Background: an optimization exercise with open tools, aiming at small area. Do not read the settings as production practice.
The RTL was checked by simulation tests, not by an equivalence proof against the original design.
The series may have gaps, and a smaller design here may also do less where the tests do not look.
The clock port is modelled as an ideal driver; clocking choices that lean on that would not hold on a real chip.
Power figures rest on the tool's default switching activity, not on a simulated workload.

**flow/config.mk**
```make
export PLATFORM = sky130hd
export DESIGN_NAME = lcd_display
export DESIGN_NICKNAME = lcd_display
export VERILOG_FILES = /design/flow/design.v
export SDC_FILE = /design/flow/constraint.sdc
export NUM_CORES = 4
export LEC_CHECK = 0
export CAP_MARGIN = 20
export CORE_MARGIN = 2
export CORE_UTILIZATION = 40
export SLEW_MARGIN = 20
```
**flow/constraint.sdc**
```tcl
create_clock -name core_clock -period 15.0 [get_ports {clk}]
set_input_delay 3.0000 -clock core_clock [delete_from_list [all_inputs] [get_ports {clk}]]
set_output_delay 3.0000 -clock core_clock [all_outputs]
set_load 0.01 [all_outputs]
```
**flow/design.v**
```verilog
`timescale 1ns / 1ps
module lcd_display #(parameter cnt1ms = 2)(
    input clk,
    input reset,
    input set_time,
    input [11:0] set_year,
    input [4:0] set_month,
    input [7:0] set_day,
    input [4:0] set_hour,
    input [5:0] set_min,
    input [5:0] set_sec,
    output reg lcd_e,
    output lcd_rs,
    output lcd_rw,
    output reg [7:0] lcd_data
    );
    reg   [31:0] cnt_clk;
    reg    [4:0] cnt_4ms, cnt_100ms, cnt_line;
    reg   [11:0] cnt_2sec;
    reg          tick_1ms, tick_4ms, tick_100ms, tick_2sec, tick_line;
    reg    [3:0] lcd_routine;
    reg          fast_tick1s;
    parameter delay_100ms      = 0;
    parameter function_set     = 1;
    parameter entry_mode       = 2;
    parameter disp_on          = 3;
    parameter disp_line1       = 4;
    parameter disp_line2       = 5;
    parameter disp_line3       = 6;
    parameter disp_line4       = 7;
    parameter start_clear      = 8;
    parameter address_line1=8'b1000_0000;
    parameter address_line2=8'b1100_0000;
    parameter address_line3=8'b1000_0000;
    parameter address_line4=8'b1100_0000;
    always @(posedge clk)begin
        if(!reset)begin
            cnt_clk<=32'b0;
            tick_1ms<=1'b0;
        end
        else begin
            if(cnt_clk==cnt1ms-1)begin
                cnt_clk<=0;
                tick_1ms<=1;
            end
            else begin
                cnt_clk<=cnt_clk+1;
                tick_1ms<=0;
            end
        end
    end
    always @(posedge clk)begin
        if(!reset)begin
            cnt_4ms<=0;
            tick_4ms<=0;
        end
        else begin
            if(tick_1ms)begin
                if(cnt_4ms==3)begin
                    cnt_4ms<=0;
                    tick_4ms<=1;
                end
                else begin
                    cnt_4ms<=cnt_4ms+1;
                end
            end
            else tick_4ms<=0;
        end
    end
    always @(posedge clk)begin
        if(!reset)begin
            cnt_100ms<=0;
            tick_100ms<=0;
        end
        else begin
            if(lcd_routine==delay_100ms)begin
                if(tick_4ms)begin
                    if(cnt_100ms==24)begin
                        cnt_100ms<=0;
                        tick_100ms<=1;
                    end
                    else begin
                        cnt_100ms<=cnt_100ms+1;
                    end
                end
            end
            else tick_100ms<=0;
        end
    end
    always @(posedge clk)begin
        if(!reset)begin
            cnt_line<=0;
            tick_line<=0;
        end
        else begin
            if((lcd_routine==disp_line1)||(lcd_routine==disp_line2)||(lcd_routine==disp_line3)||(lcd_routine==disp_line4))begin
                if(tick_4ms)begin
                    if(cnt_line==16)begin
                        cnt_line<=0;
                        tick_line<=1;
                    end
                    else begin
                        cnt_line<=cnt_line+1;
                    end
                end
                else tick_line<=0;
            end
            else begin
                cnt_line<=0;
                tick_line<=0;
            end
        end
    end
    always @(posedge clk)begin
        if(!reset) lcd_routine<=start_clear;
        else begin
            case(lcd_routine)
                delay_100ms     :  if(tick_100ms)  lcd_routine<=function_set;     
                function_set    :  if(tick_4ms)    lcd_routine<=entry_mode;       
                entry_mode      :  if(tick_4ms)    lcd_routine<=disp_on;          
                disp_on         :  if(tick_4ms)    lcd_routine<=disp_line1;       
                disp_line1      :  if(tick_line)   lcd_routine<=disp_line2;       
                disp_line2      :  if(tick_line)   lcd_routine<=disp_line3;       
                disp_line3      :  if(tick_line)   lcd_routine<=disp_line4;       
                disp_line4      :  if(tick_line)   lcd_routine<=disp_line1;     
                start_clear     :  if(tick_4ms)    lcd_routine<=delay_100ms;      
            endcase
        end
    end
    assign lcd_rw=0;
    assign lcd_rs=(cnt_line!=0)&&((lcd_routine==disp_line1)||(lcd_routine==disp_line2)||(lcd_routine==disp_line3)||(lcd_routine==disp_line4));
    always @(posedge clk)begin
        if(!reset)begin
            lcd_data<=8'b0000_0000;
            lcd_e<=0;
        end
        else begin
            if(tick_1ms)begin
                case(lcd_routine)
                    start_clear : begin
                        lcd_data<=8'b0000_0001;
                        if(cnt_4ms==1) lcd_e<=1;
                        else lcd_e<=0;
                    end
                    delay_100ms : begin
                        lcd_data<=8'b0000_0000;
                        if(cnt_4ms==1) lcd_e<=1;
                        else lcd_e<=0;
                    end
                    function_set : begin
                        lcd_data<=8'b0011_1000;
                        if(cnt_4ms==1) lcd_e<=1;
                        else lcd_e<=0;
                    end
                    entry_mode : begin
                        lcd_data<=8'b0000_0110;
                        if(cnt_4ms==1) lcd_e<=1;
                        else lcd_e<=0;
                    end
                    disp_on : begin
                        lcd_data<=8'b0000_1100;
                        if(cnt_4ms==1) lcd_e<=1;
                        else lcd_e<=0;
                    end
                    disp_line1 : begin
                        if(!cnt_line) lcd_data<=address_line1;
                        else lcd_data<=get_char(0,cnt_line-1);
                        if(cnt_4ms==1) lcd_e<=1;
                        else lcd_e<=0;
                    end
                    disp_line2 : begin
                        if(!cnt_line) lcd_data<=address_line2;
                        else lcd_data<=get_char(1,cnt_line-1);
                        if(cnt_4ms==1) lcd_e<=1;
                        else lcd_e<=0;
                    end
                    disp_line3 : begin
                        if(!cnt_line) lcd_data<=address_line3;
                        else lcd_data<=get_char(0,cnt_line-1);
                        if(cnt_4ms==1) lcd_e<=1;
                        else lcd_e<=0;
                    end
                    disp_line4 : begin
                        if(!cnt_line) lcd_data<=address_line4;
                        else lcd_data<=get_char(1,cnt_line-1);
                        if(cnt_4ms==1) lcd_e<=1;
                        else lcd_e<=0;
                    end
                endcase
            end
        end
    end
    reg [11:0] year;
    reg [4:0]  month;
    reg [7:0]  day;
    reg [4:0]  hour;
    reg [5:0]  min;
    reg [5:0]  sec;
    always @(posedge clk) begin
        if (!reset) begin
            year  <= 12'd2024;
            month <= 5'd1;
            day   <= 8'd1;
            hour  <= 5'd0;
            min   <= 6'd0;
            sec   <= 6'd0;
        end else if (set_time) begin
            year  <= set_year;
            month <= set_month;
            day   <= set_day;
            hour  <= set_hour;
            min   <= set_min;
            sec   <= set_sec;
        end else if (fast_tick1s) begin                  
            if (sec == 59) begin sec <= 0;
                if (min == 59) begin min <= 0;
                    if (hour == 23) begin hour <= 0;
                        if (day == days_in_month(month)) begin day <= 1;
                            if (month == 12) begin month <= 1; year <= year + 1; end
                            else month <= month + 1;
                        end else day <= day + 1;
                    end else hour <= hour + 1;
                end else min <= min + 1;
            end else sec <= sec + 1;
        end
    end
    function [7:0] days_in_month;
        input [4:0] m;
        begin
            case (m)
                1,3,5,7,8,10,12: days_in_month = 31;
                4,6,9,11:        days_in_month = 30;
                2:               days_in_month = 28;
                default:         days_in_month = 31;
            endcase
        end
    endfunction
    localparam [7:0] CG_SPACE  = 8'h20;  
    localparam [7:0] CG_DIGIT0 = 8'h30;  
    localparam [7:0] CG_SLASH  = 8'h2F;  
    localparam [7:0] CG_COLON  = 8'h3A;  
    function [7:0] get_char;
        input        line;        
        input [4:0]  idx;         
        begin
            if (!line) begin
                case (idx)
                    0:  get_char = CG_DIGIT0 + (year / 1000);
                    1:  get_char = CG_DIGIT0 + ((year / 100)   % 10);
                    2:  get_char = CG_DIGIT0 + ((year / 10)    % 10);
                    3:  get_char = CG_DIGIT0 + (year           % 10);
                    4:  get_char = CG_SLASH;
                    5:  get_char = CG_DIGIT0 + (month / 10);
                    6:  get_char = CG_DIGIT0 + (month % 10);
                    7:  get_char = CG_SLASH;
                    8:  get_char = CG_DIGIT0 + (day   / 10);
                    9:  get_char = CG_DIGIT0 + (day   % 10);
                    10: get_char = CG_SPACE;
                    11: get_char = CG_SPACE;
                    12: get_char = CG_SPACE;
                    13: get_char = CG_SPACE;
                    14: get_char = CG_SPACE;
                    15: get_char = CG_SPACE;                 
                    default: get_char = CG_SPACE;
                endcase
            end else begin
                case (idx)
                    0:  get_char = CG_DIGIT0 + (hour  / 10);
                    1:  get_char = CG_DIGIT0 + (hour  % 10);
                    2:  get_char = CG_COLON;
                    3:  get_char = CG_DIGIT0 + (min   / 10);
                    4:  get_char = CG_DIGIT0 + (min   % 10);
                    5:  get_char = CG_COLON;
                    6:  get_char = CG_DIGIT0 + (sec   / 10);
                    7:  get_char = CG_DIGIT0 + (sec   % 10);
                    8: get_char = CG_SPACE;
                    9: get_char = CG_SPACE;
                    10: get_char = CG_SPACE;
                    11: get_char = CG_SPACE;              
                    12: get_char = CG_SPACE;
                    13: get_char = CG_SPACE;
                    14: get_char = CG_SPACE;
                    15: get_char = CG_SPACE;
                    default: get_char = CG_SPACE;
                endcase
            end
        end
    endfunction
    reg [17:0] fast_sec_cnt;  
    always @(posedge clk) begin
      if (!reset) begin
        fast_sec_cnt  <= 0;
        fast_tick1s   <= 0;
      end else if (fast_sec_cnt == 100-1) begin
        fast_sec_cnt  <= 0;
        fast_tick1s   <= 1;    
      end else begin
        fast_sec_cnt  <= fast_sec_cnt + 1;
        fast_tick1s   <= 0;
      end
    end
endmodule
```
**flow/run.sh**
```bash
#!/bin/bash
# synth_recipe.tcl (not shown) runs the flow's synth.tcl, then flattens the netlist and writes it again
# the make line also repeats each setting of config.mk as NAME=value (left out here)
make -C /OpenROAD-flow-scripts/flow DESIGN_CONFIG=/design/flow/config.mk WORK_HOME=/design/flow/orfs CLKGATE_MAP_FILE= SYNTH_SCRIPT=/design/flow/synth_recipe.tcl finish
```
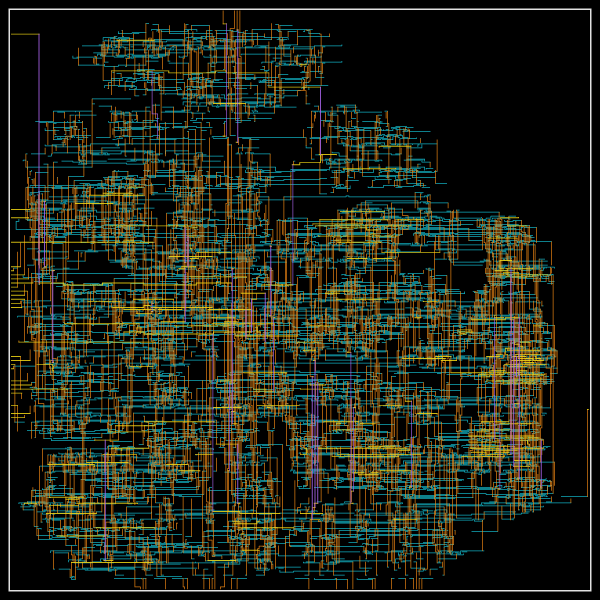
*Signal wires by layer, run 1*
(3 px per um)
orange -> M2  # wire length 19300 um
purple -> M4  # wire length 1120 um
cyan -> M1  # wire length 20.3 mm
yellow -> M3  # wire length 2180 um

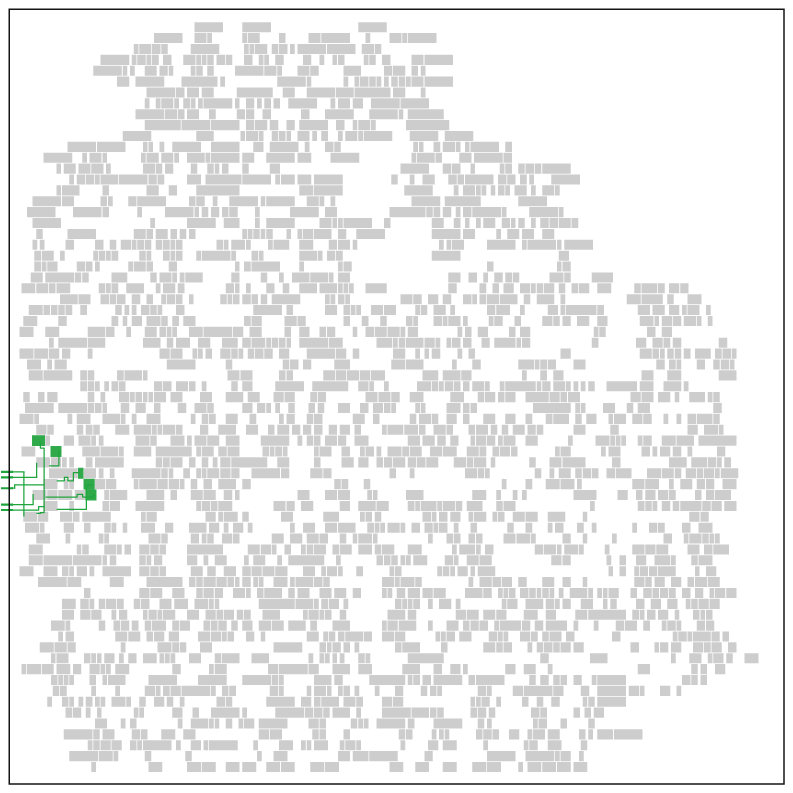
*Port wiring, run 1*
(4 px per um)
green -> set_hour  # direction input, edge west, end cells 5, buffers 5, wire 114 um

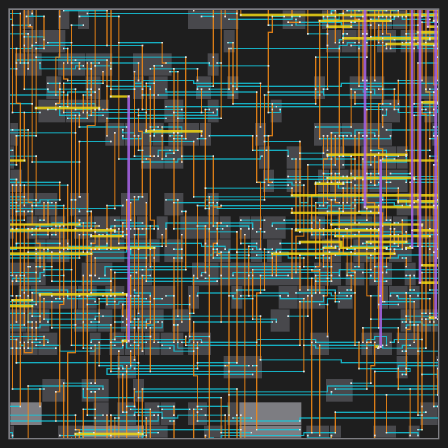
*Close-up of the layout, run 1*
Window x 120 to 170, y 23 to 73 um. Cells in grey, sequential cells in the stronger grey; small squares are vias.
orange -> M2
purple -> M4
yellow -> M3
cyan -> M1
most frequent = nor2_1 (23), nand2_1 (19), a21oi_1 (13)
cells with their middle in the window = 178
netlist names of flops here include = year (4)
sequential cells in the window = 4

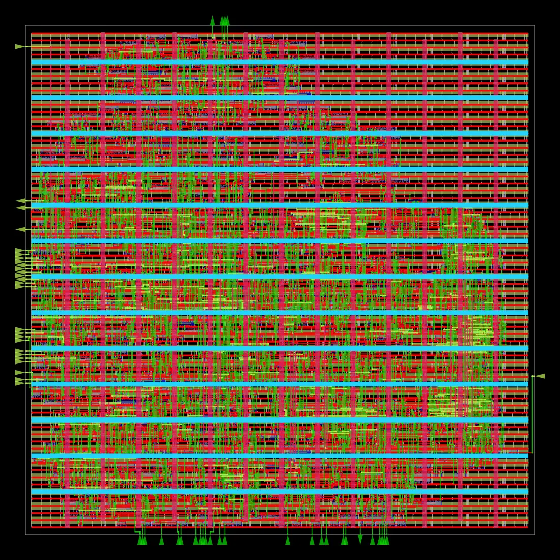
*Top view of the die, run 1*
final core occ: 44.0%
number of cell rows: 69

==> results.yml, run 1 <==
timing:
  slew_headroom_pct: 29.4
  hold_viol: 0
  slew_violations: 0
  max_freq_mhz: 124
  whs_ns: 0.457
  rsz0062_at_grt: "no"
  min_period_ns: 8.05
  fin_crit_sh_pct: 53.7
  tns_ns: 0
  layout_setup_ws_ns: 6.95
  finClkSkew_ns: 0.0130
route:
  wl_met1_mm: 20.3
  wirelength_mm: 42.9
  wl_per_cell_um: 17.3
  drt_iter0_markers: 1101
  dr_wl_met2_mm: 19.3
  dr.pass1.iters: 8
  vias: 15200
  ant_nets: 0
setup_path:
  slowest_delay_ns: 0.89
  required_ns: 15.32
  crit_type: "reg -> reg"
  reg2reg_depth: 25
  reg2reg_to: "lcd_data[7]$_SDFFE_PN0P_"
  path_buf_inv: 2
  crit_end: "lcd_data[7]$_SDFFE_PN0P_"
  reg2reg_slack_ns: 6.95
  cp.arrival_ns: 8.37
  crit_fanout: 23
  r2r-start: "year[10]$_SDFFE_PN1P_"
  cp_slowest_cell: "dfxtp_1"
  worst_path_dominant_cell_family: "compound AO/OA/AOI/OAI gates"
  critPathCaptureType: "flip-flop"
  critPathLaunch: "year[10]$_SDFFE_PN1P_"
  cp.depth: 25
placed_design:
  dp_hpwl_mm: 31.8
  placed_area_um2: 15000
  dp.cells: 2451
  place_congestion: 0.927
  place_worst_setup_slack_ns: 7.19
global_routing:
  grt_pass1_wl_mm: 71.1
  grt_overflow: 0
  grt_use_total_pct: 22.4
  antenna_found_initial: 0
  grt_pass1_vias: 13900
  grt_max_degree: 43
final_layout:
  final_cell_mix: "nor2_1, nand2_1, a21oi_1"
  drive_gt1_share_pct: 6.28
  multi_input_area_share_pct: 70.4
  n_all_inverters: 74
  final_common_cell: "nor2_1"
  largest_class: "multi-input gates"
  multi_input_gates: 1720
  buf_share_pct: 4.13
  area_delta_synth_final_pct: 8.69
  finalInstanceArea_um2: 15600
  finalNonFillerCells: 2482
  clkbuf_count: 18
  multiInputGateArea_um2: 11000
  antennaDiodeCount: 0
  design.seq.count: 127
  nFillCells: 3665
  buffers: 69
  sh_seq_area_pct: 16.3
  regArea_um2: 2540
clock_network:
  ctsResizeCount: 0
  clk_pin_slew_worst_paths_ns: 0.06
  clk_path_buf_depth: 2
  holdBufCountCts: 0
  cts_tree: "done"
  clock_sinks: 127
  clock_latency_ns: 0.43
  cts_buffers: 17
  cts.htree.levels: 4
floorplanning:
  core_area_um2: 35400
  initial_core_util_pct: 40.5
  die-area_um2: 37400
  tapCellCount: 461
  die_h_um: 193
yosys:
  syn_area_per_cell_um2: 7.02
  async_flop_share_pct: 0
  synth_ff_type: "dfxtp_1"
  synth_top_area_share_pct: 17.7
  synth_compound_area_share_pct: 32.6
  synth_nets: 2149
  synth_simple_gate_area_share_pct: 28.3
  synthTopCellsByArea: "dfxtp_1, nor2_1, a21oi_1, ha_1, nand2_1"
  synth_most_common_cell: "nor2_1"
  synthCells: 2043
  synth_area_um2: 14300
  synth_xor_area_share_pct: 7.51
  synthMuxAreaShare_pct: 2.15
  synth_area_leader_cell: "dfxtp_1"
  synthTopCellsByCount: "nor2_1, nand2_1, a21oi_1"
  synthAdderAreaFrac_pct: 5.88
  synth-edff-count: 0
  ys_seq_area_share_pct: 17.7
  ys_ff_latch: 127
power:
  power.density_nw_per_um2: 84.4
  p_switching_uw: 522
  total_power_uw: 1320
  pwr-share-comb_pct: 41.1
  intPower_uw: 793
  swShare_pct: 39.7
  peakVddDrop_uv: 69.4
  clkPwrFrac_pct: 31.2
run_status:
  status: "timing/DRC/antenna clean"
hold_path:
  holdPathStages: 1
  min_to: "fast_sec_cnt[0]$_SDFF_PP0_"
run:
  cap_violations: 0
==> run 1: power groups by stage <==
stage	registers [uW]	logic [uW]	clock network, uW
after global placement	371	526	0
after floorplan	360	425	0
final	364	541	411
after detailed placement	371	527	0
after global routing	366	599	435
after CTS	363	531	420
==> run 1: layer usage <==
layer  vias to the layer above  track usage, %
li1                       7537               -
met1                      7085            30.8
met2                       464            35.9
met3                        73            3.03
met4                         0            7.63
met5                         -               0
==> run 1: sequential cells by signal (all words and copies together), names as in the netlist, named ones only <==
signal and count:
fast_tick1s 1, cnt_line 5, month 5, lcd_data 8, cnt_100ms 5, lcd_routine 4, tick_4ms 1, fast_sec_cnt 18
cnt_4ms 5, tick_line 1, hour 5, tick_1ms 1, tick_100ms 1, year 12, min 6, sec 6
day 8, cnt_clk 32, lcd_e 1
==> run 1: cell families (layout without fill, tap and decap cells) <==
family,count (synthesis),after routing
other cells,1,1
buf+inv,196,174
mux,30,30
simple gates,834,834
flops,127,127
fa+ha+maj,69,69
compound gates,663,663
xor+xnor,123,123
### Gate-type map, run 1

(3 px per um)
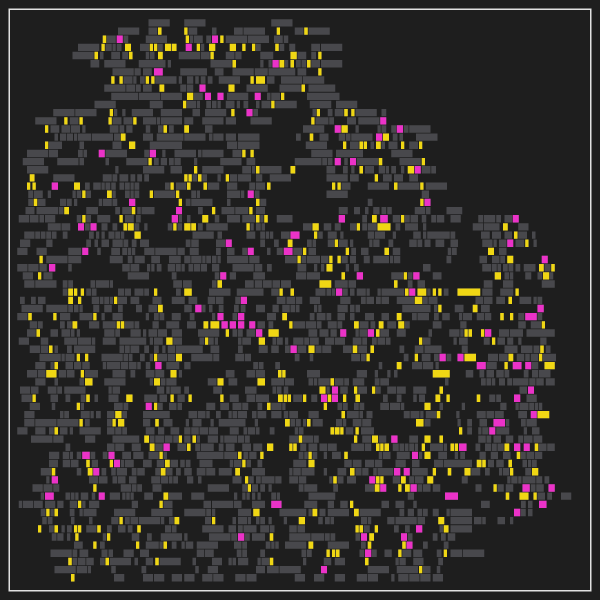

--- run 2 (diff from run 1) ---
==> flow/design.v (replaced) <==
`timescale 1ns / 1ps
module lcd_display #(parameter cnt1ms = 2)(
    input clk,
    input reset,
    input set_time,
    input [11:0] set_year,
    input [4:0] set_month,
    input [7:0] set_day,
    input [4:0] set_hour,
    input [5:0] set_min,
    input [5:0] set_sec,
    output lcd_e,
    output lcd_rs,
    output lcd_rw,
    output reg [7:0] lcd_data
    );
    reg [2:0] ph;
    reg [4:0] cnt;
    reg       lmode;
    reg       odd;
    reg [4:0] q;
    reg [11:0] year;
    reg [3:0]  month;
    reg [4:0]  day;
    reg [4:0]  hour;
    reg [5:0]  min;
    reg [5:0]  sec;
    assign lcd_rw = 1'b0;
    assign lcd_e  = (ph == 3'd2) || (ph == 3'd3);
    assign lcd_rs = lmode && (cnt != 5'd0);
    wire tick = (q == 5'd25) && (ph[1:0] == 2'b01);
    always @(posedge clk) begin
        if (!reset) begin
            ph    <= 3'd5;
            cnt   <= 5'd0;
            lmode <= 1'b0;
            odd   <= 1'b0;
            q     <= 5'd0;
        end else begin
            ph <= ph + 3'd1;
            if (ph == 3'd6) begin
                if (!lmode) begin
                    if (cnt == 5'd30) begin
                        lmode <= 1'b1;
                        cnt   <= 5'd1;
                    end else
                        cnt <= cnt + 5'd1;
                end else begin
                    if (cnt == 5'd16) cnt <= 5'd0;
                    else              cnt <= cnt + 5'd1;
                end
            end
            if (ph == 3'd7 && lmode && cnt == 5'd0)
                odd <= ~odd;
            if (ph[1:0] == 2'b00)
                q <= (q == 5'd25) ? 5'd1 : q + 5'd1;
        end
    end
    function [4:0] dim;
        input [3:0] m;
        begin
            case (m)
                4'd4, 4'd6, 4'd9, 4'd11: dim = 30;
                4'd2:                    dim = 28;
                default:                 dim = 31;
            endcase
        end
    endfunction
    always @(posedge clk) begin
        if (!reset) begin
            year  <= 12'd2024;
            month <= 4'd1;
            day   <= 5'd1;
            hour  <= 5'd0;
            min   <= 6'd0;
            sec   <= 6'd0;
        end else if (set_time) begin
            year  <= set_year;
            month <= set_month[3:0];
            day   <= set_day[4:0];
            hour  <= set_hour;
            min   <= set_min;
            sec   <= set_sec;
        end else if (tick) begin
            if (sec == 6'd59) begin sec <= 6'd0;
                if (min == 6'd59) begin min <= 6'd0;
                    if (hour == 5'd23) begin hour <= 5'd0;
                        if (day == dim(month)) begin day <= 5'd1;
                            if (month == 4'd12) begin month <= 4'd1; year <= year + 12'd1; end
                            else month <= month + 4'd1;
                        end else day <= day + 5'd1;
                    end else hour <= hour + 5'd1;
                end else min <= min + 6'd1;
            end else sec <= sec + 6'd1;
        end
    end
    wire [5:0] yhi = year / 7'd100;
    wire [6:0] ylo = year % 7'd100;
    reg [6:0] v;
    reg       units;
    wire [3:0] vt = v / 4'd10;
    wire [3:0] vu = v % 4'd10;
    reg       isdig;
    reg [7:0] ch;
    always @* begin
        v = 7'd0; units = 1'b0; isdig = 1'b0; ch = 8'h20;
        if (!odd) begin
            case (cnt)
                5'd1:  begin v = yhi;   units = 0; isdig = 1; end
                5'd2:  begin v = yhi;   units = 1; isdig = 1; end
                5'd3:  begin v = ylo;   units = 0; isdig = 1; end
                5'd4:  begin v = ylo;   units = 1; isdig = 1; end
                5'd5:  ch = 8'h2F;
                5'd6:  begin v = month; units = 0; isdig = 1; end
                5'd7:  begin v = month; units = 1; isdig = 1; end
                5'd8:  ch = 8'h2F;
                5'd9:  begin v = day;   units = 0; isdig = 1; end
                5'd10: begin v = day;   units = 1; isdig = 1; end
                default: ch = 8'h20;
            endcase
        end else begin
            case (cnt)
                5'd1:  begin v = hour;  units = 0; isdig = 1; end
                5'd2:  begin v = hour;  units = 1; isdig = 1; end
                5'd3:  ch = 8'h3A;
                5'd4:  begin v = min;   units = 0; isdig = 1; end
                5'd5:  begin v = min;   units = 1; isdig = 1; end
                5'd6:  ch = 8'h3A;
                5'd7:  begin v = sec;   units = 0; isdig = 1; end
                5'd8:  begin v = sec;   units = 1; isdig = 1; end
                default: ch = 8'h20;
            endcase
        end
        if (isdig)
            ch = {4'h3, units ? vu : vt};
    end
    reg [7:0] nd;
    always @* begin
        if (lmode) begin
            if (cnt == 5'd0) nd = {1'b1, odd, 6'd0};
            else             nd = ch;
        end else begin
            case (cnt)
                5'd1:  nd = 8'h01;
                5'd27: nd = (ph == 3'd7) ? 8'h00 : 8'h38;
                5'd28: nd = 8'h06;
                5'd29: nd = 8'h0C;
                5'd30: nd = 8'h80;
                default: nd = 8'h00;
            endcase
        end
    end
    always @(posedge clk) begin
        if (!reset)
            lcd_data <= 8'h00;
        else if (ph[0])
            lcd_data <= nd;
    end
endmodule
--- a/flow/config.mk
+++ b/flow/config.mk
@@ -5,6 +5,7 @@
 export SDC_FILE = /design/flow/constraint.sdc
 export NUM_CORES = 4
 export LEC_CHECK = 0
+export ABC_AREA = 1
 export CAP_MARGIN = 20
 export CORE_MARGIN = 2
 export CORE_UTILIZATION = 40
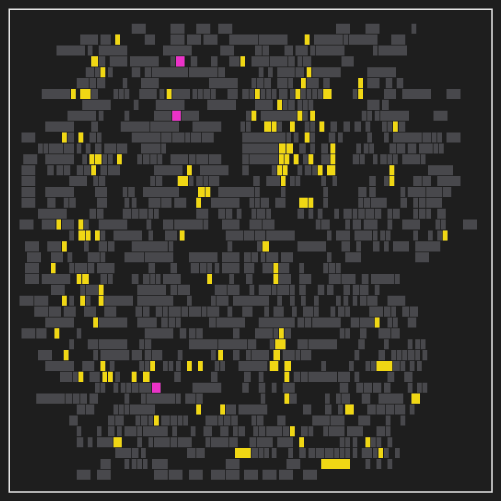
*Gate-type map, run 2*
(4 px per um)
yellow -> nor cells  # cells 106, most used nor2_1
magenta -> and/or cells  # cells 3, most used or2_2

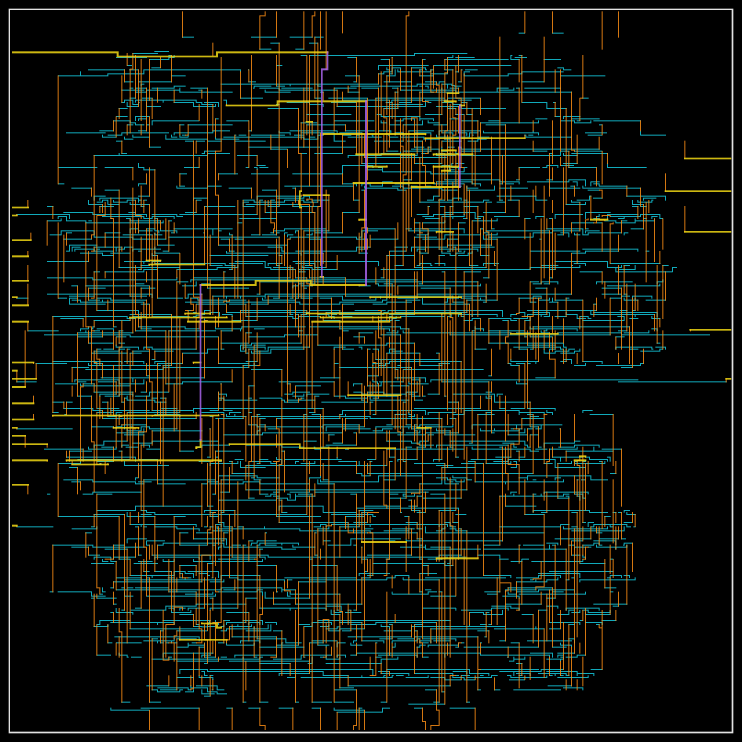
*Signal wires by layer, run 2*
(6 px per um)
Routed wire per std cell: 13.2 um
Global Route Usage Sum: 19.8%
Total Routed Length: 14.0 mm

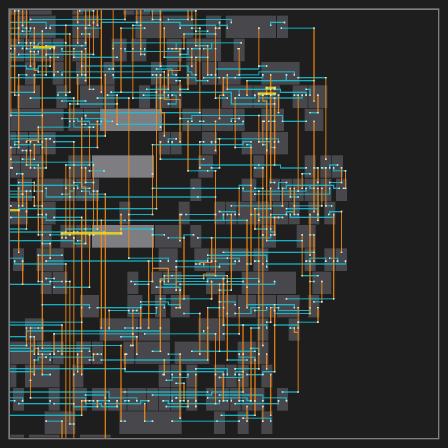
*Close-up of the layout, run 2*
Window x 65 to 115, y 5 to 55 um. Cells in grey, sequential cells in the stronger grey; small squares are vias.

==> results.yml, run 2 <==
run_status:
  status: "timing/DRC/antenna clean"
clock_network:
  ctsResizeCount: 0
  holdBufCountCts: 0
  cts_tree: "done"
  clock_latency_ns: 0.33
  cts.htree.levels: 3
  clk_pin_slew_worst_paths_ns: 0.06
setup_path:
  worst_path_dominant_cell_family: "buffers and inverters"
  r2r-start: "year[8]$_SDFFE_PN1P_"
  cp.arrival_ns: 7.94
  slowest_delay_ns: 0.62
  reg2reg_to: "lcd_data[1]$_SDFFE_PN0P_"
  crit_type: "in -> reg"
  reg2reg_slack_ns: 9.53
  crit_end: "year[11]$_SDFFE_PN0P_"
  cp_slowest_cell: "clkinv_1"
  cp.depth: 19
  critPathLaunch: "set_time"
  path_buf_inv: 10
  crit_fanout: 45
floorplanning:
  die_h_um: 120
  core_area_um2: 13200
  die-area_um2: 14500
final_layout:
  finalInstanceArea_um2: 6380
  regMostFlops: "year"
  final_cell_mix: "nand2_1, inv_1, nor2_1"
  largest_reg_flops: 12
  final_util_pct: 48.2
  reg_top3: "year (12), lcd_data (8)"
  final_common_cell: "nand2_1"
  drive_gt1_share_pct: 11.8
  antennaDiodeCount: 0
  finalNonFillerCells: 1056
timing:
  rsz0062_at_grt: "no"
  slew_violations: 0
  whs_ns: 0.484
  hold_viol: 0
  layout_setup_ws_ns: 7.32
  tns_ns: 0
  finClkSkew_ns: 0.00557
  fin_crit_sh_pct: 51.2
  max_freq_mhz: 130
yosys:
  ys_seq_area_share_pct: 22.6
  synth_most_common_cell: "nand2_1"
  synth_top_area_share_pct: 22.6
  synthTopCellsByCount: "nand2_1, inv_1, nor2_1"
  ys_ff_latch: 61
  synth_nets: 900
  synthTopCellsByArea: "dfxtp_1, nand2_1, inv_1, nor2_1, ha_1"
  synth-edff-count: 0
  synthMuxAreaShare_pct: 0
  synth_area_um2: 5410
  synthCells: 831
  synth_simple_gate_area_share_pct: 38.1
hold_path:
  holdPathStages: 2
  min_to: "lcd_data[7]$_SDFFE_PN0P_"
placed_design:
  place_congestion: 0.865
  placed_area_um2: 6070
  dp_hpwl_mm: 10.5
  place_worst_setup_slack_ns: 7.01
global_routing:
  antenna_found_initial: 0
  grt_max_degree: 46
route:
  drt_iter0_markers: 317
  vias: 5341
power:
  total_power_uw: 536
  peakVddDrop_uv: 51.8
  power.density_nw_per_um2: 84.1
run:
  cap_violations: 0
## run 2: area by class of cell
type / count / area (um2) / share of cell area, %
multi-input combinational: 631 / 3650 / 57.3
tap: 176 / 220 / 3.45
timing repair buffer: 53 / 523 / 8.20
sequential: 61 / 1220 / 19.1
clock inverter: 3 / 42.5 / 0.667
clock buffer: 13 / 270 / 4.24
inverter: 119 / 449 / 7.04
## run 2: kinds of logic (layout without fill, tap and decap cells)
kind of cell             Yosys count  in the layout
XOR/XNOR                          26             26
buffers and inverters            139            188
AND/OR/NAND/NOR                  414            414
adder cells (fa/ha/maj)           24             24
other                              1              1
flip-flops                        61             61
AO/OA/AOI/OAI                    166            166
## run 2: metal layers
layer  global-route usage [%]  share of wire (%)
met4                     3.71               0.77
met1                     29.7                 53
met3                     3.02                3.9
met5                        0                  0
met2                     30.1                 42
## run 2: power breakdown
part | switching [uW] | total [uW] | internal (uW)
Sequential | 7.35 | 176 | 169
Combinational | 88.0 | 141 | 53.2
Clock | 77.0 | 219 | 142
Total | 172 | 536 | 364
## run 2: worst reg2reg max path: cells and delay by family, from the launching register on
family	cells	cell delay (ns)
simple gates	42	3.98
fa+ha+maj	2	0.38
buf+inv	4	0.33
compound gates	2	0.28
flops	1	0.41
### Port wiring, run 2

(6 px per um)
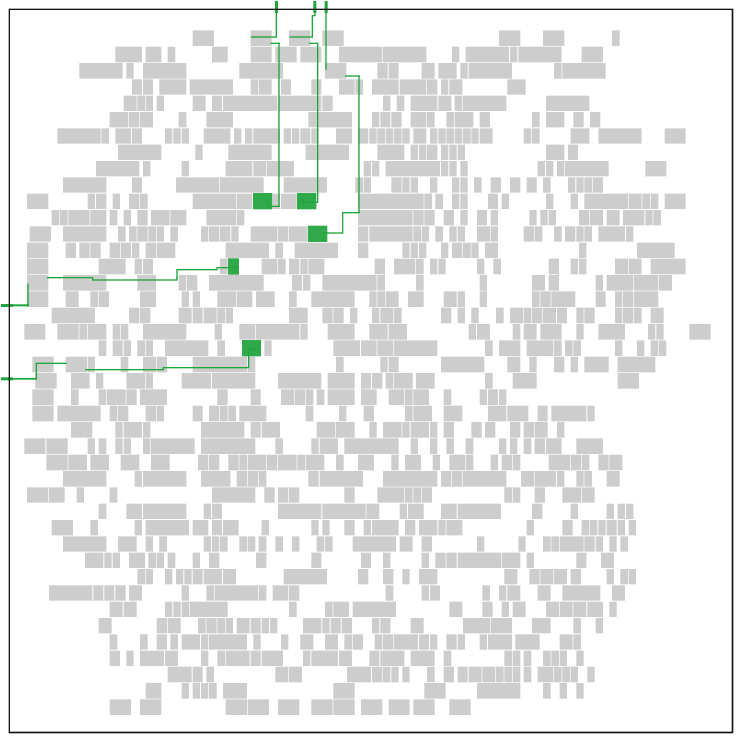

--- run 3 (diff from run 2) ---
--- a/flow/config.mk
+++ b/flow/config.mk
@@ -9,4 +9,5 @@
 export CAP_MARGIN = 20
 export CORE_MARGIN = 2
 export CORE_UTILIZATION = 40
+export CTS_BUF_LIST = sky130_fd_sc_hd__clkbuf_4
 export SLEW_MARGIN = 20
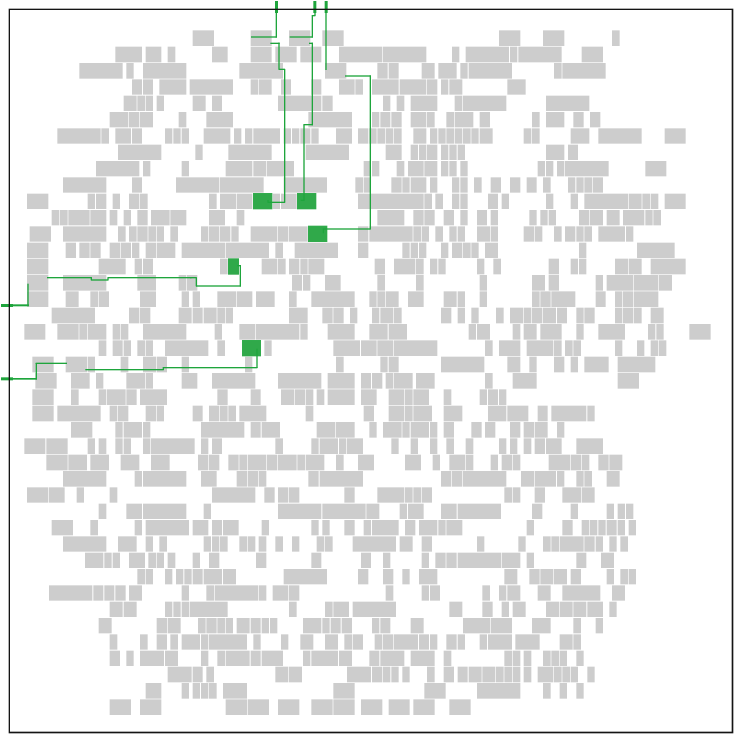
*Port wiring, run 3*
(6 px per um)
green -> set_hour  # direction input, edge 3 north, 2 west, end cells 5, buffers 5, wire 213 um

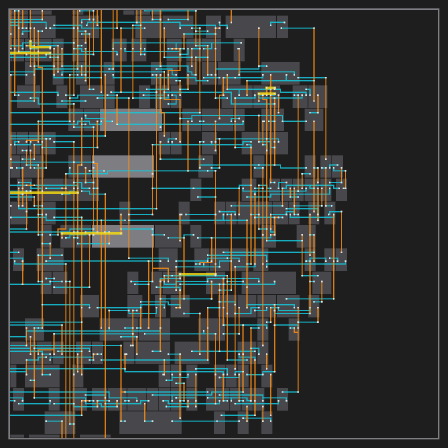
*Close-up of the layout, run 3*
Window x 65 to 115, y 5 to 55 um. Cells in grey, sequential cells in the stronger grey; small squares are vias.

==> results.yml, run 3 <==
run_status:
  status: "timing/DRC/antenna clean"
global_routing:
  grt-busiest-layer: "met2"
  antenna_found_initial: 0
  grt_max_degree: 46
  met1_usage_pct: 29.6
  grt_use_total_pct: 19.6
yosys:
  synthTopCellsByArea: "dfxtp_1, nand2_1, inv_1, nor2_1, ha_1"
  synthCells: 831
  synth-edff-count: 0
  synth_top_area_share_pct: 22.6
  synthTopCellsByCount: "nand2_1, inv_1, nor2_1"
  synth_simple_gate_area_share_pct: 38.1
  synth_area_um2: 5410
  ys_ff_latch: 61
route:
  drt_iter0_markers: 305
  wirelength_mm: 13.9
  dr_wl_met2_mm: 5.96
  top_layer: "met4"
  vias: 5319
  wl_per_cell_um: 13.2
  wl_met1_mm: 7.29
  routed-wl-met3_um: 550
final_layout:
  reg_top3: "year (12), lcd_data (8)"
  final_cell_mix: "nand2_1, inv_1, nor2_1"
  antennaDiodeCount: 0
  final_util_pct: 46.8
  drive_gt1_share_pct: 11.6
  final_common_cell: "nand2_1"
  finalNonFillerCells: 1056
  largest_reg_flops: 12
floorplanning:
  die_h_um: 120
  core_area_um2: 13200
  die-area_um2: 14500
power:
  pwr-share-comb_pct: 32.6
  intPower_uw: 273
  clkPwrFrac_pct: 26.9
  power.density_nw_per_um2: 70.0
  maxPowerGroup: "registers"
  total_power_uw: 434
  swShare_pct: 37.1
  pg_seq_uw: 176
  sequentialPowerShare_pct: 40.6
  powerClk_uw: 117
  powerComb_uw: 141
  peakVddDrop_uv: 33.0
clock_network:
  clk_pin_slew_worst_paths_ns: 0.11
  clock_latency_ns: 0.41
  cts.htree.levels: 3
  cts_tree: "done"
setup_path:
  slowest_delay_ns: 0.62
  crit_type: "in -> reg"
  cp.arrival_ns: 7.95
  worst_path_dominant_cell_family: "buffers and inverters"
  crit_fanout: 45
timing:
  finClkSkew_ns: 0.0162
  tns_ns: 0
  slew_violations: 0
  rsz0062_at_grt: "no"
  max_freq_mhz: 131
  layout_setup_ws_ns: 7.38
  whs_ns: 0.491
placed_design:
  place_worst_setup_slack_ns: 7.01
  placed_area_um2: 6070
run:
  cap_violations: 0
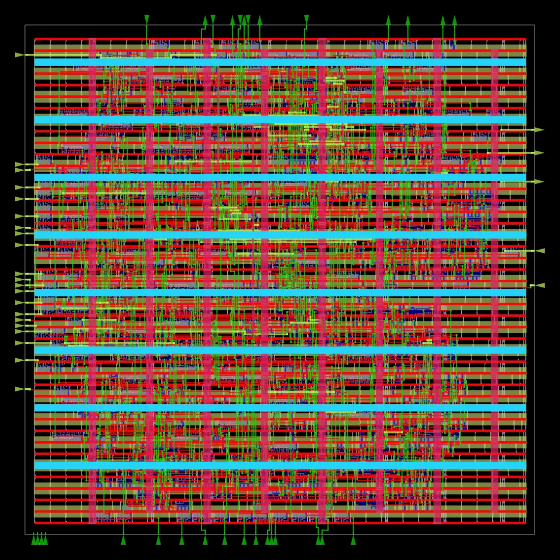
*Top view of the die, run 3*
final instance area: 6200 um2
number of cell rows: 42
I/O pins: 56

## run 3: cell counts after synthesis
No cell type changed its count.
## run 3: cells by family (layout without fill, tap and decap cells)
kind of cell	count (synthesis)	count (layout)
buf+inv	139	188
xor+xnor	26	26
compound gates	166	166
other cells	1	1
flops	61	61
simple gates	414	414
fa+ha+maj	24	24
## run 3: final timing paths
| kind | depth (start not counted) | start | slack, ns | end |
|---|---|---|---|---|
| setup / recovery | 19 | set_time | 7.38 | year[11]$_SDFFE_PN0P_ |
| setup reg to reg | 49 | year[8]$_SDFFE_PN1P_ | 9.53 | lcd_data[1]$_SDFFE_PN0P_ |
| hold reg to reg | 2 | lcd_data[7]$_SDFFE_PN0P_ | 0.49 | lcd_data[7]$_SDFFE_PN0P_ |
| hold / removal | 2 | lcd_data[7]$_SDFFE_PN0P_ | 0.49 | lcd_data[7]$_SDFFE_PN0P_ |
## run 3: layout make-up
type,instances,area [um2],share of cell area (%)
Multi-Input combinational cell,631,3650,59.0
Inverter,119,449,7.25
Timing Repair Buffer,53,523,8.44
Clock inverter,6,53.8,0.868
Clock buffer,10,75.1,1.21
Sequential cell,61,1220,19.7
Tap cell,176,220,3.55
### Signal wires by layer, run 3

(6 px per um)
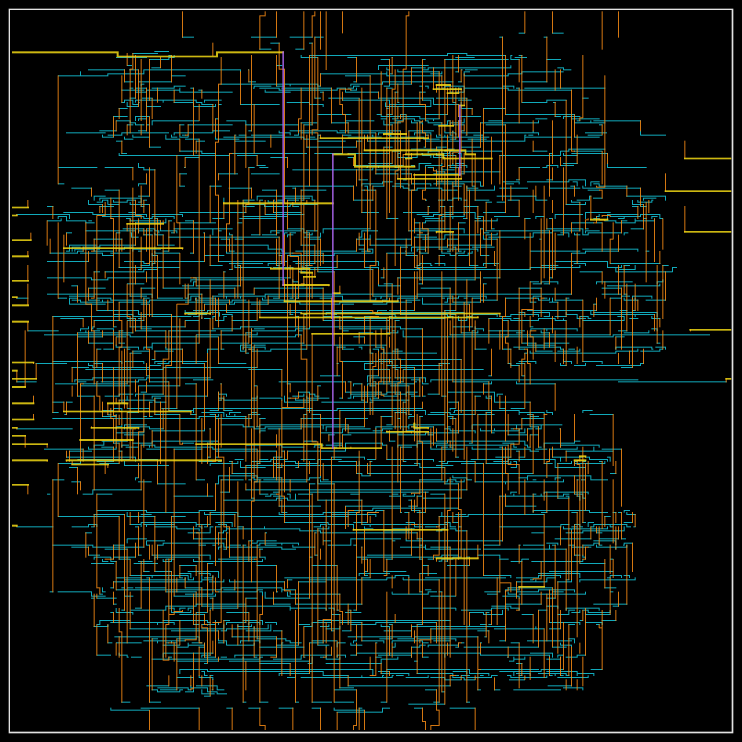

--- run 4 (diff from run 3) ---
--- a/flow/config.mk
+++ b/flow/config.mk
@@ -9,5 +9,5 @@
 export CAP_MARGIN = 20
 export CORE_MARGIN = 2
 export CORE_UTILIZATION = 40
-export CTS_BUF_LIST = sky130_fd_sc_hd__clkbuf_4
+export CTS_BUF_LIST = sky130_fd_sc_hd__clkbuf_8
 export SLEW_MARGIN = 20
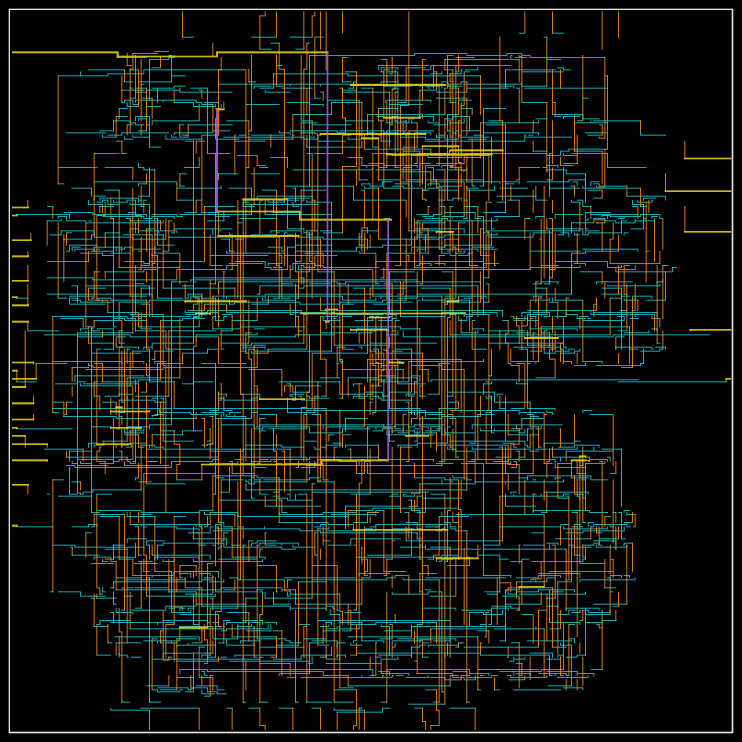
*Signal wires by layer, run 4*
(6 px per um)
yellow -> M3  # wire length 424 um
cyan -> M1  # wire length 7420 um
purple -> M4  # wire length 102 um
orange -> M2  # wire length 5980 um

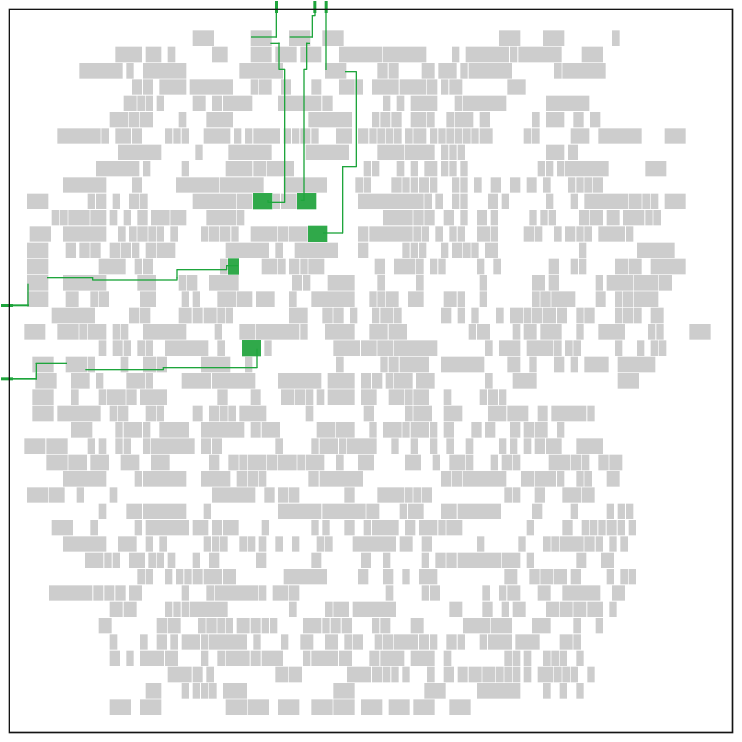
*Port wiring, run 4*
(6 px per um)
green -> set_hour  # direction input, edge 3 north, 2 west, end cells 5, buffers 5, wire 204 um

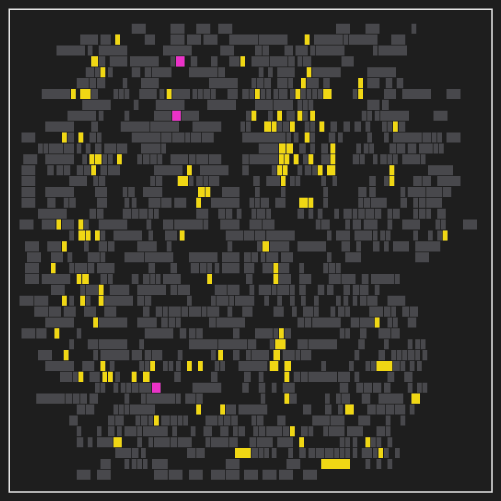
*Gate-type map, run 4*
(4 px per um)
most common cell after layout, fill and taps aside: nand2_1
Non-Filler Instances: 1056
fraction of standard cell area in multi-input logic: 58.2%

==> results.yml, run 4 <==
yosys:
  synthMuxAreaShare_pct: 0
  synth_simple_gate_area_share_pct: 38.1
  synth_top_area_share_pct: 22.6
  synth-edff-count: 0
  synth_ff_type: "dfxtp_1"
  synthTopCellsByCount: "nand2_1, inv_1, nor2_1"
  synthTopCellsByArea: "dfxtp_1, nand2_1, inv_1, nor2_1, ha_1"
  synth_area_um2: 5410
  synth_area_leader_cell: "dfxtp_1"
  ys_seq_area_share_pct: 22.6
  syn_area_per_cell_um2: 6.51
  ys_ff_latch: 61
  synthCells: 831
  synth_warnings: 1
  synth_nets: 900
  synth_xor_area_share_pct: 4.21
route:
  wl_met1_mm: 7.42
  wirelength_mm: 13.9
  dr.pass1.iters: 5
  top_layer: "met4"
  via_per_inst: 5.02
  ant_nets: 0
  dr_wl_met2_mm: 5.98
  routed-wl-met3_um: 423
  drcViolationCount: 0
  wl_per_cell_um: 13.2
  vias: 5296
  drt_iter0_markers: 329
clock_network:
  ctsResizeCount: 0
  clk_path_buf_depth: 2
  clock_sinks: 61
  holdBufCountCts: 0
  clock_latency_ns: 0.35
  clk_pin_slew_worst_paths_ns: 0.07
  cts.htree.levels: 3
  cts_tree: "done"
setup_path:
  reg2reg_slack_ns: 9.53
  path_buf_inv: 10
  crit_fanout: 45
  cp.arrival_ns: 7.97
  crit_top_cell: "nor2_1"
  reg2reg_depth: 50
  crit_type: "in -> reg"
  slowest_delay_ns: 0.63
  reg2reg_to: "lcd_data[1]$_SDFFE_PN0P_"
  required_ns: 15.28
  r2r-start: "year[8]$_SDFFE_PN1P_"
  path_cells: "clkdlybuf4s50_1 -> buf_4 -> clkinv_1 -> nand2_1 -> inv_1 -> nor2_1 -> inv_1 -> nor2_1 -> clkinv_1 -> nor2_1 -> inv_1 -> nor2_1 -> inv_1 -> nor2_1 -> buf_4 -> clkinv_1 -> a21oi_1 -> o21ai_0 -> a21oi_1"
  worst_path_dominant_cell_family: "buffers and inverters"
global_routing:
  grt_pass1_vias: 4883
  antenna_found_initial: 0
  grt_overflow: 0
  grt_use_total_pct: 19.7
  grt-busiest-layer: "met2"
  met1_usage_pct: 29.4
  grt_max_degree: 46
  grt_use_met3_pct: 2.74
floorplanning:
  num_rows: 42
  die-area_um2: 14500
  die_h_um: 120
  initial_core_util_pct: 40.8
  pin_count: 56
  core_area_um2: 13200
timing:
  slew_headroom_pct: 46.0
  finalSetupViolations: 0
  whs_ns: 0.484
  slew_violations: 0
  tns_ns: 0
  rsz0062_at_grt: "no"
  min_period_ns: 7.69
  finClkSkew_ns: 0.00870
  fin_crit_sh_pct: 51.3
  layout_setup_ws_ns: 7.31
  max_freq_mhz: 130
power:
  peakVddDrop_uv: 42.9
  pwr-share-comb_pct: 29.6
  intPower_uw: 311
  swShare_pct: 34.8
  sequentialPowerShare_pct: 36.8
  total_power_uw: 478
  powerComb_uw: 141
  power.density_nw_per_um2: 76.1
  powerClk_uw: 161
  clkPwrFrac_pct: 33.6
  maxPowerGroup: "registers"
  pg_seq_uw: 176
placed_design:
  placed_area_um2: 6070
  place_congestion: 0.865
  dp.cells: 1040
  place_worst_setup_slack_ns: 7.01
  dp_hpwl_mm: 10.5
hold_path:
  min_from: "lcd_data[7]$_SDFFE_PN0P_"
  holdPathStages: 2
  hold_class: "reg -> reg"
  min_to: "lcd_data[7]$_SDFFE_PN0P_"
final_layout:
  final_cell_mix: "nand2_1, inv_1, nor2_1"
  largest_reg_flops: 12
  nFillCells: 1401
  finalInstanceArea_um2: 6280
  drive_gt1_share_pct: 11.8
  antennaDiodeCount: 0
  area_delta_synth_final_pct: 16.1
  regArea_um2: 1220
  nets: 944
  reg_top3: "year (12), lcd_data (8)"
  final_util_pct: 47.4
  multiInputGateArea_um2: 3650
  regMostFlops: "year"
run_status:
  status: "timing/DRC/antenna clean"
run:
  cap_violations: 0
==> run 4: final cells by class <==
| type | instances | area share, % |
|---|---|---|
| well taps | 176 | 3.51 |
| repair buffers | 53 | 8.33 |
| inverters | 119 | 7.15 |
| clock inverters | 4 | 0.737 |
| clock buffers | 12 | 2.63 |
| flip-flops and latches | 61 | 19.4 |
| multi-input cells | 631 | 58.2 |
==> run 4: how the worst max path moves through the flow <==
stage | slack [ns] | startpoint | cells past startpoint | endpoint
global route | 6.63 | set_time | 17 | year[9]$_SDFFE_PN1P_
finish | 7.31 | set_time | 19 | year[11]$_SDFFE_PN0P_
global placement | 6.99 | set_time | 17 | year[9]$_SDFFE_PN1P_
detailed placement | 7.01 | set_time | 19 | year[11]$_SDFFE_PN0P_
floorplan | 9.01 | set_time | 17 | year[11]$_SDFFE_PN0P_
CTS | 7.38 | set_time | 19 | year[11]$_SDFFE_PN0P_
==> run 4: worst min-delay path, stage by stage (launching register included) <==
cell	delay (ns)
dfxtp_1	0.32
nand2_1	0.06
a21oi_1	0.06
==> run 4: logic make-up after synthesis <==
family / count (synthesis)
buf+inv: 139
compound gates: 166
xor+xnor: 26
other cells: 1
fa+ha+maj: 24
simple gates: 414
flops: 61
### Close-up of the layout, run 4

Window x 65 to 115, y 5 to 55 um. Cells in grey, sequential cells in the stronger grey; small squares are vias.
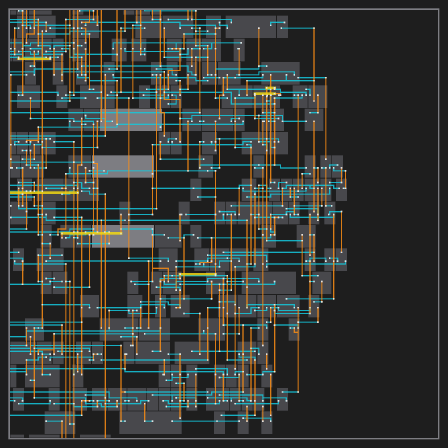

--- run 5 (diff from run 4) ---
==> flow/flow/run.sh (new file) <==
#!/bin/bash
# Own flow: the standard layout, with two changes.
#  1. Synthesis: the standard flow's synthesis script, but ABC maps the combinational
#     logic with a stronger area script (flow/area.abc) and Yosys's
#     full/half-adder extraction is skipped so ABC sees all the logic.
#     Registers are untouched (ABC runs without -dff), so their names,
#     count and cell types are those of the standard synthesis.
#  2. Port buffers are sky130_fd_sc_hd__buf_1 instead of the default choice.
set -euo pipefail
W=$(pwd)
F=$W/flow
cat > $W/own_synth.tcl <<EOT
proc abc {args} {
  set i [lsearch -exact \$args -script]
  if {\$i >= 0} { lset args [expr {\$i+1}] $F/area.abc }
  yosys abc {*}\$args
}
proc extract_fa {args} { }
source $W/synth_recipe.tcl
EOT
sed "s|SYNTH_SCRIPT=[^ ]*synth_recipe.tcl|SYNTH_SCRIPT=$W/own_synth.tcl|" $W/standard.sh > $W/own.sh
grep -q own_synth.tcl $W/own.sh
export BUFFER_PORTS_ARGS="-buffer_cell sky130_fd_sc_hd__buf_1"
bash $W/own.sh > $W/flow_make.log 2>&1
==> flow/flow/area.abc (new file) <==
strash
&get -n
&deepsyn -T 60
&put
dch -f
&get -n
&nf -R 1000
&put
topo
stime -c
==> flow/standard.sh (new file) <==
#!/bin/bash
# synth_recipe.tcl (not shown) runs the flow's synth.tcl, then flattens the netlist and writes it again
# the make line also repeats each setting of config.mk as NAME=value (left out here)
make -C /OpenROAD-flow-scripts/flow DESIGN_CONFIG=/design/flow/config.mk WORK_HOME=/design/flow/orfs CLKGATE_MAP_FILE= SYNTH_SCRIPT=/design/flow/synth_recipe.tcl "${@:-finish}"
--- a/flow/config.mk
+++ b/flow/config.mk
@@ -9,5 +9,5 @@
 export CAP_MARGIN = 20
 export CORE_MARGIN = 2
 export CORE_UTILIZATION = 40
-export CTS_BUF_LIST = sky130_fd_sc_hd__clkbuf_8
+export CTS_BUF_LIST = sky130_fd_sc_hd__clkbuf_2 sky130_fd_sc_hd__clkbuf_4
 export SLEW_MARGIN = 20
removed: flow/run.sh
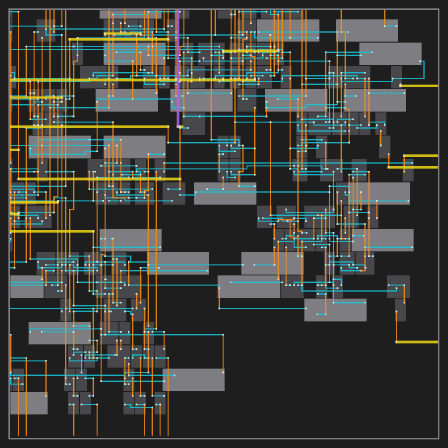
*Close-up of the layout, run 5*
Window x 48 to 98, y 0 to 50 um. Cells in grey, sequential cells in the stronger grey; small squares are vias.
purple -> M4
cyan -> M1
orange -> M2
yellow -> M3
most frequent = nor2_1 (24), nand2_1 (22), dfxtp_1 (22)
cells with their middle in the window = 135
netlist names of flops here include = sec (6), q (5), cnt (4)
sequential cells in the window = 22

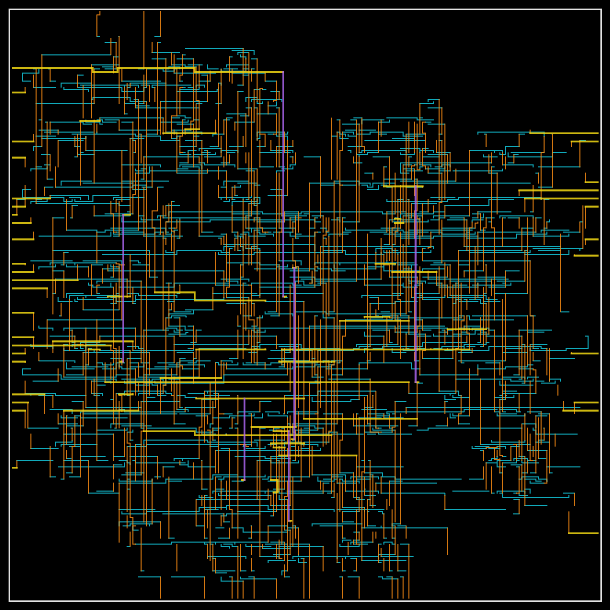
*Signal wires by layer, run 5*
(6 px per um)
yellow -> M3  # wire length 527 um
orange -> M2  # wire length 3970 um
purple -> M4  # wire length 152 um
cyan -> M1  # wire length 4370 um

==> results.yml, run 5 <==
final_layout:
  sh_seq_area_pct: 30.2
  multi_input_area_share_pct: 56.7
  regArea_um2: 1220
  final_cell_mix: "nand2_1, nor2_1, dfxtp_1"
  largest_reg_flops: 12
  buf_share_pct: 5.20
  antennaDiodeCount: 0
  drive_gt1_share_pct: 3.23
  finalInstanceArea_um2: 4040
  finalNonFillerCells: 665
  n_all_inverters: 12
power:
  swShare_pct: 34.0
  power.density_nw_per_um2: 97.2
  pg_seq_uw: 181
  sequentialPowerShare_pct: 46.1
yosys:
  synthTopCellsByCount: "nand2_1, nor2_1, dfxtp_1"
  synth_area_leader_cell: "dfxtp_1"
  synth_nets: 534
  synth_top_area_share_pct: 34.3
  syn_area_per_cell_um2: 7.29
  synth-edff-count: 0
  synth_ff_type: "dfxtp_1"
  synthTopCellsByArea: "dfxtp_1, nand2_1, nor2_1, a21oi_1, o21ai_0"
placed_design:
  place_worst_setup_slack_ns: 6.64
  dp_hpwl_mm: 6.89
floorplanning:
  core_area_um2: 8680
  initial_core_util_pct: 41.1
  die_h_um: 98.4
  num_rows: 34
route:
  drt_iter0_markers: 175
  wl_per_cell_um: 13.6
  vias: 3709
  wirelength_mm: 9.03
  via_per_inst: 5.58
  ant_nets: 0
  drcViolationCount: 0
setup_path:
  slowest_delay_ns: 0.64
  cp.depth: 37
  crit_top_cell: "nor2_1"
  worst_path_dominant_cell_family: "simple AND/OR/NAND/NOR gates"
  path_buf_inv: 2
  required_ns: 15.30
timing:
  tns_ns: 0
  slew_headroom_pct: 34.4
  finalSetupViolations: 0
  min_period_ns: 8.41
  layout_setup_ws_ns: 6.59
  rsz0062_at_grt: "no"
global_routing:
  grt_overflow: 0
  grt_use_total_pct: 19.5
  grt_pass1_vias: 3430
  antenna_found_initial: 0
run:
  cap_violations: 0
clock_network:
  holdBufCountCts: 0
  clock_latency_ns: 0.42
  clk_pin_slew_worst_paths_ns: 0.12
run_status:
  status: "timing/DRC/antenna clean"
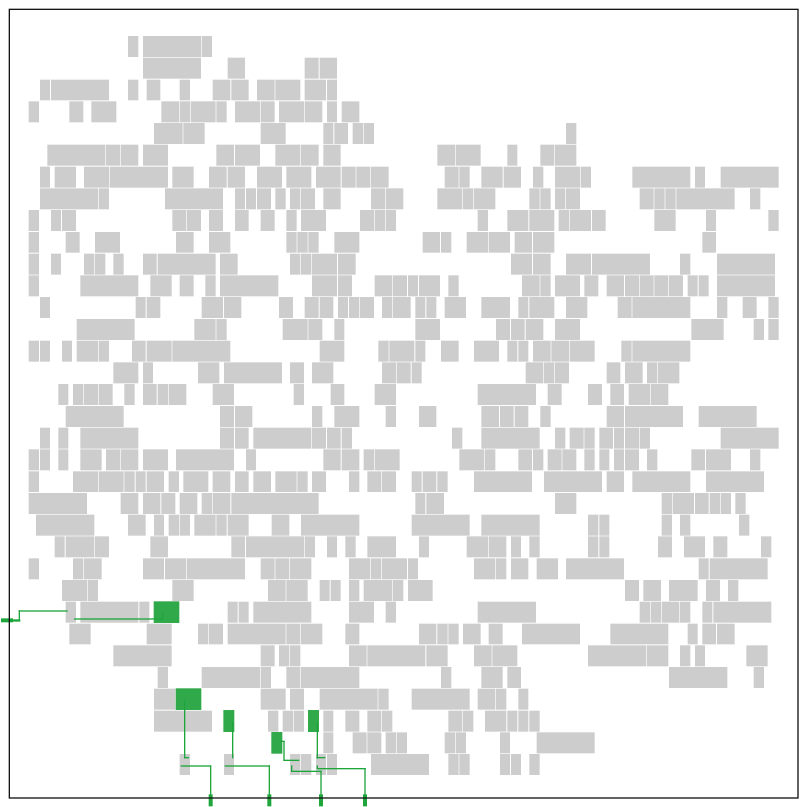
*Port wiring, run 5*
(8 px per um)
green -> set_hour  # direction input, edge 4 south, 1 west, end cells 5, buffers 5, wire 74.8 um

==> run 5: cell types whose count changed after synthesis, sizes merged, moves of 20 or more <==
cell and delta:
nor2 -20, inv -114, ha -24, nand3 -53
nand2 -135
==> run 5: kinds of logic after synthesis <==
group | Yosys count | share of synthesized area [%]
AOI/OAI and AO/OA | 146 | 26.5
xor gates and xnor gates | 23 | 5.65
buffers and inverters | 13 | 1.47
DFF | 61 | 34.3
other | 1 | 0.105
and+or+nand+nor | 245 | 32.0
==> run 5: path summary, 6_finish.rpt <==
path / startpoint / to / slack, ns
worst max-delay path: year[6]$_SDFFE_PN1P_ / lcd_data[2]$_SDFFE_PN0P_ / 6.59
worst min-delay path: lcd_data[2]$_SDFFE_PN0P_ / lcd_data[2]$_SDFFE_PN0P_ / 0.48
worst max register to register: year[6]$_SDFFE_PN1P_ / lcd_data[2]$_SDFFE_PN0P_ / 6.59
worst min register to register: lcd_data[2]$_SDFFE_PN0P_ / lcd_data[2]$_SDFFE_PN0P_ / 0.48
==> run 5: per-layer routing <==
layer	track usage, %	routed length [um]
met5	0	0
met4	7.38	151
met3	3.44	527
met2	30.6	3970
met1	26.7	4370
--- run 6 (diff from run 5) ---
--- a/flow/config.mk
+++ b/flow/config.mk
@@ -9,5 +9,5 @@
 export CAP_MARGIN = 20
 export CORE_MARGIN = 2
 export CORE_UTILIZATION = 40
-export CTS_BUF_LIST = sky130_fd_sc_hd__clkbuf_2 sky130_fd_sc_hd__clkbuf_4
+export CTS_BUF_LIST = sky130_fd_sc_hd__clkbuf_4
 export SLEW_MARGIN = 20
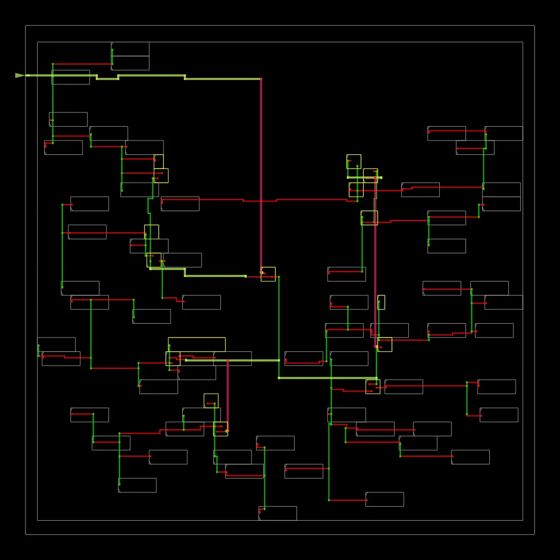
*Clock routing, run 6*
Skew-Pair Late Insertion Delay: 0.42 ns
clkbuf count: 10
Clock Sink Count: 61
Clk. pwr: 119 uW

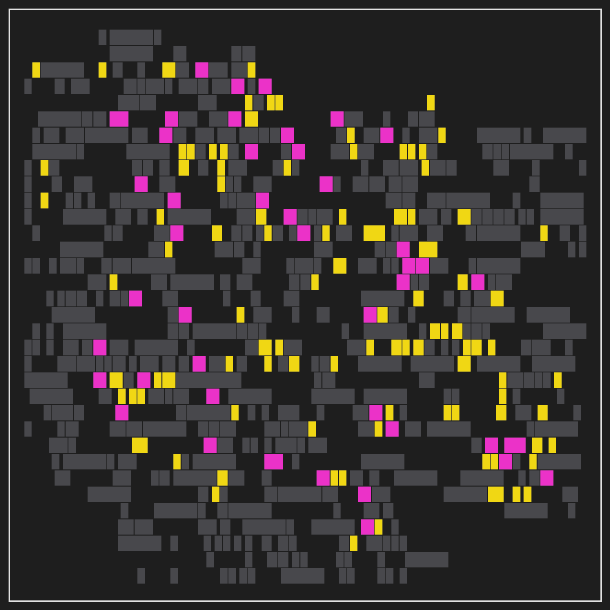
*Gate-type map, run 6*
(6 px per um)
yellow -> nor cells  # cells 97, most used nor2_1
magenta -> and/or cells  # cells 44, most used and3_1

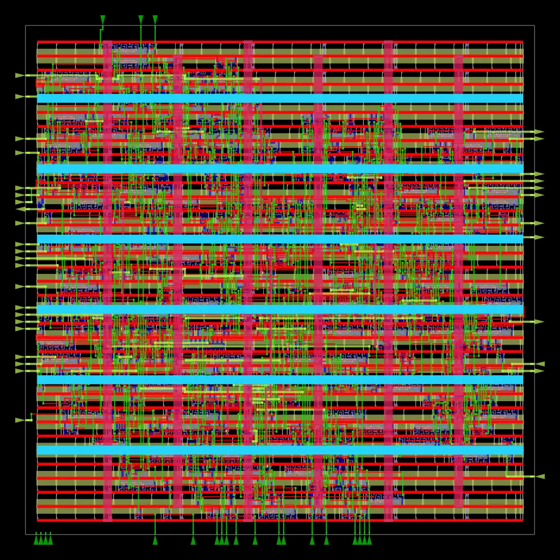
*Top view of the die, run 6*
final core occ: 46.6%
number of cell rows: 34
Die Y: 98.4 um
Total Routed Length: 9.03 mm

==> results.yml, run 6 <==
yosys:
  synthCells: 489
  synth_warnings: 1
  synth_ff_type: "dfxtp_1"
  synth_cell_types: 51
  synth_area_leader_cell: "dfxtp_1"
  synthTopCellsByArea: "dfxtp_1, nand2_1, nor2_1, a21oi_1, o21ai_0"
  async_flop_share_pct: 0
  synthTopCellsByCount: "nand2_1, nor2_1, dfxtp_1"
  synth_area_um2: 3560
  synth-edff-count: 0
  synth_top_area_share_pct: 34.3
  synth_most_common_cell: "nand2_1"
  synth_nets: 534
  syn_area_per_cell_um2: 7.29
setup_path:
  reg2reg_slack_ns: 6.59
  crit_fanout: 8
  crit_top_cell: "nor2_1"
  crit_type: "reg -> reg"
  r2r-start: "year[6]$_SDFFE_PN1P_"
  cp.arrival_ns: 8.71
  crit_end: "lcd_data[2]$_SDFFE_PN0P_"
  path_buf_inv: 2
  critPathCaptureType: "flip-flop"
  reg2reg_to: "lcd_data[2]$_SDFFE_PN0P_"
  reg2reg_depth: 37
  critPathLaunchType: "flip-flop"
  cp_slowest_cell: "a2111oi_0"
  required_ns: 15.30
  cp.depth: 37
  worst_path_dominant_cell_family: "simple AND/OR/NAND/NOR gates"
  critPathLaunch: "year[6]$_SDFFE_PN1P_"
  slowest_delay_ns: 0.64
placed_design:
  placed_area_um2: 3900
  dp_hpwl_mm: 6.89
  dp.cells: 649
  place_congestion: 0.839
  place_worst_setup_slack_ns: 6.64
  numPortBuffers: 50
global_routing:
  grt_overflow: 0
  grt_pass1_vias: 3430
  antenna_found_initial: 0
  grt_pass1_wl_mm: 15.6
  grt_max_degree: 23
  grt_use_total_pct: 19.5
final_layout:
  final_common_cell: "nand2_1"
  nets: 597
  finalNonFillerCells: 665
  antennaDiodeCount: 0
  final_cell_mix: "nand2_1, nor2_1, dfxtp_1"
  largest_reg_flops: 12
  reg_top3: "year (12), lcd_data (8)"
  regArea_um2: 1220
  finalInstanceArea_um2: 4040
  drive_gt1_share_pct: 3.23
  regMostFlops: "year"
  area_delta_synth_final_pct: 13.3
timing:
  whs_ns: 0.480
  hold_viol: 0
  max_freq_mhz: 119
  slew_violations: 0
  rsz0062_at_grt: "no"
  tns_ns: 0
  finClkSkew_ns: 0.0226
  slew_headroom_pct: 34.4
  min_period_ns: 8.41
  finalSetupViolations: 0
  layout_setup_ws_ns: 6.59
clock_network:
  clk_pin_slew_worst_paths_ns: 0.12
  clk_path_buf_depth: 2
  ctsResizeCount: 0
  holdBufCountCts: 0
  cts_tree: "done"
  cts.htree.levels: 3
power:
  power.leakage_uw: 0.00144
  power.density_nw_per_um2: 97.2
  total_power_uw: 393
hold_path:
  min_from: "lcd_data[2]$_SDFFE_PN0P_"
  min_to: "lcd_data[2]$_SDFFE_PN0P_"
  holdPathStages: 2
run_status:
  status: "timing/DRC/antenna clean"
floorplanning:
  initial_core_util_pct: 41.1
  die-area_um2: 9680
  die-width_um: 98.4
  core_area_um2: 8680
route:
  via_per_inst: 5.58
  drt_iter0_markers: 175
  ant_nets: 0
  wl_per_cell_um: 13.6
  dr.pass1.iters: 4
  vias: 3709
  drcViolationCount: 0
run:
  cap_violations: 0
[run 6: cell type report]
class                           count  area share [%]
Multi-Input combinational cell    415            56.7
Clock inverter                      6            1.55
Sequential cell                    61            30.2
Timing Repair Buffer               53            5.20
Tap cell                          108            3.34
Inverter                           12            1.11
Clock buffer                       10            1.86
[run 6: power breakdown]
part / internal, uW / leakage (uW) / switching, uW
Clock: 52.4 / 0.0000704 / 66.6
Sequential: 170 / 0.000501 / 11.0
Combinational: 36.9 / 0.000867 / 56.0
Total: 259 / 0.00144 / 134
[run 6: metal layers]
| layer | vias up | wire length (um) | global-route usage, % | share of wire, % |
|---|---|---|---|---|
| met3 | 12 | 527 | 3.44 | 5.8 |
| met1 | 1677 | 4370 | 26.7 | 48 |
| met4 | 0 | 151 | 7.38 | 1.7 |
| met5 | - | 0 | 0 | 0 |
| met2 | 108 | 3970 | 30.6 | 44 |
| li1 | 1912 | - | - | - |
[run 6: kinds of logic after synthesis]
family	count (synthesis)	share of synthesized area (%)
other	1	0.105
AO/OA/AOI/OAI	146	26.5
AND/OR/NAND/NOR	245	32.0
buffers and inverters	13	1.47
flip-flops	61	34.3
XOR/XNOR	23	5.65
--- run 7 (diff from run 6) ---
--- a/flow/config.mk
+++ b/flow/config.mk
@@ -9,5 +9,5 @@
 export CAP_MARGIN = 20
 export CORE_MARGIN = 2
 export CORE_UTILIZATION = 40
-export CTS_BUF_LIST = sky130_fd_sc_hd__clkbuf_4
+export CTS_BUF_LIST = sky130_fd_sc_hd__clkbuf_8
 export SLEW_MARGIN = 20
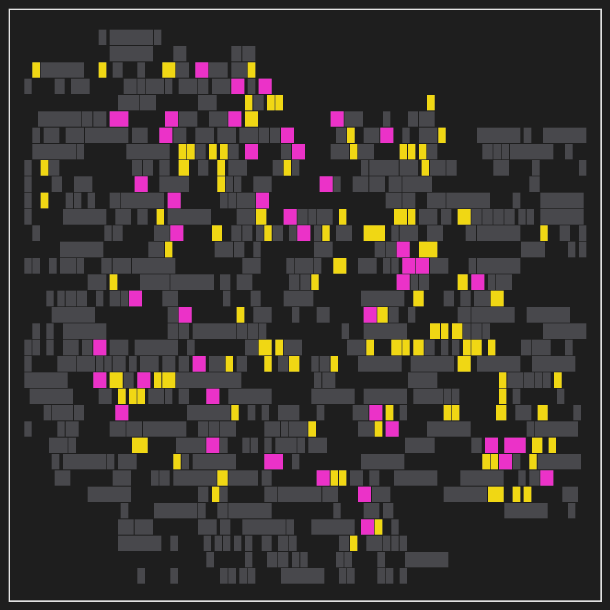
*Gate-type map, run 7*
(6 px per um)
magenta -> and/or cells  # cells 44, most used and3_1
yellow -> nor cells  # cells 97, most used nor2_1

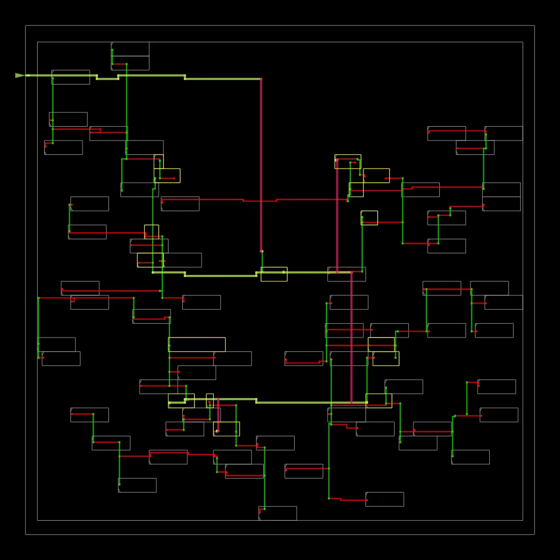
*Clock routing, run 7*
Seq cells: 61
clk_skew: 0.0106 ns
Clk. pwr: 152 uW
Skew-Pair Late Insertion Delay: 0.35 ns

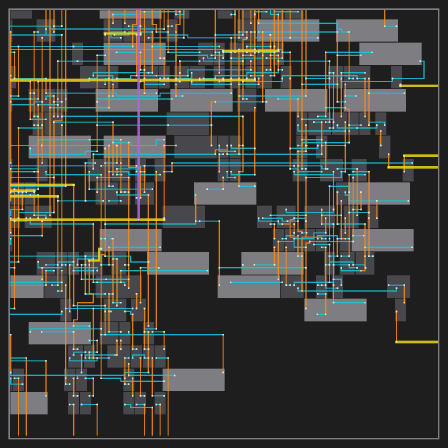
*Close-up of the layout, run 7*
Window x 48 to 98, y 0 to 50 um. Cells in grey, sequential cells in the stronger grey; small squares are vias.
orange -> M2
yellow -> M3
cyan -> M1
purple -> M4
most frequent = nor2_1 (24), nand2_1 (22), dfxtp_1 (22)
netlist names of flops here include = sec (6), q (5), cnt (4)
sequential cells in the window = 22
cells with their middle in the window = 135

==> results.yml, run 7 <==
yosys:
  syn_area_per_cell_um2: 7.29
  synthTopCellsByArea: "dfxtp_1, nand2_1, nor2_1, a21oi_1, o21ai_0"
  synth-edff-count: 0
  synthAdderAreaFrac_pct: 0
  synthTopCellsByCount: "nand2_1, nor2_1, dfxtp_1"
  synth_top_family_by_area: "simple AND/OR/NAND/NOR gates"
  synthMuxAreaShare_pct: 0
  synthCells: 489
  synth_ff_type: "dfxtp_1"
  synth_compound_area_share_pct: 26.5
  async_flop_share_pct: 0
  synth_area_leader_cell: "dfxtp_1"
  synth_most_common_cell: "nand2_1"
  synth_xor_area_share_pct: 5.65
  synth_simple_gate_area_share_pct: 32.0
  synth_nets: 534
  synth_top_area_share_pct: 34.3
  synth_warnings: 1
placed_design:
  numPortBuffers: 50
  dp_hpwl_mm: 6.89
  place_worst_setup_slack_ns: 6.64
  dp.cells: 649
route:
  wl_per_cell_um: 13.7
  wirelength_mm: 9.10
  routed-wl-met3_um: 386
  vias: 3693
  via_per_inst: 5.55
  wl_met1_mm: 4.55
  top_layer: "met4"
  dr_wl_met2_mm: 4.01
  dr.pass1.iters: 4
global_routing:
  grt_max_degree: 23
  grt-busiest-layer: "met2"
  met1_usage_pct: 26.4
  globalRouteMet2Util_pct: 31.0
  grt_use_met3_pct: 4.29
  grt_use_total_pct: 19.5
  antenna_found_initial: 0
  grt_overflow: 0
  grt_pass1_vias: 3450
floorplanning:
  die-area_um2: 9680
  initial_core_util_pct: 41.1
  die_h_um: 98.4
  num_rows: 34
  die-width_um: 98.4
  core_area_um2: 8680
  pin_count: 56
final_layout:
  finalNonFillerCells: 665
  antennaDiodeCount: 0
  regMostFlops: "year"
  area_delta_synth_final_pct: 15.1
  reg_top3: "year (12), lcd_data (8)"
  final_common_cell: "nand2_1"
  nets: 597
  final_util_pct: 47.3
  drive_gt1_share_pct: 3.23
timing:
  layout_setup_ws_ns: 6.58
  slew_headroom_pct: 34.6
  min_period_ns: 8.42
  slew_violations: 0
  finalSetupViolations: 0
  hold_viol: 0
  tns_ns: 0
  max_freq_mhz: 119
setup_path:
  r2r-start: "year[6]$_SDFFE_PN1P_"
  crit_fanout: 8
  path_buf_inv: 2
  critPathCaptureType: "flip-flop"
  crit_top_cell: "nor2_1"
  crit_type: "reg -> reg"
  critPathLaunch: "year[6]$_SDFFE_PN1P_"
  worst_path_dominant_cell_family: "simple AND/OR/NAND/NOR gates"
  cp_slowest_cell: "a2111oi_0"
  slowest_delay_ns: 0.64
run:
  cap_violations: 0
clock_network:
  clk_path_buf_depth: 2
  holdBufCountCts: 0
  clock_sinks: 61
  clk_pin_slew_worst_paths_ns: 0.08
  ctsResizeCount: 0
  cts.htree.levels: 3
power:
  intPower_uw: 288
  p_switching_uw: 138
  maxPowerGroup: "registers"
  swShare_pct: 32.5
  sequentialPowerShare_pct: 42.5
run_status:
  status: "timing/DRC/antenna clean"
run 7: changes by cell type in the layout (fill, tap and decap cells not counted):
| cell | delta |
|---|---|
| clkbuf_4 | -10 |
| clkinv_1 | -1 |
| clkbuf_8 | +10 |
| inv_1 | +1 |
run 7: metrics by stage:
step | hold WS (ns) | power, uW | instance area (um2)
4_1_cts | 0.477 | 429 | 4100
3_5_place_dp | 0.456 | 277 | 3900
2_1_floorplan | 0.474 | 254 | 3560
3_3_place_gp | 0.440 | 275 | 3900
5_1_grt | 0.513 | 452 | 4100
6_report | 0.474 | 426 | 4100
run 7: path summary, 6_finish.rpt:
kind              cells past startpoint                  endpoint
setup reg to reg                     37  lcd_data[2]$_SDFFE_PN0P_
setup / recovery                     37  lcd_data[2]$_SDFFE_PN0P_
hold / removal                        2  lcd_data[2]$_SDFFE_PN0P_
hold reg to reg                       2  lcd_data[2]$_SDFFE_PN0P_
run 7: layout make-up:
cell class                 count  area, um2
clock inverter                 6       62.6
multi-input combinational    415       2290
fill                         923       4580
timing repair buffer          53        210
inverter                      12       45.0
clock buffer                  10        138
sequential                    61       1220
tap                          108        135
### Signal wires by layer, run 7

(6 px per um)
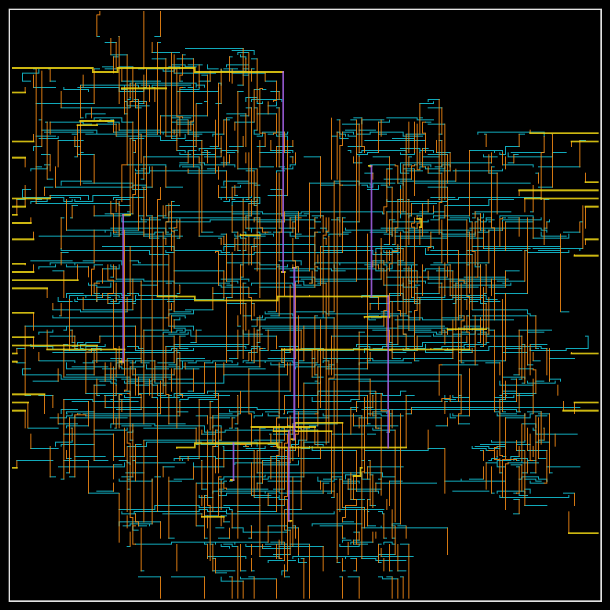

--- run 8 (diff from run 7) ---
--- a/flow/flow/run.sh
+++ b/flow/flow/run.sh
@@ -6,6 +6,7 @@
 #     Registers are untouched (ABC runs without -dff), so their names,
 #     count and cell types are those of the standard synthesis.
 #  2. Port buffers are sky130_fd_sc_hd__buf_1 instead of the default choice.
+#  3. If flow/cts_args exists, it replaces the clock_tree_synthesis arguments.
 set -euo pipefail
 W=$(pwd)
 F=$W/flow
@@ -21,4 +22,5 @@
 sed "s|SYNTH_SCRIPT=[^ ]*synth_recipe.tcl|SYNTH_SCRIPT=$W/own_synth.tcl|" $W/standard.sh > $W/own.sh
 grep -q own_synth.tcl $W/own.sh
 export BUFFER_PORTS_ARGS="-buffer_cell sky130_fd_sc_hd__buf_1"
+if [[ -f $F/cts_args ]]; then export CTS_ARGS="$(cat $F/cts_args)"; fi
 bash $W/own.sh > $W/flow_make.log 2>&1
==> flow/flow/cts_args (new file) <==
-sink_clustering_enable -repair_clock_nets -buf_list sky130_fd_sc_hd__clkbuf_8 -sink_clustering_size 16 -sink_clustering_max_diameter 200 -dont_use_dummy_load
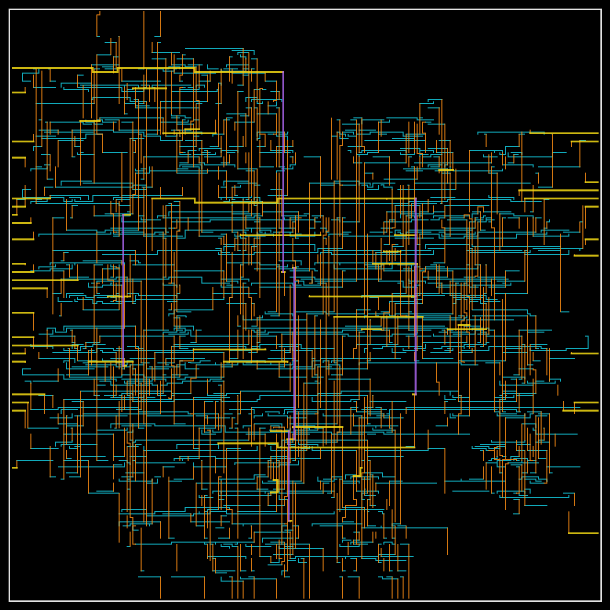
*Signal wires by layer, run 8*
(6 px per um)
orange -> M2  # wire length 3940 um
yellow -> M3  # wire length 421 um
cyan -> M1  # wire length 4540 um
purple -> M4  # wire length 135 um

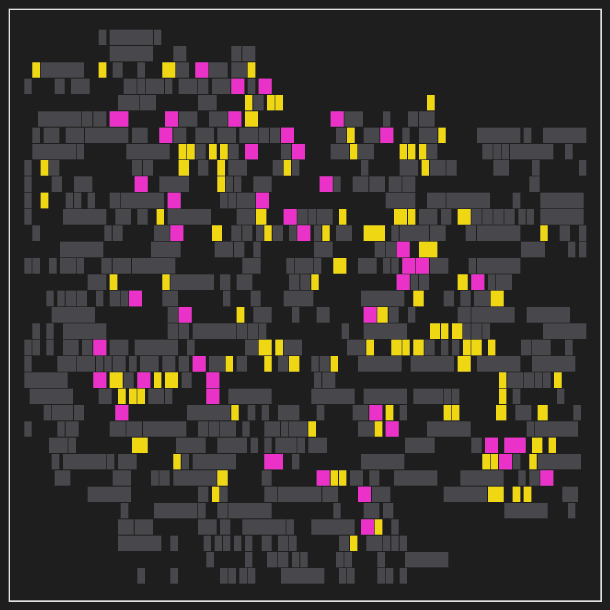
*Gate-type map, run 8*
(6 px per um)
magenta -> and/or cells  # cells 44, most used and3_1
yellow -> nor cells  # cells 97, most used nor2_1

==> results.yml, run 8 <==
power:
  swShare_pct: 32.4
  powerClk_uw: 111
  total_power_uw: 385
  p_switching_uw: 125
  sequentialPowerShare_pct: 47.1
  maxPowerGroup: "registers"
floorplanning:
  die_h_um: 98.4
  initial_core_util_pct: 41.1
  die-area_um2: 9680
  num_rows: 34
  die-width_um: 98.4
yosys:
  synth_most_common_cell: "nand2_1"
  async_flop_share_pct: 0
  synth-edff-count: 0
  synth_top_area_share_pct: 34.3
  synthCells: 489
  synth_area_leader_cell: "dfxtp_1"
  synthTopCellsByArea: "dfxtp_1, nand2_1, nor2_1, a21oi_1, o21ai_0"
placed_design:
  dp.cells: 649
  numPortBuffers: 50
  place_worst_setup_slack_ns: 6.64
  placed_area_um2: 3900
final_layout:
  finalInstanceArea_um2: 4030
  n_all_inverters: 12
  finalNonFillerCells: 658
  buf_share_pct: 5.22
  largest_class: "multi-input gates"
  antennaDiodeCount: 0
  multi_input_area_share_pct: 56.9
  design.seq.count: 61
  regMostFlops: "year"
  clk_share_pct: 3.08
  multiInputGateArea_um2: 2290
  multi_input_gates: 415
  final_util_pct: 46.4
  final_common_cell: "nand2_1"
  regArea_um2: 1220
route:
  via_per_inst: 5.57
  wl_per_cell_um: 13.7
  wirelength_mm: 9.03
clock_network:
  ctsResizeCount: 0
  clock_latency_ns: 0.34
  clk_pin_slew_worst_paths_ns: 0.06
  clock_sinks: 61
setup_path:
  crit_fanout: 8
  crit_top_cell: "nor2_1"
  r2r-start: "year[6]$_SDFFE_PN1P_"
  crit_end: "lcd_data[2]$_SDFFE_PN0P_"
  reg2reg_depth: 37
timing:
  finalSetupViolations: 0
  layout_setup_ws_ns: 6.61
  tns_ns: 0
  slew_violations: 0
run_status:
  status: "timing/DRC/antenna clean"
run:
  cap_violations: 0
hold_path:
  min_to: "lcd_data[6]$_SDFFE_PN0P_"
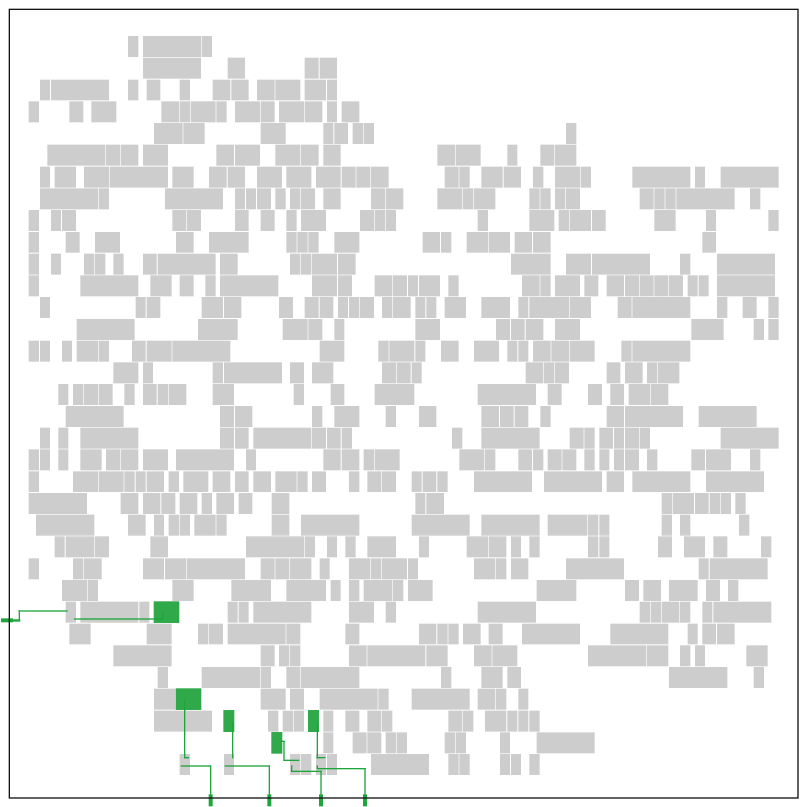
*Port wiring, run 8*
(8 px per um)
green -> set_hour  # direction input, edge 4 south, 1 west, end cells 5, buffers 5, wire 74.8 um

==> run 8: cell count changes in the layout (fill, tap and decap cells not counted) <==
cell / previous run / this run
clkinvlp_4: 2 / 0
inv_6: 1 / 0
clkbuf_8: 10 / 9
inv_1: 1 / 0
bufinv_16: 1 / 0
clkinv_2: 1 / 0
==> run 8: worst max-delay path, delay by kind of cell, from the launching register on <==
kind | cells | cell delay (ns)
AND/OR/NAND/NOR | 23 | 4.84
flip-flops | 1 | 0.39
AO/OA/AOI/OAI | 9 | 2.39
buffers and inverters | 2 | 0.14
XOR/XNOR | 3 | 0.47
==> run 8: per-layer routing <==
| layer | track usage [%] | up-vias | share of wire, % |
|---|---|---|---|
| li1 | - | 1904 | - |
| met1 | 26.3 | 1658 | 50 |
| met2 | 31.0 | 90 | 44 |
| met3 | 4.51 | 12 | 4.7 |
| met4 | 5.48 | 0 | 1.5 |
| met5 | 0 | - | 0 |
==> run 8: logic make-up after synthesis <==
logic type | count (synthesis) | synth area share, %
and+or+nand+nor | 245 | 32.0
other | 1 | 0.105
AOI/OAI and AO/OA | 146 | 26.5
buffers and inverters | 13 | 1.47
xor gates and xnor gates | 23 | 5.65
DFF | 61 | 34.3
### Close-up of the layout, run 8

Window x 48 to 98, y 0 to 50 um. Cells in grey, sequential cells in the stronger grey; small squares are vias.
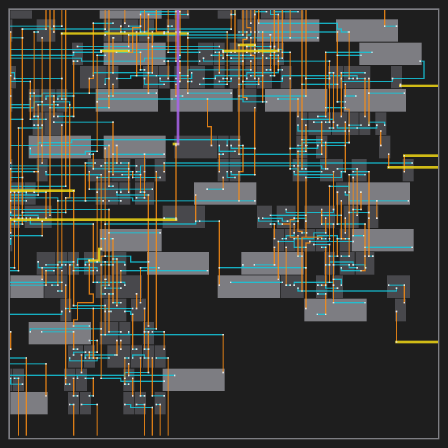

--- run 9 (diff from run 8) ---
==> flow/flow/cts_args (replaced) <==
-sink_clustering_enable -repair_clock_nets -buf_list sky130_fd_sc_hd__clkbuf_8 -root_buf sky130_fd_sc_hd__clkbuf_4 -sink_clustering_size 16 -sink_clustering_max_diameter 200 -dont_use_dummy_load
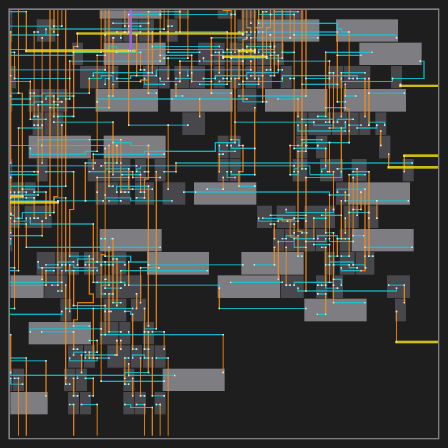
*Close-up of the layout, run 9*
Window x 48 to 98, y 0 to 50 um. Cells in grey, sequential cells in the stronger grey; small squares are vias.
purple -> M4
cyan -> M1
orange -> M2
yellow -> M3
most frequent = nor2_1 (24), nand2_1 (22), dfxtp_1 (22)
cells with their middle in the window = 134
netlist names of flops here include = sec (6), q (5), cnt (4)
sequential cells in the window = 22

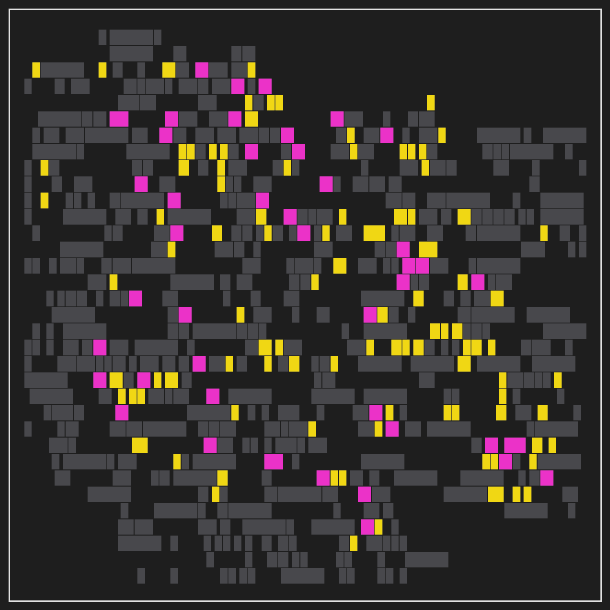
*Gate-type map, run 9*
(6 px per um)
Non-Filler Instances: 658
fraction of standard cell area in multi-input logic: 57.7%

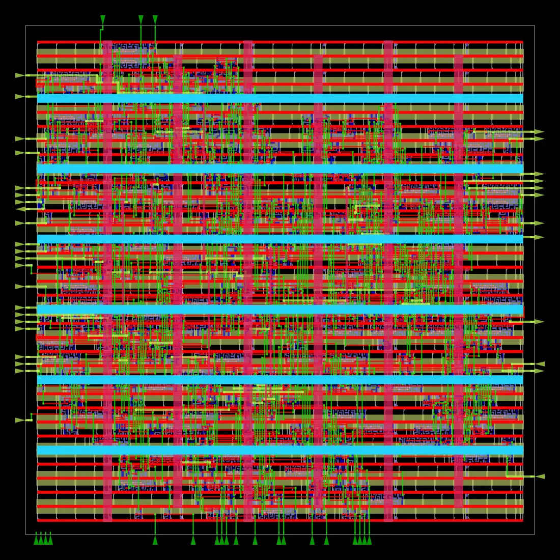
*Top view of the die, run 9*
final instance area: 3970 um2
Total Routed Length: 9.00 mm
final core occ: 45.7%

==> results.yml, run 9 <==
final_layout:
  nets: 597
  nFillCells: 939
  regMostFlops: "year"
  final_common_cell: "nand2_1"
  final_cell_mix: "nand2_1, nor2_1, dfxtp_1"
  area_delta_synth_final_pct: 11.4
  antennaDiodeCount: 0
  reg_top3: "year (12), lcd_data (8)"
  largest_reg_flops: 12
yosys:
  synthTopCellsByArea: "dfxtp_1, nand2_1, nor2_1, a21oi_1, o21ai_0"
  synth_area_leader_cell: "dfxtp_1"
  synth_ff_type: "dfxtp_1"
  synth_top_area_share_pct: 34.3
  async_flop_share_pct: 0
  synth_nets: 534
  ys_seq_area_share_pct: 34.3
  synthCells: 489
  synth_most_common_cell: "nand2_1"
  synth-edff-count: 0
  synth_area_um2: 3560
  ys_ff_latch: 61
  syn_area_per_cell_um2: 7.29
  synth_warnings: 1
  synth_cell_types: 51
floorplanning:
  die_h_um: 98.4
  core_area_um2: 8680
  initial_core_util_pct: 41.1
  die-area_um2: 9680
  num_rows: 34
  die-width_um: 98.4
timing:
  finClkSkew_ns: 0.0451
  max_freq_mhz: 118
  hold_viol: 0
  rsz0062_at_grt: "no"
  slew_violations: 0
  layout_setup_ws_ns: 6.53
  min_period_ns: 8.47
  tightest_slew_ns: 0.958
  finalSetupViolations: 0
  whs_ns: 0.475
  tns_ns: 0
power:
  total_power_uw: 355
  power.density_nw_per_um2: 89.5
  power.leakage_uw: 0.00141
setup_path:
  reg2reg_slack_ns: 6.53
  r2r-start: "year[6]$_SDFFE_PN1P_"
  cp_slowest_cell: "a2111oi_0"
  slowest_delay_ns: 0.67
  reg2reg_depth: 37
  reg2reg_to: "lcd_data[2]$_SDFFE_PN0P_"
  crit_type: "reg -> reg"
  crit_top_cell: "nor2_1"
  required_ns: 15.25
  critPathLaunch: "year[6]$_SDFFE_PN1P_"
  crit_fanout: 8
  critPathLaunchType: "flip-flop"
  crit_end: "lcd_data[2]$_SDFFE_PN0P_"
route:
  vias: 3700
  top_layer: "met4"
  drt_iter0_markers: 174
  ant_nets: 0
  dr_wl_met2_mm: 3.99
  wl_per_cell_um: 13.7
  drcViolationCount: 0
  wl_met1_mm: 4.47
  via_per_inst: 5.62
  routed-wl-met3_um: 382
placed_design:
  place_worst_setup_slack_ns: 6.64
  dp.cells: 649
  placed_area_um2: 3900
  place_congestion: 0.839
  numPortBuffers: 50
clock_network:
  holdBufCountCts: 0
  clock_latency_ns: 0.41
  post_cts_buffers: 0
  ctsResizeCount: 0
  cts_buffers: 9
  clk_pin_slew_worst_paths_ns: 0.09
  clock_sinks: 61
  cts_tree: "done"
global_routing:
  grt_max_degree: 23
  antenna_found_initial: 0
  grt_overflow: 0
  grt_pass1_vias: 3409
  grt_use_met3_pct: 3.44
  grt_pass1_wl_mm: 15.5
  grt-busiest-layer: "met2"
  met1_usage_pct: 26.5
  globalRouteMet2Util_pct: 30.4
hold_path:
  hold_class: "reg -> reg"
  holdPathStages: 2
  min_to: "lcd_data[6]$_SDFFE_PN0P_"
run:
  cap_violations: 0
run_status:
  status: "timing/DRC/antenna clean"
==> run 9: report_power, final <==
part / total, uW / switching (uW) / internal [uW]
clock: 81.4 / 53.5 / 27.9
combinational: 93.0 / 56.1 / 36.9
sequential: 181 / 11.1 / 170
total: 355 / 121 / 235
==> run 9: logic make-up after synthesis <==
| family | count (synthesis) | share of synthesized area (%) |
|---|---|---|
| AND/OR/NAND/NOR | 245 | 32.0 |
| flip-flops | 61 | 34.3 |
| XOR/XNOR | 23 | 5.65 |
| buffers and inverters | 13 | 1.47 |
| other | 1 | 0.105 |
| AO/OA/AOI/OAI | 146 | 26.5 |
==> run 9: worst max-delay path, delay by kind of cell (launching register included) <==
family	cells	cell delay, ns
AND/OR/NAND/NOR	23	4.85
AO/OA/AOI/OAI	9	2.47
XOR/XNOR	3	0.47
flip-flops	1	0.40
buffers and inverters	2	0.14
==> run 9: layout make-up <==
class	instances	area (um2)	share of cell area, %
Clock buffer	9	67.6	1.70
Multi-Input combinational cell	415	2290	57.7
Timing Repair Buffer	53	210	5.29
Sequential cell	61	1220	30.8
Inverter	12	45.0	1.13
Tap cell	108	135	3.40
--- run 10 (diff from run 9) ---
==> flow/flow/cts_args (replaced) <==
-sink_clustering_enable -repair_clock_nets -buf_list sky130_fd_sc_hd__clkbuf_8 -root_buf sky130_fd_sc_hd__clkbuf_4 -sink_clustering_size 32 -sink_clustering_max_diameter 200 -dont_use_dummy_load
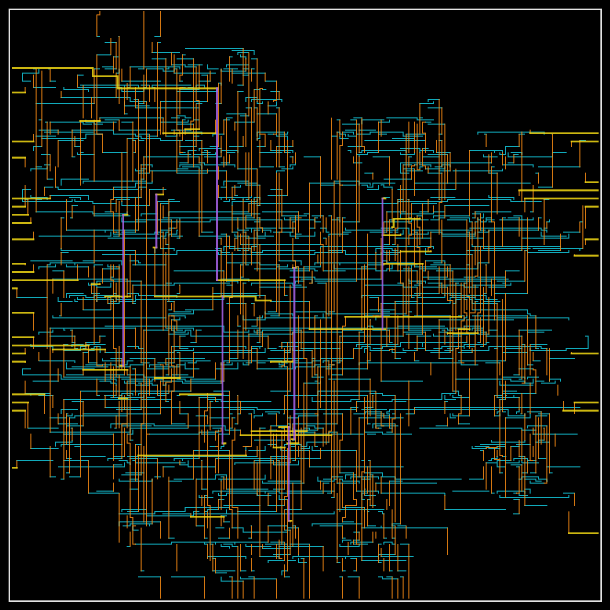
*Signal wires by layer, run 10*
(6 px per um)
purple -> M4  # wire length 156 um
cyan -> M1  # wire length 4470 um
orange -> M2  # wire length 3990 um
yellow -> M3  # wire length 382 um

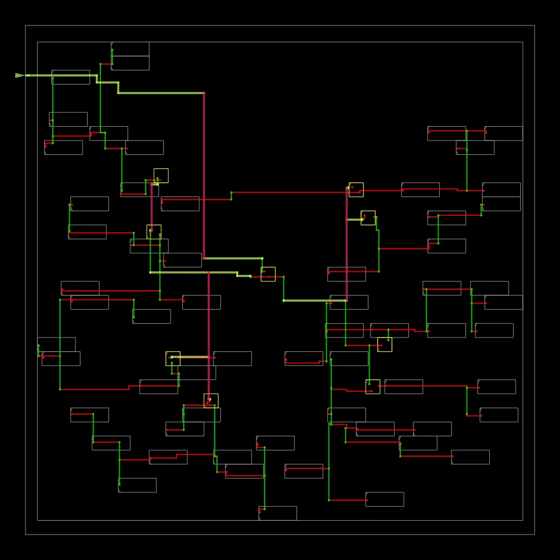
*Clock routing, run 10*
cts bufs inserted: 9
Clk. pwr: 81.4 uW
clk_skew: 0.0451 ns

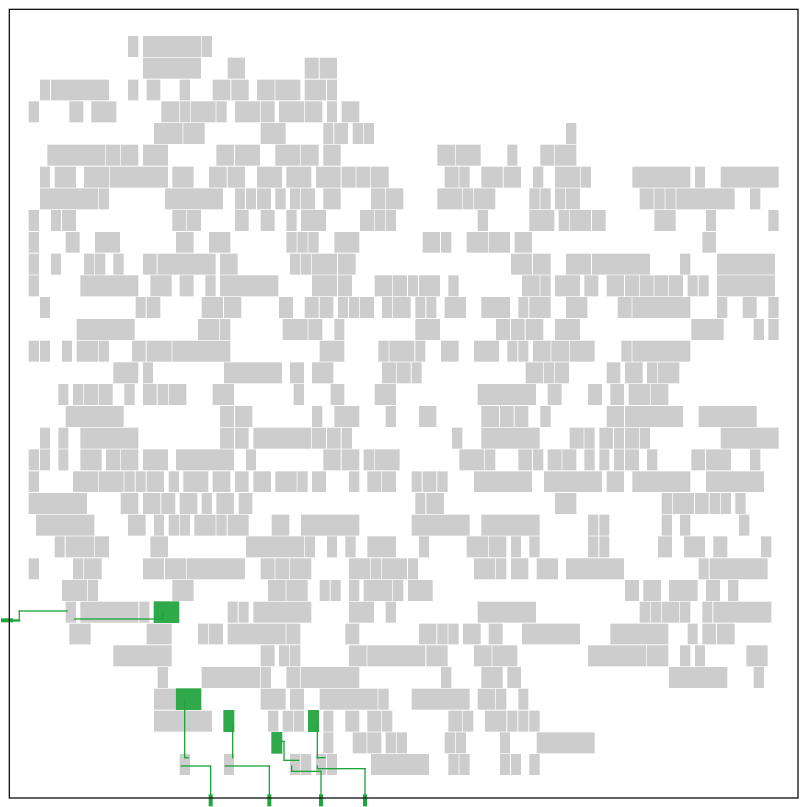
*Port wiring, run 10*
(8 px per um)
green -> set_hour  # direction input, edge 4 south, 1 west, end cells 5, buffers 5, wire 74.8 um

==> results.yml, run 10 <==
floorplanning:
  initial_core_util_pct: 41.1
  die-area_um2: 9680
  die_h_um: 98.4
  num_rows: 34
  pin_count: 56
  core_area_um2: 8680
  die-width_um: 98.4
clock_network:
  ctsResizeCount: 0
  post_cts_buffers: 0
  clock_sinks: 61
  clk_pin_slew_worst_paths_ns: 0.09
  holdBufCountCts: 0
  cts_tree: "done"
  clock_latency_ns: 0.41
global_routing:
  antenna_found_initial: 0
  grt_pass1_wl_mm: 15.5
  grt_use_total_pct: 19.3
  grt-busiest-layer: "met2"
  grt_overflow: 0
  grt_pass1_vias: 3409
  grt_max_degree: 23
  globalRouteMet2Util_pct: 30.4
  grt_use_met3_pct: 3.44
  met1_usage_pct: 26.5
route:
  wirelength_mm: 9.00
  routed-wl-met3_um: 382
  wl_per_cell_um: 13.7
  vias: 3700
  via_per_inst: 5.62
  dr.pass1.iters: 4
  drcViolationCount: 0
  dr_wl_met2_mm: 3.99
  wl_met1_mm: 4.47
  drt_iter0_markers: 174
  top_layer: "met4"
  ant_nets: 0
power:
  maxPowerGroup: "registers"
  clkPwrFrac_pct: 22.9
  total_power_uw: 355
  sequentialPowerShare_pct: 50.9
  pg_seq_uw: 181
  powerComb_uw: 93.0
  swShare_pct: 34.0
  p_switching_uw: 121
  power.leakage_uw: 0.00141
  peakVddDrop_uv: 34.6
  pwr-share-comb_pct: 26.2
  intPower_uw: 235
  power.density_nw_per_um2: 89.5
setup_path:
  crit_top_cell: "nor2_1"
  slowest_delay_ns: 0.67
  cp_slowest_cell: "a2111oi_0"
  required_ns: 15.25
  crit_end: "lcd_data[2]$_SDFFE_PN0P_"
  reg2reg_to: "lcd_data[2]$_SDFFE_PN0P_"
  crit_fanout: 8
  critPathLaunch: "year[6]$_SDFFE_PN1P_"
  critPathLaunchType: "flip-flop"
  crit_type: "reg -> reg"
  reg2reg_depth: 37
  reg2reg_slack_ns: 6.53
  r2r-start: "year[6]$_SDFFE_PN1P_"
  cp.arrival_ns: 8.72
  critPathCaptureType: "flip-flop"
run_status:
  status: "timing/DRC/antenna clean"
final_layout:
  nets: 597
  drive_gt1_share_pct: 2.18
  area_delta_synth_final_pct: 11.4
  regMostFlops: "year"
  antennaDiodeCount: 0
  final_cell_mix: "nand2_1, nor2_1, dfxtp_1"
  finalNonFillerCells: 658
  largest_reg_flops: 12
  reg_top3: "year (12), lcd_data (8)"
  final_common_cell: "nand2_1"
timing:
  finalSetupViolations: 0
  tns_ns: 0
  hold_viol: 0
  slew_headroom_pct: 34.5
  min_period_ns: 8.47
  rsz0062_at_grt: "no"
  slew_violations: 0
  fin_crit_sh_pct: 56.5
  tightest_slew_ns: 0.958
  max_freq_mhz: 118
yosys:
  synthCells: 489
  synth_most_common_cell: "nand2_1"
  syn_area_per_cell_um2: 7.29
  synth_nets: 534
  synth_warnings: 1
  synth_area_leader_cell: "dfxtp_1"
  synthTopCellsByCount: "nand2_1, nor2_1, dfxtp_1"
  synth-edff-count: 0
  ys_ff_latch: 61
  synth_ff_type: "dfxtp_1"
  synth_top_area_share_pct: 34.3
  synth_cell_types: 51
  async_flop_share_pct: 0
  ys_seq_area_share_pct: 34.3
  synth_area_um2: 3560
  synthTopCellsByArea: "dfxtp_1, nand2_1, nor2_1, a21oi_1, o21ai_0"
placed_design:
  dp.cells: 649
  dp_hpwl_mm: 6.89
  numPortBuffers: 50
  place_congestion: 0.839
run:
  cap_violations: 0
hold_path:
  hold_class: "reg -> reg"
  min_from: "lcd_data[6]$_SDFFE_PN0P_"
  min_to: "lcd_data[6]$_SDFFE_PN0P_"
  holdPathStages: 2
## run 10: cell counts after synthesis
No cell type changed its count.
## run 10: cell families after synthesis
kind of cell              share of synthesized area, %
buffers and inverters                             1.47
and+or+nand+nor                                   32.0
DFF                                               34.3
AOI/OAI and AO/OA                                 26.5
xor gates and xnor gates                          5.65
other                                            0.105
## run 10: through the flow
step	instance area [um2]	hold WS (ns)	utilization, %	worst slack (ns)
after floorplan	3560	0.474	-	7.86
after global placement	3900	0.440	45.0	6.70
after detailed placement	3900	0.456	45.0	6.64
after CTS	3970	0.479	45.7	6.59
after global routing	3970	0.515	45.7	5.79
final	3970	0.475	45.7	6.53
## run 10: layout make-up
class | count | area, um2
inverters | 12 | 45.0
flip-flops and latches | 61 | 1220
repair buffers | 53 | 210
multi-input cells | 415 | 2290
well taps | 108 | 135
fillers | 939 | 4710
clock buffers | 9 | 67.6
## run 10: worst max-delay path, delay by kind of cell (launching register included)
family / cells / cell delay [ns]
xor gates and xnor gates: 3 / 0.47
DFF: 1 / 0.40
AOI/OAI and AO/OA: 9 / 2.47
and+or+nand+nor: 23 / 4.85
buffers and inverters: 2 / 0.14
--- run 11 (diff from run 10) ---
==> flow/flow/cts_args (replaced) <==
-sink_clustering_enable -repair_clock_nets -buf_list sky130_fd_sc_hd__clkbuf_4 -root_buf sky130_fd_sc_hd__clkbuf_4 -sink_clustering_size 20 -sink_clustering_max_diameter 200 -dont_use_dummy_load
==> results.yml, run 11 <==
run_status:
  status: "timing/DRC/antenna clean"
final_layout:
  drive_gt1_share_pct: 2.18
  nFillCells: 939
  final_common_cell: "nand2_1"
  final_util_pct: 45.7
  largest_reg_flops: 12
  final_cell_mix: "nand2_1, nor2_1, dfxtp_1"
  nets: 597
setup_path:
  required_ns: 15.25
  r2r-start: "year[6]$_SDFFE_PN1P_"
  reg2reg_to: "lcd_data[2]$_SDFFE_PN0P_"
  critPathCaptureType: "flip-flop"
  crit_top_cell: "nor2_1"
power:
  clkPwrFrac_pct: 22.9
  sequentialPowerShare_pct: 50.9
  swShare_pct: 34.0
  pwr-share-comb_pct: 26.2
  pg_seq_uw: 181
  maxPowerGroup: "registers"
  power.leakage_uw: 0.00141
  power.density_nw_per_um2: 89.5
  intPower_uw: 235
  powerClk_uw: 81.4
timing:
  layout_setup_ws_ns: 6.53
  min_period_ns: 8.47
  max_freq_mhz: 118
  hold_viol: 0
  tightest_slew_ns: 0.958
  tns_ns: 0
  rsz0062_at_grt: "no"
  finClkSkew_ns: 0.0451
floorplanning:
  num_rows: 34
  die-area_um2: 9680
  pin_count: 56
  die-width_um: 98.4
  die_h_um: 98.4
route:
  drt_iter0_markers: 174
  drcViolationCount: 0
  wl_met1_mm: 4.47
  dr_wl_met2_mm: 3.99
  routed-wl-met3_um: 382
  vias: 3700
  dr.pass1.iters: 4
yosys:
  async_flop_share_pct: 0
  synth_area_leader_cell: "dfxtp_1"
  synthTopCellsByCount: "nand2_1, nor2_1, dfxtp_1"
  synth_warnings: 1
  synth_cell_types: 51
  synth_area_um2: 3560
  synth_ff_type: "dfxtp_1"
  ys_ff_latch: 61
  synth-edff-count: 0
  synthCells: 489
  ys_seq_area_share_pct: 34.3
  synth_nets: 534
  synth_top_area_share_pct: 34.3
hold_path:
  hold_class: "reg -> reg"
  min_from: "lcd_data[6]$_SDFFE_PN0P_"
  holdPathStages: 2
  min_to: "lcd_data[6]$_SDFFE_PN0P_"
run:
  cap_violations: 0
global_routing:
  grt_use_met3_pct: 3.44
  grt_max_degree: 23
  globalRouteMet2Util_pct: 30.4
  grt_pass1_vias: 3409
  grt_overflow: 0
  antenna_found_initial: 0
  grt_use_total_pct: 19.3
  grt_pass1_wl_mm: 15.5
  grt-busiest-layer: "met2"
clock_network:
  cts_tree: "done"
  ctsResizeCount: 0
  holdBufCountCts: 0
  clk_pin_slew_worst_paths_ns: 0.09
placed_design:
  place_congestion: 0.839
  dp_hpwl_mm: 6.89
  numPortBuffers: 50
[run 11: cell counts after synthesis]
Identical to the previous run, type by type.
[run 11: kinds of logic after synthesis]
logic type | synth area share (%)
AOI/OAI and AO/OA | 26.5
xor gates and xnor gates | 5.65
DFF | 34.3
other | 0.105
and+or+nand+nor | 32.0
buffers and inverters | 1.47
[run 11: critical path: cells and delay by family (launching register included)]
family / cells / cell delay, ns
buf+inv: 2 / 0.14
simple gates: 23 / 4.85
flops: 1 / 0.40
xor+xnor: 3 / 0.47
compound gates: 9 / 2.47
[run 11: stage by stage]
step / std cells / area [um2] / hold slack, ns
finish: 658 / 3970 / 0.475
global route: 658 / 3970 / 0.515
global placement: 649 / 3900 / 0.440
CTS: 658 / 3970 / 0.479
floorplan: 489 / 3560 / 0.474
detailed placement: 649 / 3900 / 0.456
[run 11: layout make-up]
type / instances / area [um2] / area share (%)
inverters: 12 / 45.0 / 1.13
repair buffers: 53 / 210 / 5.29
clock buffers: 9 / 67.6 / 1.70
flip-flops and latches: 61 / 1220 / 30.8
well taps: 108 / 135 / 3.40
multi-input cells: 415 / 2290 / 57.7
--- run 12 (diff from run 11) ---
==> flow/flow/cts_args (replaced) <==
-sink_clustering_enable -repair_clock_nets -buf_list sky130_fd_sc_hd__clkbuf_4 -root_buf sky130_fd_sc_hd__clkbuf_8 -dont_use_dummy_load
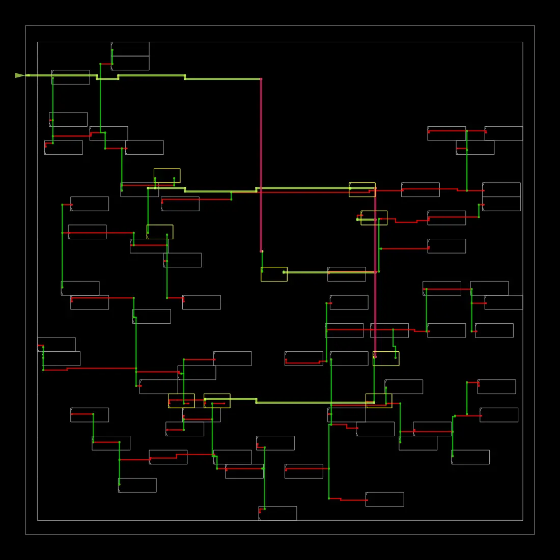
*Clock routing, run 12*
Clk. pwr: 111 uW
clk_skew: 0.0270 ns
Skew-Pair Late Insertion Delay: 0.34 ns
clkbuf count: 9

==> results.yml, run 12 <==
route:
  wl_met1_mm: 4.54
  routed-wl-met3_um: 421
  dr.pass1.iters: 4
  dr_wl_met2_mm: 3.94
  vias: 3664
power:
  pg_seq_uw: 181
  maxPowerGroup: "registers"
  clkPwrFrac_pct: 28.8
  pwr-share-comb_pct: 24.1
setup_path:
  required_ns: 15.20
  reg2reg_to: "lcd_data[2]$_SDFFE_PN0P_"
  r2r-start: "year[6]$_SDFFE_PN1P_"
  critPathCaptureType: "flip-flop"
  crit_top_cell: "nor2_1"
timing:
  max_freq_mhz: 119
  whs_ns: 0.468
  tns_ns: 0
  hold_viol: 0
  rsz0062_at_grt: "no"
  min_period_ns: 8.39
  tightest_slew_ns: 0.938
run_status:
  status: "timing/DRC/antenna clean"
yosys:
  synth_cell_types: 51
  synth_area_leader_cell: "dfxtp_1"
  synthTopCellsByCount: "nand2_1, nor2_1, dfxtp_1"
  synth_area_um2: 3560
  synthCells: 489
  synth_nets: 534
  synth_simple_gate_area_share_pct: 32.0
  synth_top_area_share_pct: 34.3
  synth_warnings: 1
  synth_ff_type: "dfxtp_1"
  synth-edff-count: 0
  synth_xor_area_share_pct: 5.65
global_routing:
  antenna_found_initial: 0
  globalRouteMet2Util_pct: 31.0
  grt-busiest-layer: "met2"
  grt_pass1_wl_mm: 15.5
  grt_overflow: 0
  grt_use_total_pct: 19.4
  grt_max_degree: 23
hold_path:
  min_from: "lcd_data[6]$_SDFFE_PN0P_"
final_layout:
  drive_gt1_share_pct: 2.18
  nets: 597
  finalInstanceArea_um2: 4030
  final_cell_mix: "nand2_1, nor2_1, dfxtp_1"
  finalNonFillerCells: 658
floorplanning:
  die-width_um: 98.4
  die-area_um2: 9680
placed_design:
  placed_area_um2: 3900
  numPortBuffers: 50
  place_congestion: 0.839
  dp_hpwl_mm: 6.89
clock_network:
  holdBufCountCts: 0
  cts_tree: "done"
run:
  cap_violations: 0
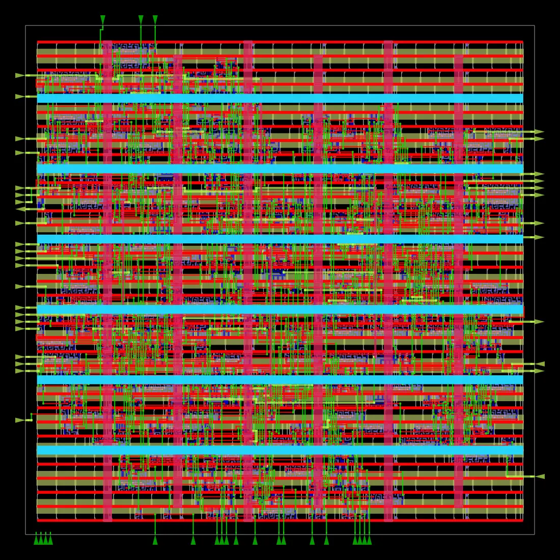
*Top view of the die, run 12*
Total Routed Length: 9.03 mm
final core occ: 46.4%

==> run 12: cell count changes in the layout (fill, tap and decap cells not counted) <==
cell	change
clkbuf_4	-9
clkbuf_8	+9
==> run 12: layout make-up <==
class	count	area, um2	area share [%]
Multi-Input combinational cell	415	2290	56.9
Sequential cell	61	1220	30.3
Tap cell	108	135	3.36
Clock buffer	9	124	3.08
Inverter	12	45.0	1.12
Timing Repair Buffer	53	210	5.22
==> run 12: critical path: cells and delay by family, from the launching register on <==
kind	cells	cell delay (ns)
flops	1	0.39
compound gates	9	2.39
xor+xnor	3	0.47
buf+inv	2	0.14
simple gates	23	4.84
==> run 12: worst min-delay path by stage <==
stage / endpoint / slack, ns / cells past startpoint
global route: lcd_data[2]$_SDFFE_PN0P_ / 0.51 / 2
finish: lcd_data[6]$_SDFFE_PN0P_ / 0.47 / 2
global placement: lcd_data[6]$_SDFFE_PN0P_ / 0.44 / 2
detailed placement: lcd_data[2]$_SDFFE_PN0P_ / 0.46 / 2
floorplan: hour[4]$_SDFFE_PN0P_ / 0.47 / 2
CTS: lcd_data[2]$_SDFFE_PN0P_ / 0.47 / 2
--- run 13 (diff from run 12) ---
==> flow/flow/cts_args (replaced) <==
-sink_clustering_enable -repair_clock_nets -buf_list sky130_fd_sc_hd__clkbuf_4 -dont_use_dummy_load
==> results.yml, run 13 <==
yosys:
  synth_ff_type: "dfxtp_1"
  synthTopCellsByCount: "nand2_1, nor2_1, dfxtp_1"
  synth_area_leader_cell: "dfxtp_1"
  synth_top_area_share_pct: 34.3
  synthCells: 489
  synth_warnings: 1
  synth_cell_types: 51
  synth_nets: 534
  synth_area_um2: 3560
route:
  wirelength_mm: 9.00
  wl_met1_mm: 4.47
  drt_iter0_markers: 174
  dr_wl_met2_mm: 3.99
  vias: 3700
  dr.pass1.iters: 4
  routed-wl-met3_um: 382
timing:
  tns_ns: 0
  whs_ns: 0.475
  hold_viol: 0
  min_period_ns: 8.47
  max_freq_mhz: 118
  tightest_slew_ns: 0.958
  rsz0062_at_grt: "no"
  finClkSkew_ns: 0.0451
global_routing:
  grt_overflow: 0
  grt_max_degree: 23
  antenna_found_initial: 0
  grt_use_total_pct: 19.3
  grt_pass1_wl_mm: 15.5
  grt-busiest-layer: "met2"
  globalRouteMet2Util_pct: 30.4
floorplanning:
  die-width_um: 98.4
  initial_core_util_pct: 41.1
  die-area_um2: 9680
final_layout:
  final_cell_mix: "nand2_1, nor2_1, dfxtp_1"
  regArea_um2: 1220
  finalNonFillerCells: 658
  multiInputGateArea_um2: 2290
  drive_gt1_share_pct: 2.18
  final_util_pct: 45.7
  finalInstanceArea_um2: 3970
  nets: 597
clock_network:
  clock_latency_ns: 0.41
  holdBufCountCts: 0
  clk_pin_slew_worst_paths_ns: 0.09
  ctsResizeCount: 0
  cts_tree: "done"
hold_path:
  holdPathStages: 2
power:
  clkPwrFrac_pct: 22.9
  maxPowerGroup: "registers"
  pg_seq_uw: 181
setup_path:
  cp.depth: 37
  critPathCaptureType: "flip-flop"
  crit_top_cell: "nor2_1"
  required_ns: 15.25
  path_buf_inv: 2
  worst_path_dominant_cell_family: "simple AND/OR/NAND/NOR gates"
run_status:
  status: "timing/DRC/antenna clean"
placed_design:
  dp_hpwl_mm: 6.89
  place_congestion: 0.839
run 13: cell count changes in the layout (fill, tap and decap cells not counted):
cell	before	now
clkbuf_4	0	9
clkbuf_8	9	0
run 13: path summary, 6_finish.rpt:
| path | startpoint | to | slack [ns] |
|---|---|---|---|
| worst min-delay path | lcd_data[6]$_SDFFE_PN0P_ | lcd_data[6]$_SDFFE_PN0P_ | 0.47 |
| worst max-delay path | year[6]$_SDFFE_PN1P_ | lcd_data[2]$_SDFFE_PN0P_ | 6.53 |
| worst max register to register | year[6]$_SDFFE_PN1P_ | lcd_data[2]$_SDFFE_PN0P_ | 6.53 |
| worst min register to register | lcd_data[6]$_SDFFE_PN0P_ | lcd_data[6]$_SDFFE_PN0P_ | 0.47 |
run 13: cell families after synthesis:
logic type      count (synthesis)  share of synthesized area, %
compound gates                146                          26.5
xor+xnor                       23                          5.65
buf+inv                        13                          1.47
flops                          61                          34.3
other cells                     1                         0.105
simple gates                  245                          32.0
run 13: cell type report:
cell class,count,share of cell area (%)
inverters,12,1.13
clock buffers,9,1.70
well taps,108,3.40
multi-input cells,415,57.7
flip-flops and latches,61,30.8
repair buffers,53,5.29

==> gallery <==
Top view of the die.
panel A
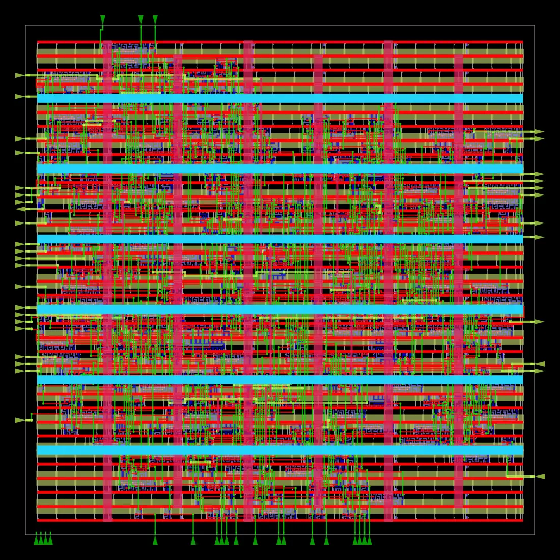
panel B
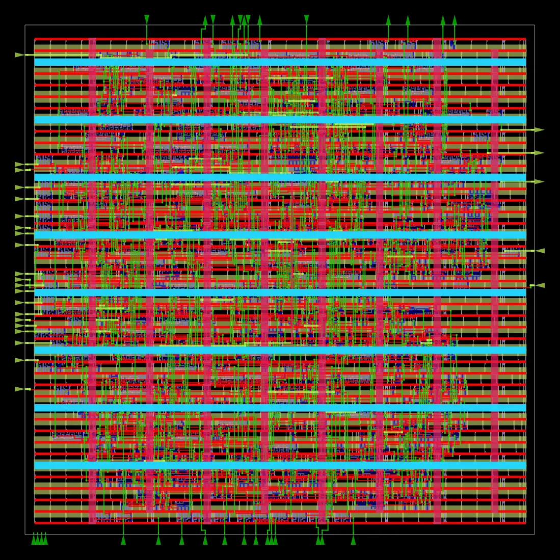
The one with the largest die is panel B.
The one with the most cells is panel B.
Panel B comes from run 4.
Panel A comes from run 7.


==> notes/layouts.md <==
Pictures saved along the way, in no particular order.

Clock routing.
picture 1
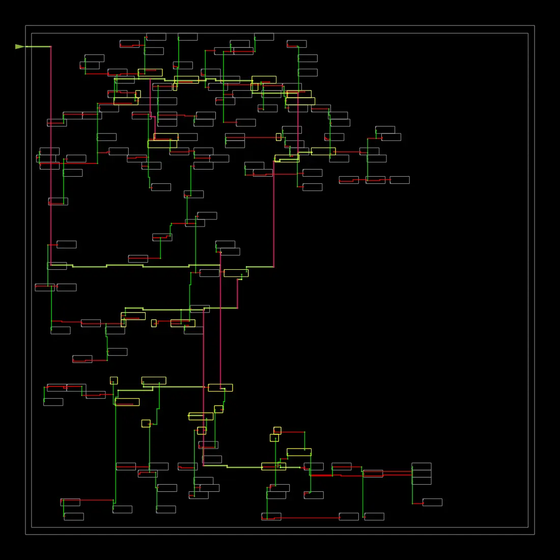
picture 2
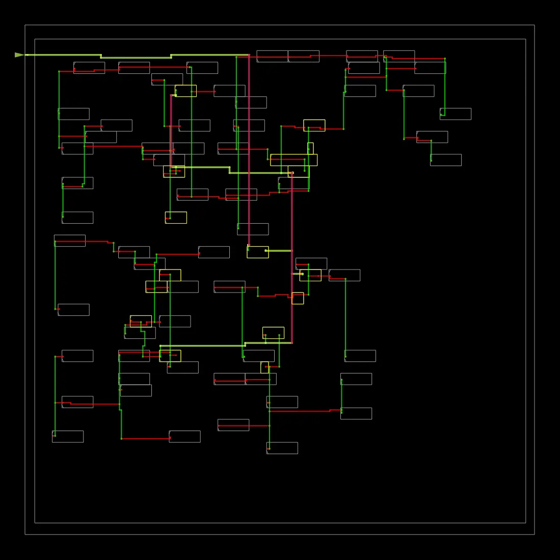
Of these, most clock buffers: picture 1
Picture 2 is run 4.
Picture 1 is run 1.

==> separate check: timing with driven ports <==
Ports are ideal in the flow. The routed layouts listed here were re-timed in OpenROAD.
Step 1 assumes that a clkbuf_16 drives the clock port and a buf_2 every other input.
Step 2, shift: input delay + t, output delay - t, t = (earliest + latest rising clock arrival at the registers) / 2. This alone moves slack from input paths to output paths.
Slacks: ideal ports / drivers / drivers and shift; pairs: ideal ports / drivers.
| run | t, ns | slack for setup (ns) | latest minus earliest clock arrival (ns) |
|---|---|---|---|
| run 1 | 0.477 | 6.948 / 6.948 / 6.948 | 0.013 / 0.013 |
| run 2 | 0.362 | 7.319 / 7.334 / 6.972 | 0.006 / 0.006 |
| run 3 | 0.430 | 7.384 / 7.393 / 6.963 | 0.016 / 0.016 |
| run 4 | 0.377 | 7.312 / 7.323 / 6.947 | 0.008 / 0.009 |
| run 5 | 0.437 | 6.591 / 6.591 / 6.591 | 0.023 / 0.022 |
| run 6 | 0.437 | 6.591 / 6.591 / 6.591 | 0.023 / 0.022 |
| run 7 | 0.372 | 6.579 / 6.579 / 6.579 | 0.010 / 0.011 |
| run 8 | 0.359 | 6.606 / 6.606 / 6.606 | 0.027 / 0.027 |
| run 9 | 0.412 | 6.529 / 6.529 / 6.529 | 0.045 / 0.046 |
| run 10 | 0.412 | 6.529 / 6.529 / 6.529 | 0.045 / 0.046 |
| run 11 | 0.412 | 6.529 / 6.529 / 6.529 | 0.045 / 0.046 |
| run 12 | 0.359 | 6.606 / 6.606 / 6.606 | 0.027 / 0.027 |
| run 13 | 0.412 | 6.529 / 6.529 / 6.529 | 0.045 / 0.046 |
After both steps setup and hold are still met in every run listed. The setup slack of run 3, which loses most, moves by +0.009 ns with the drivers and by -0.421 ns with both steps.
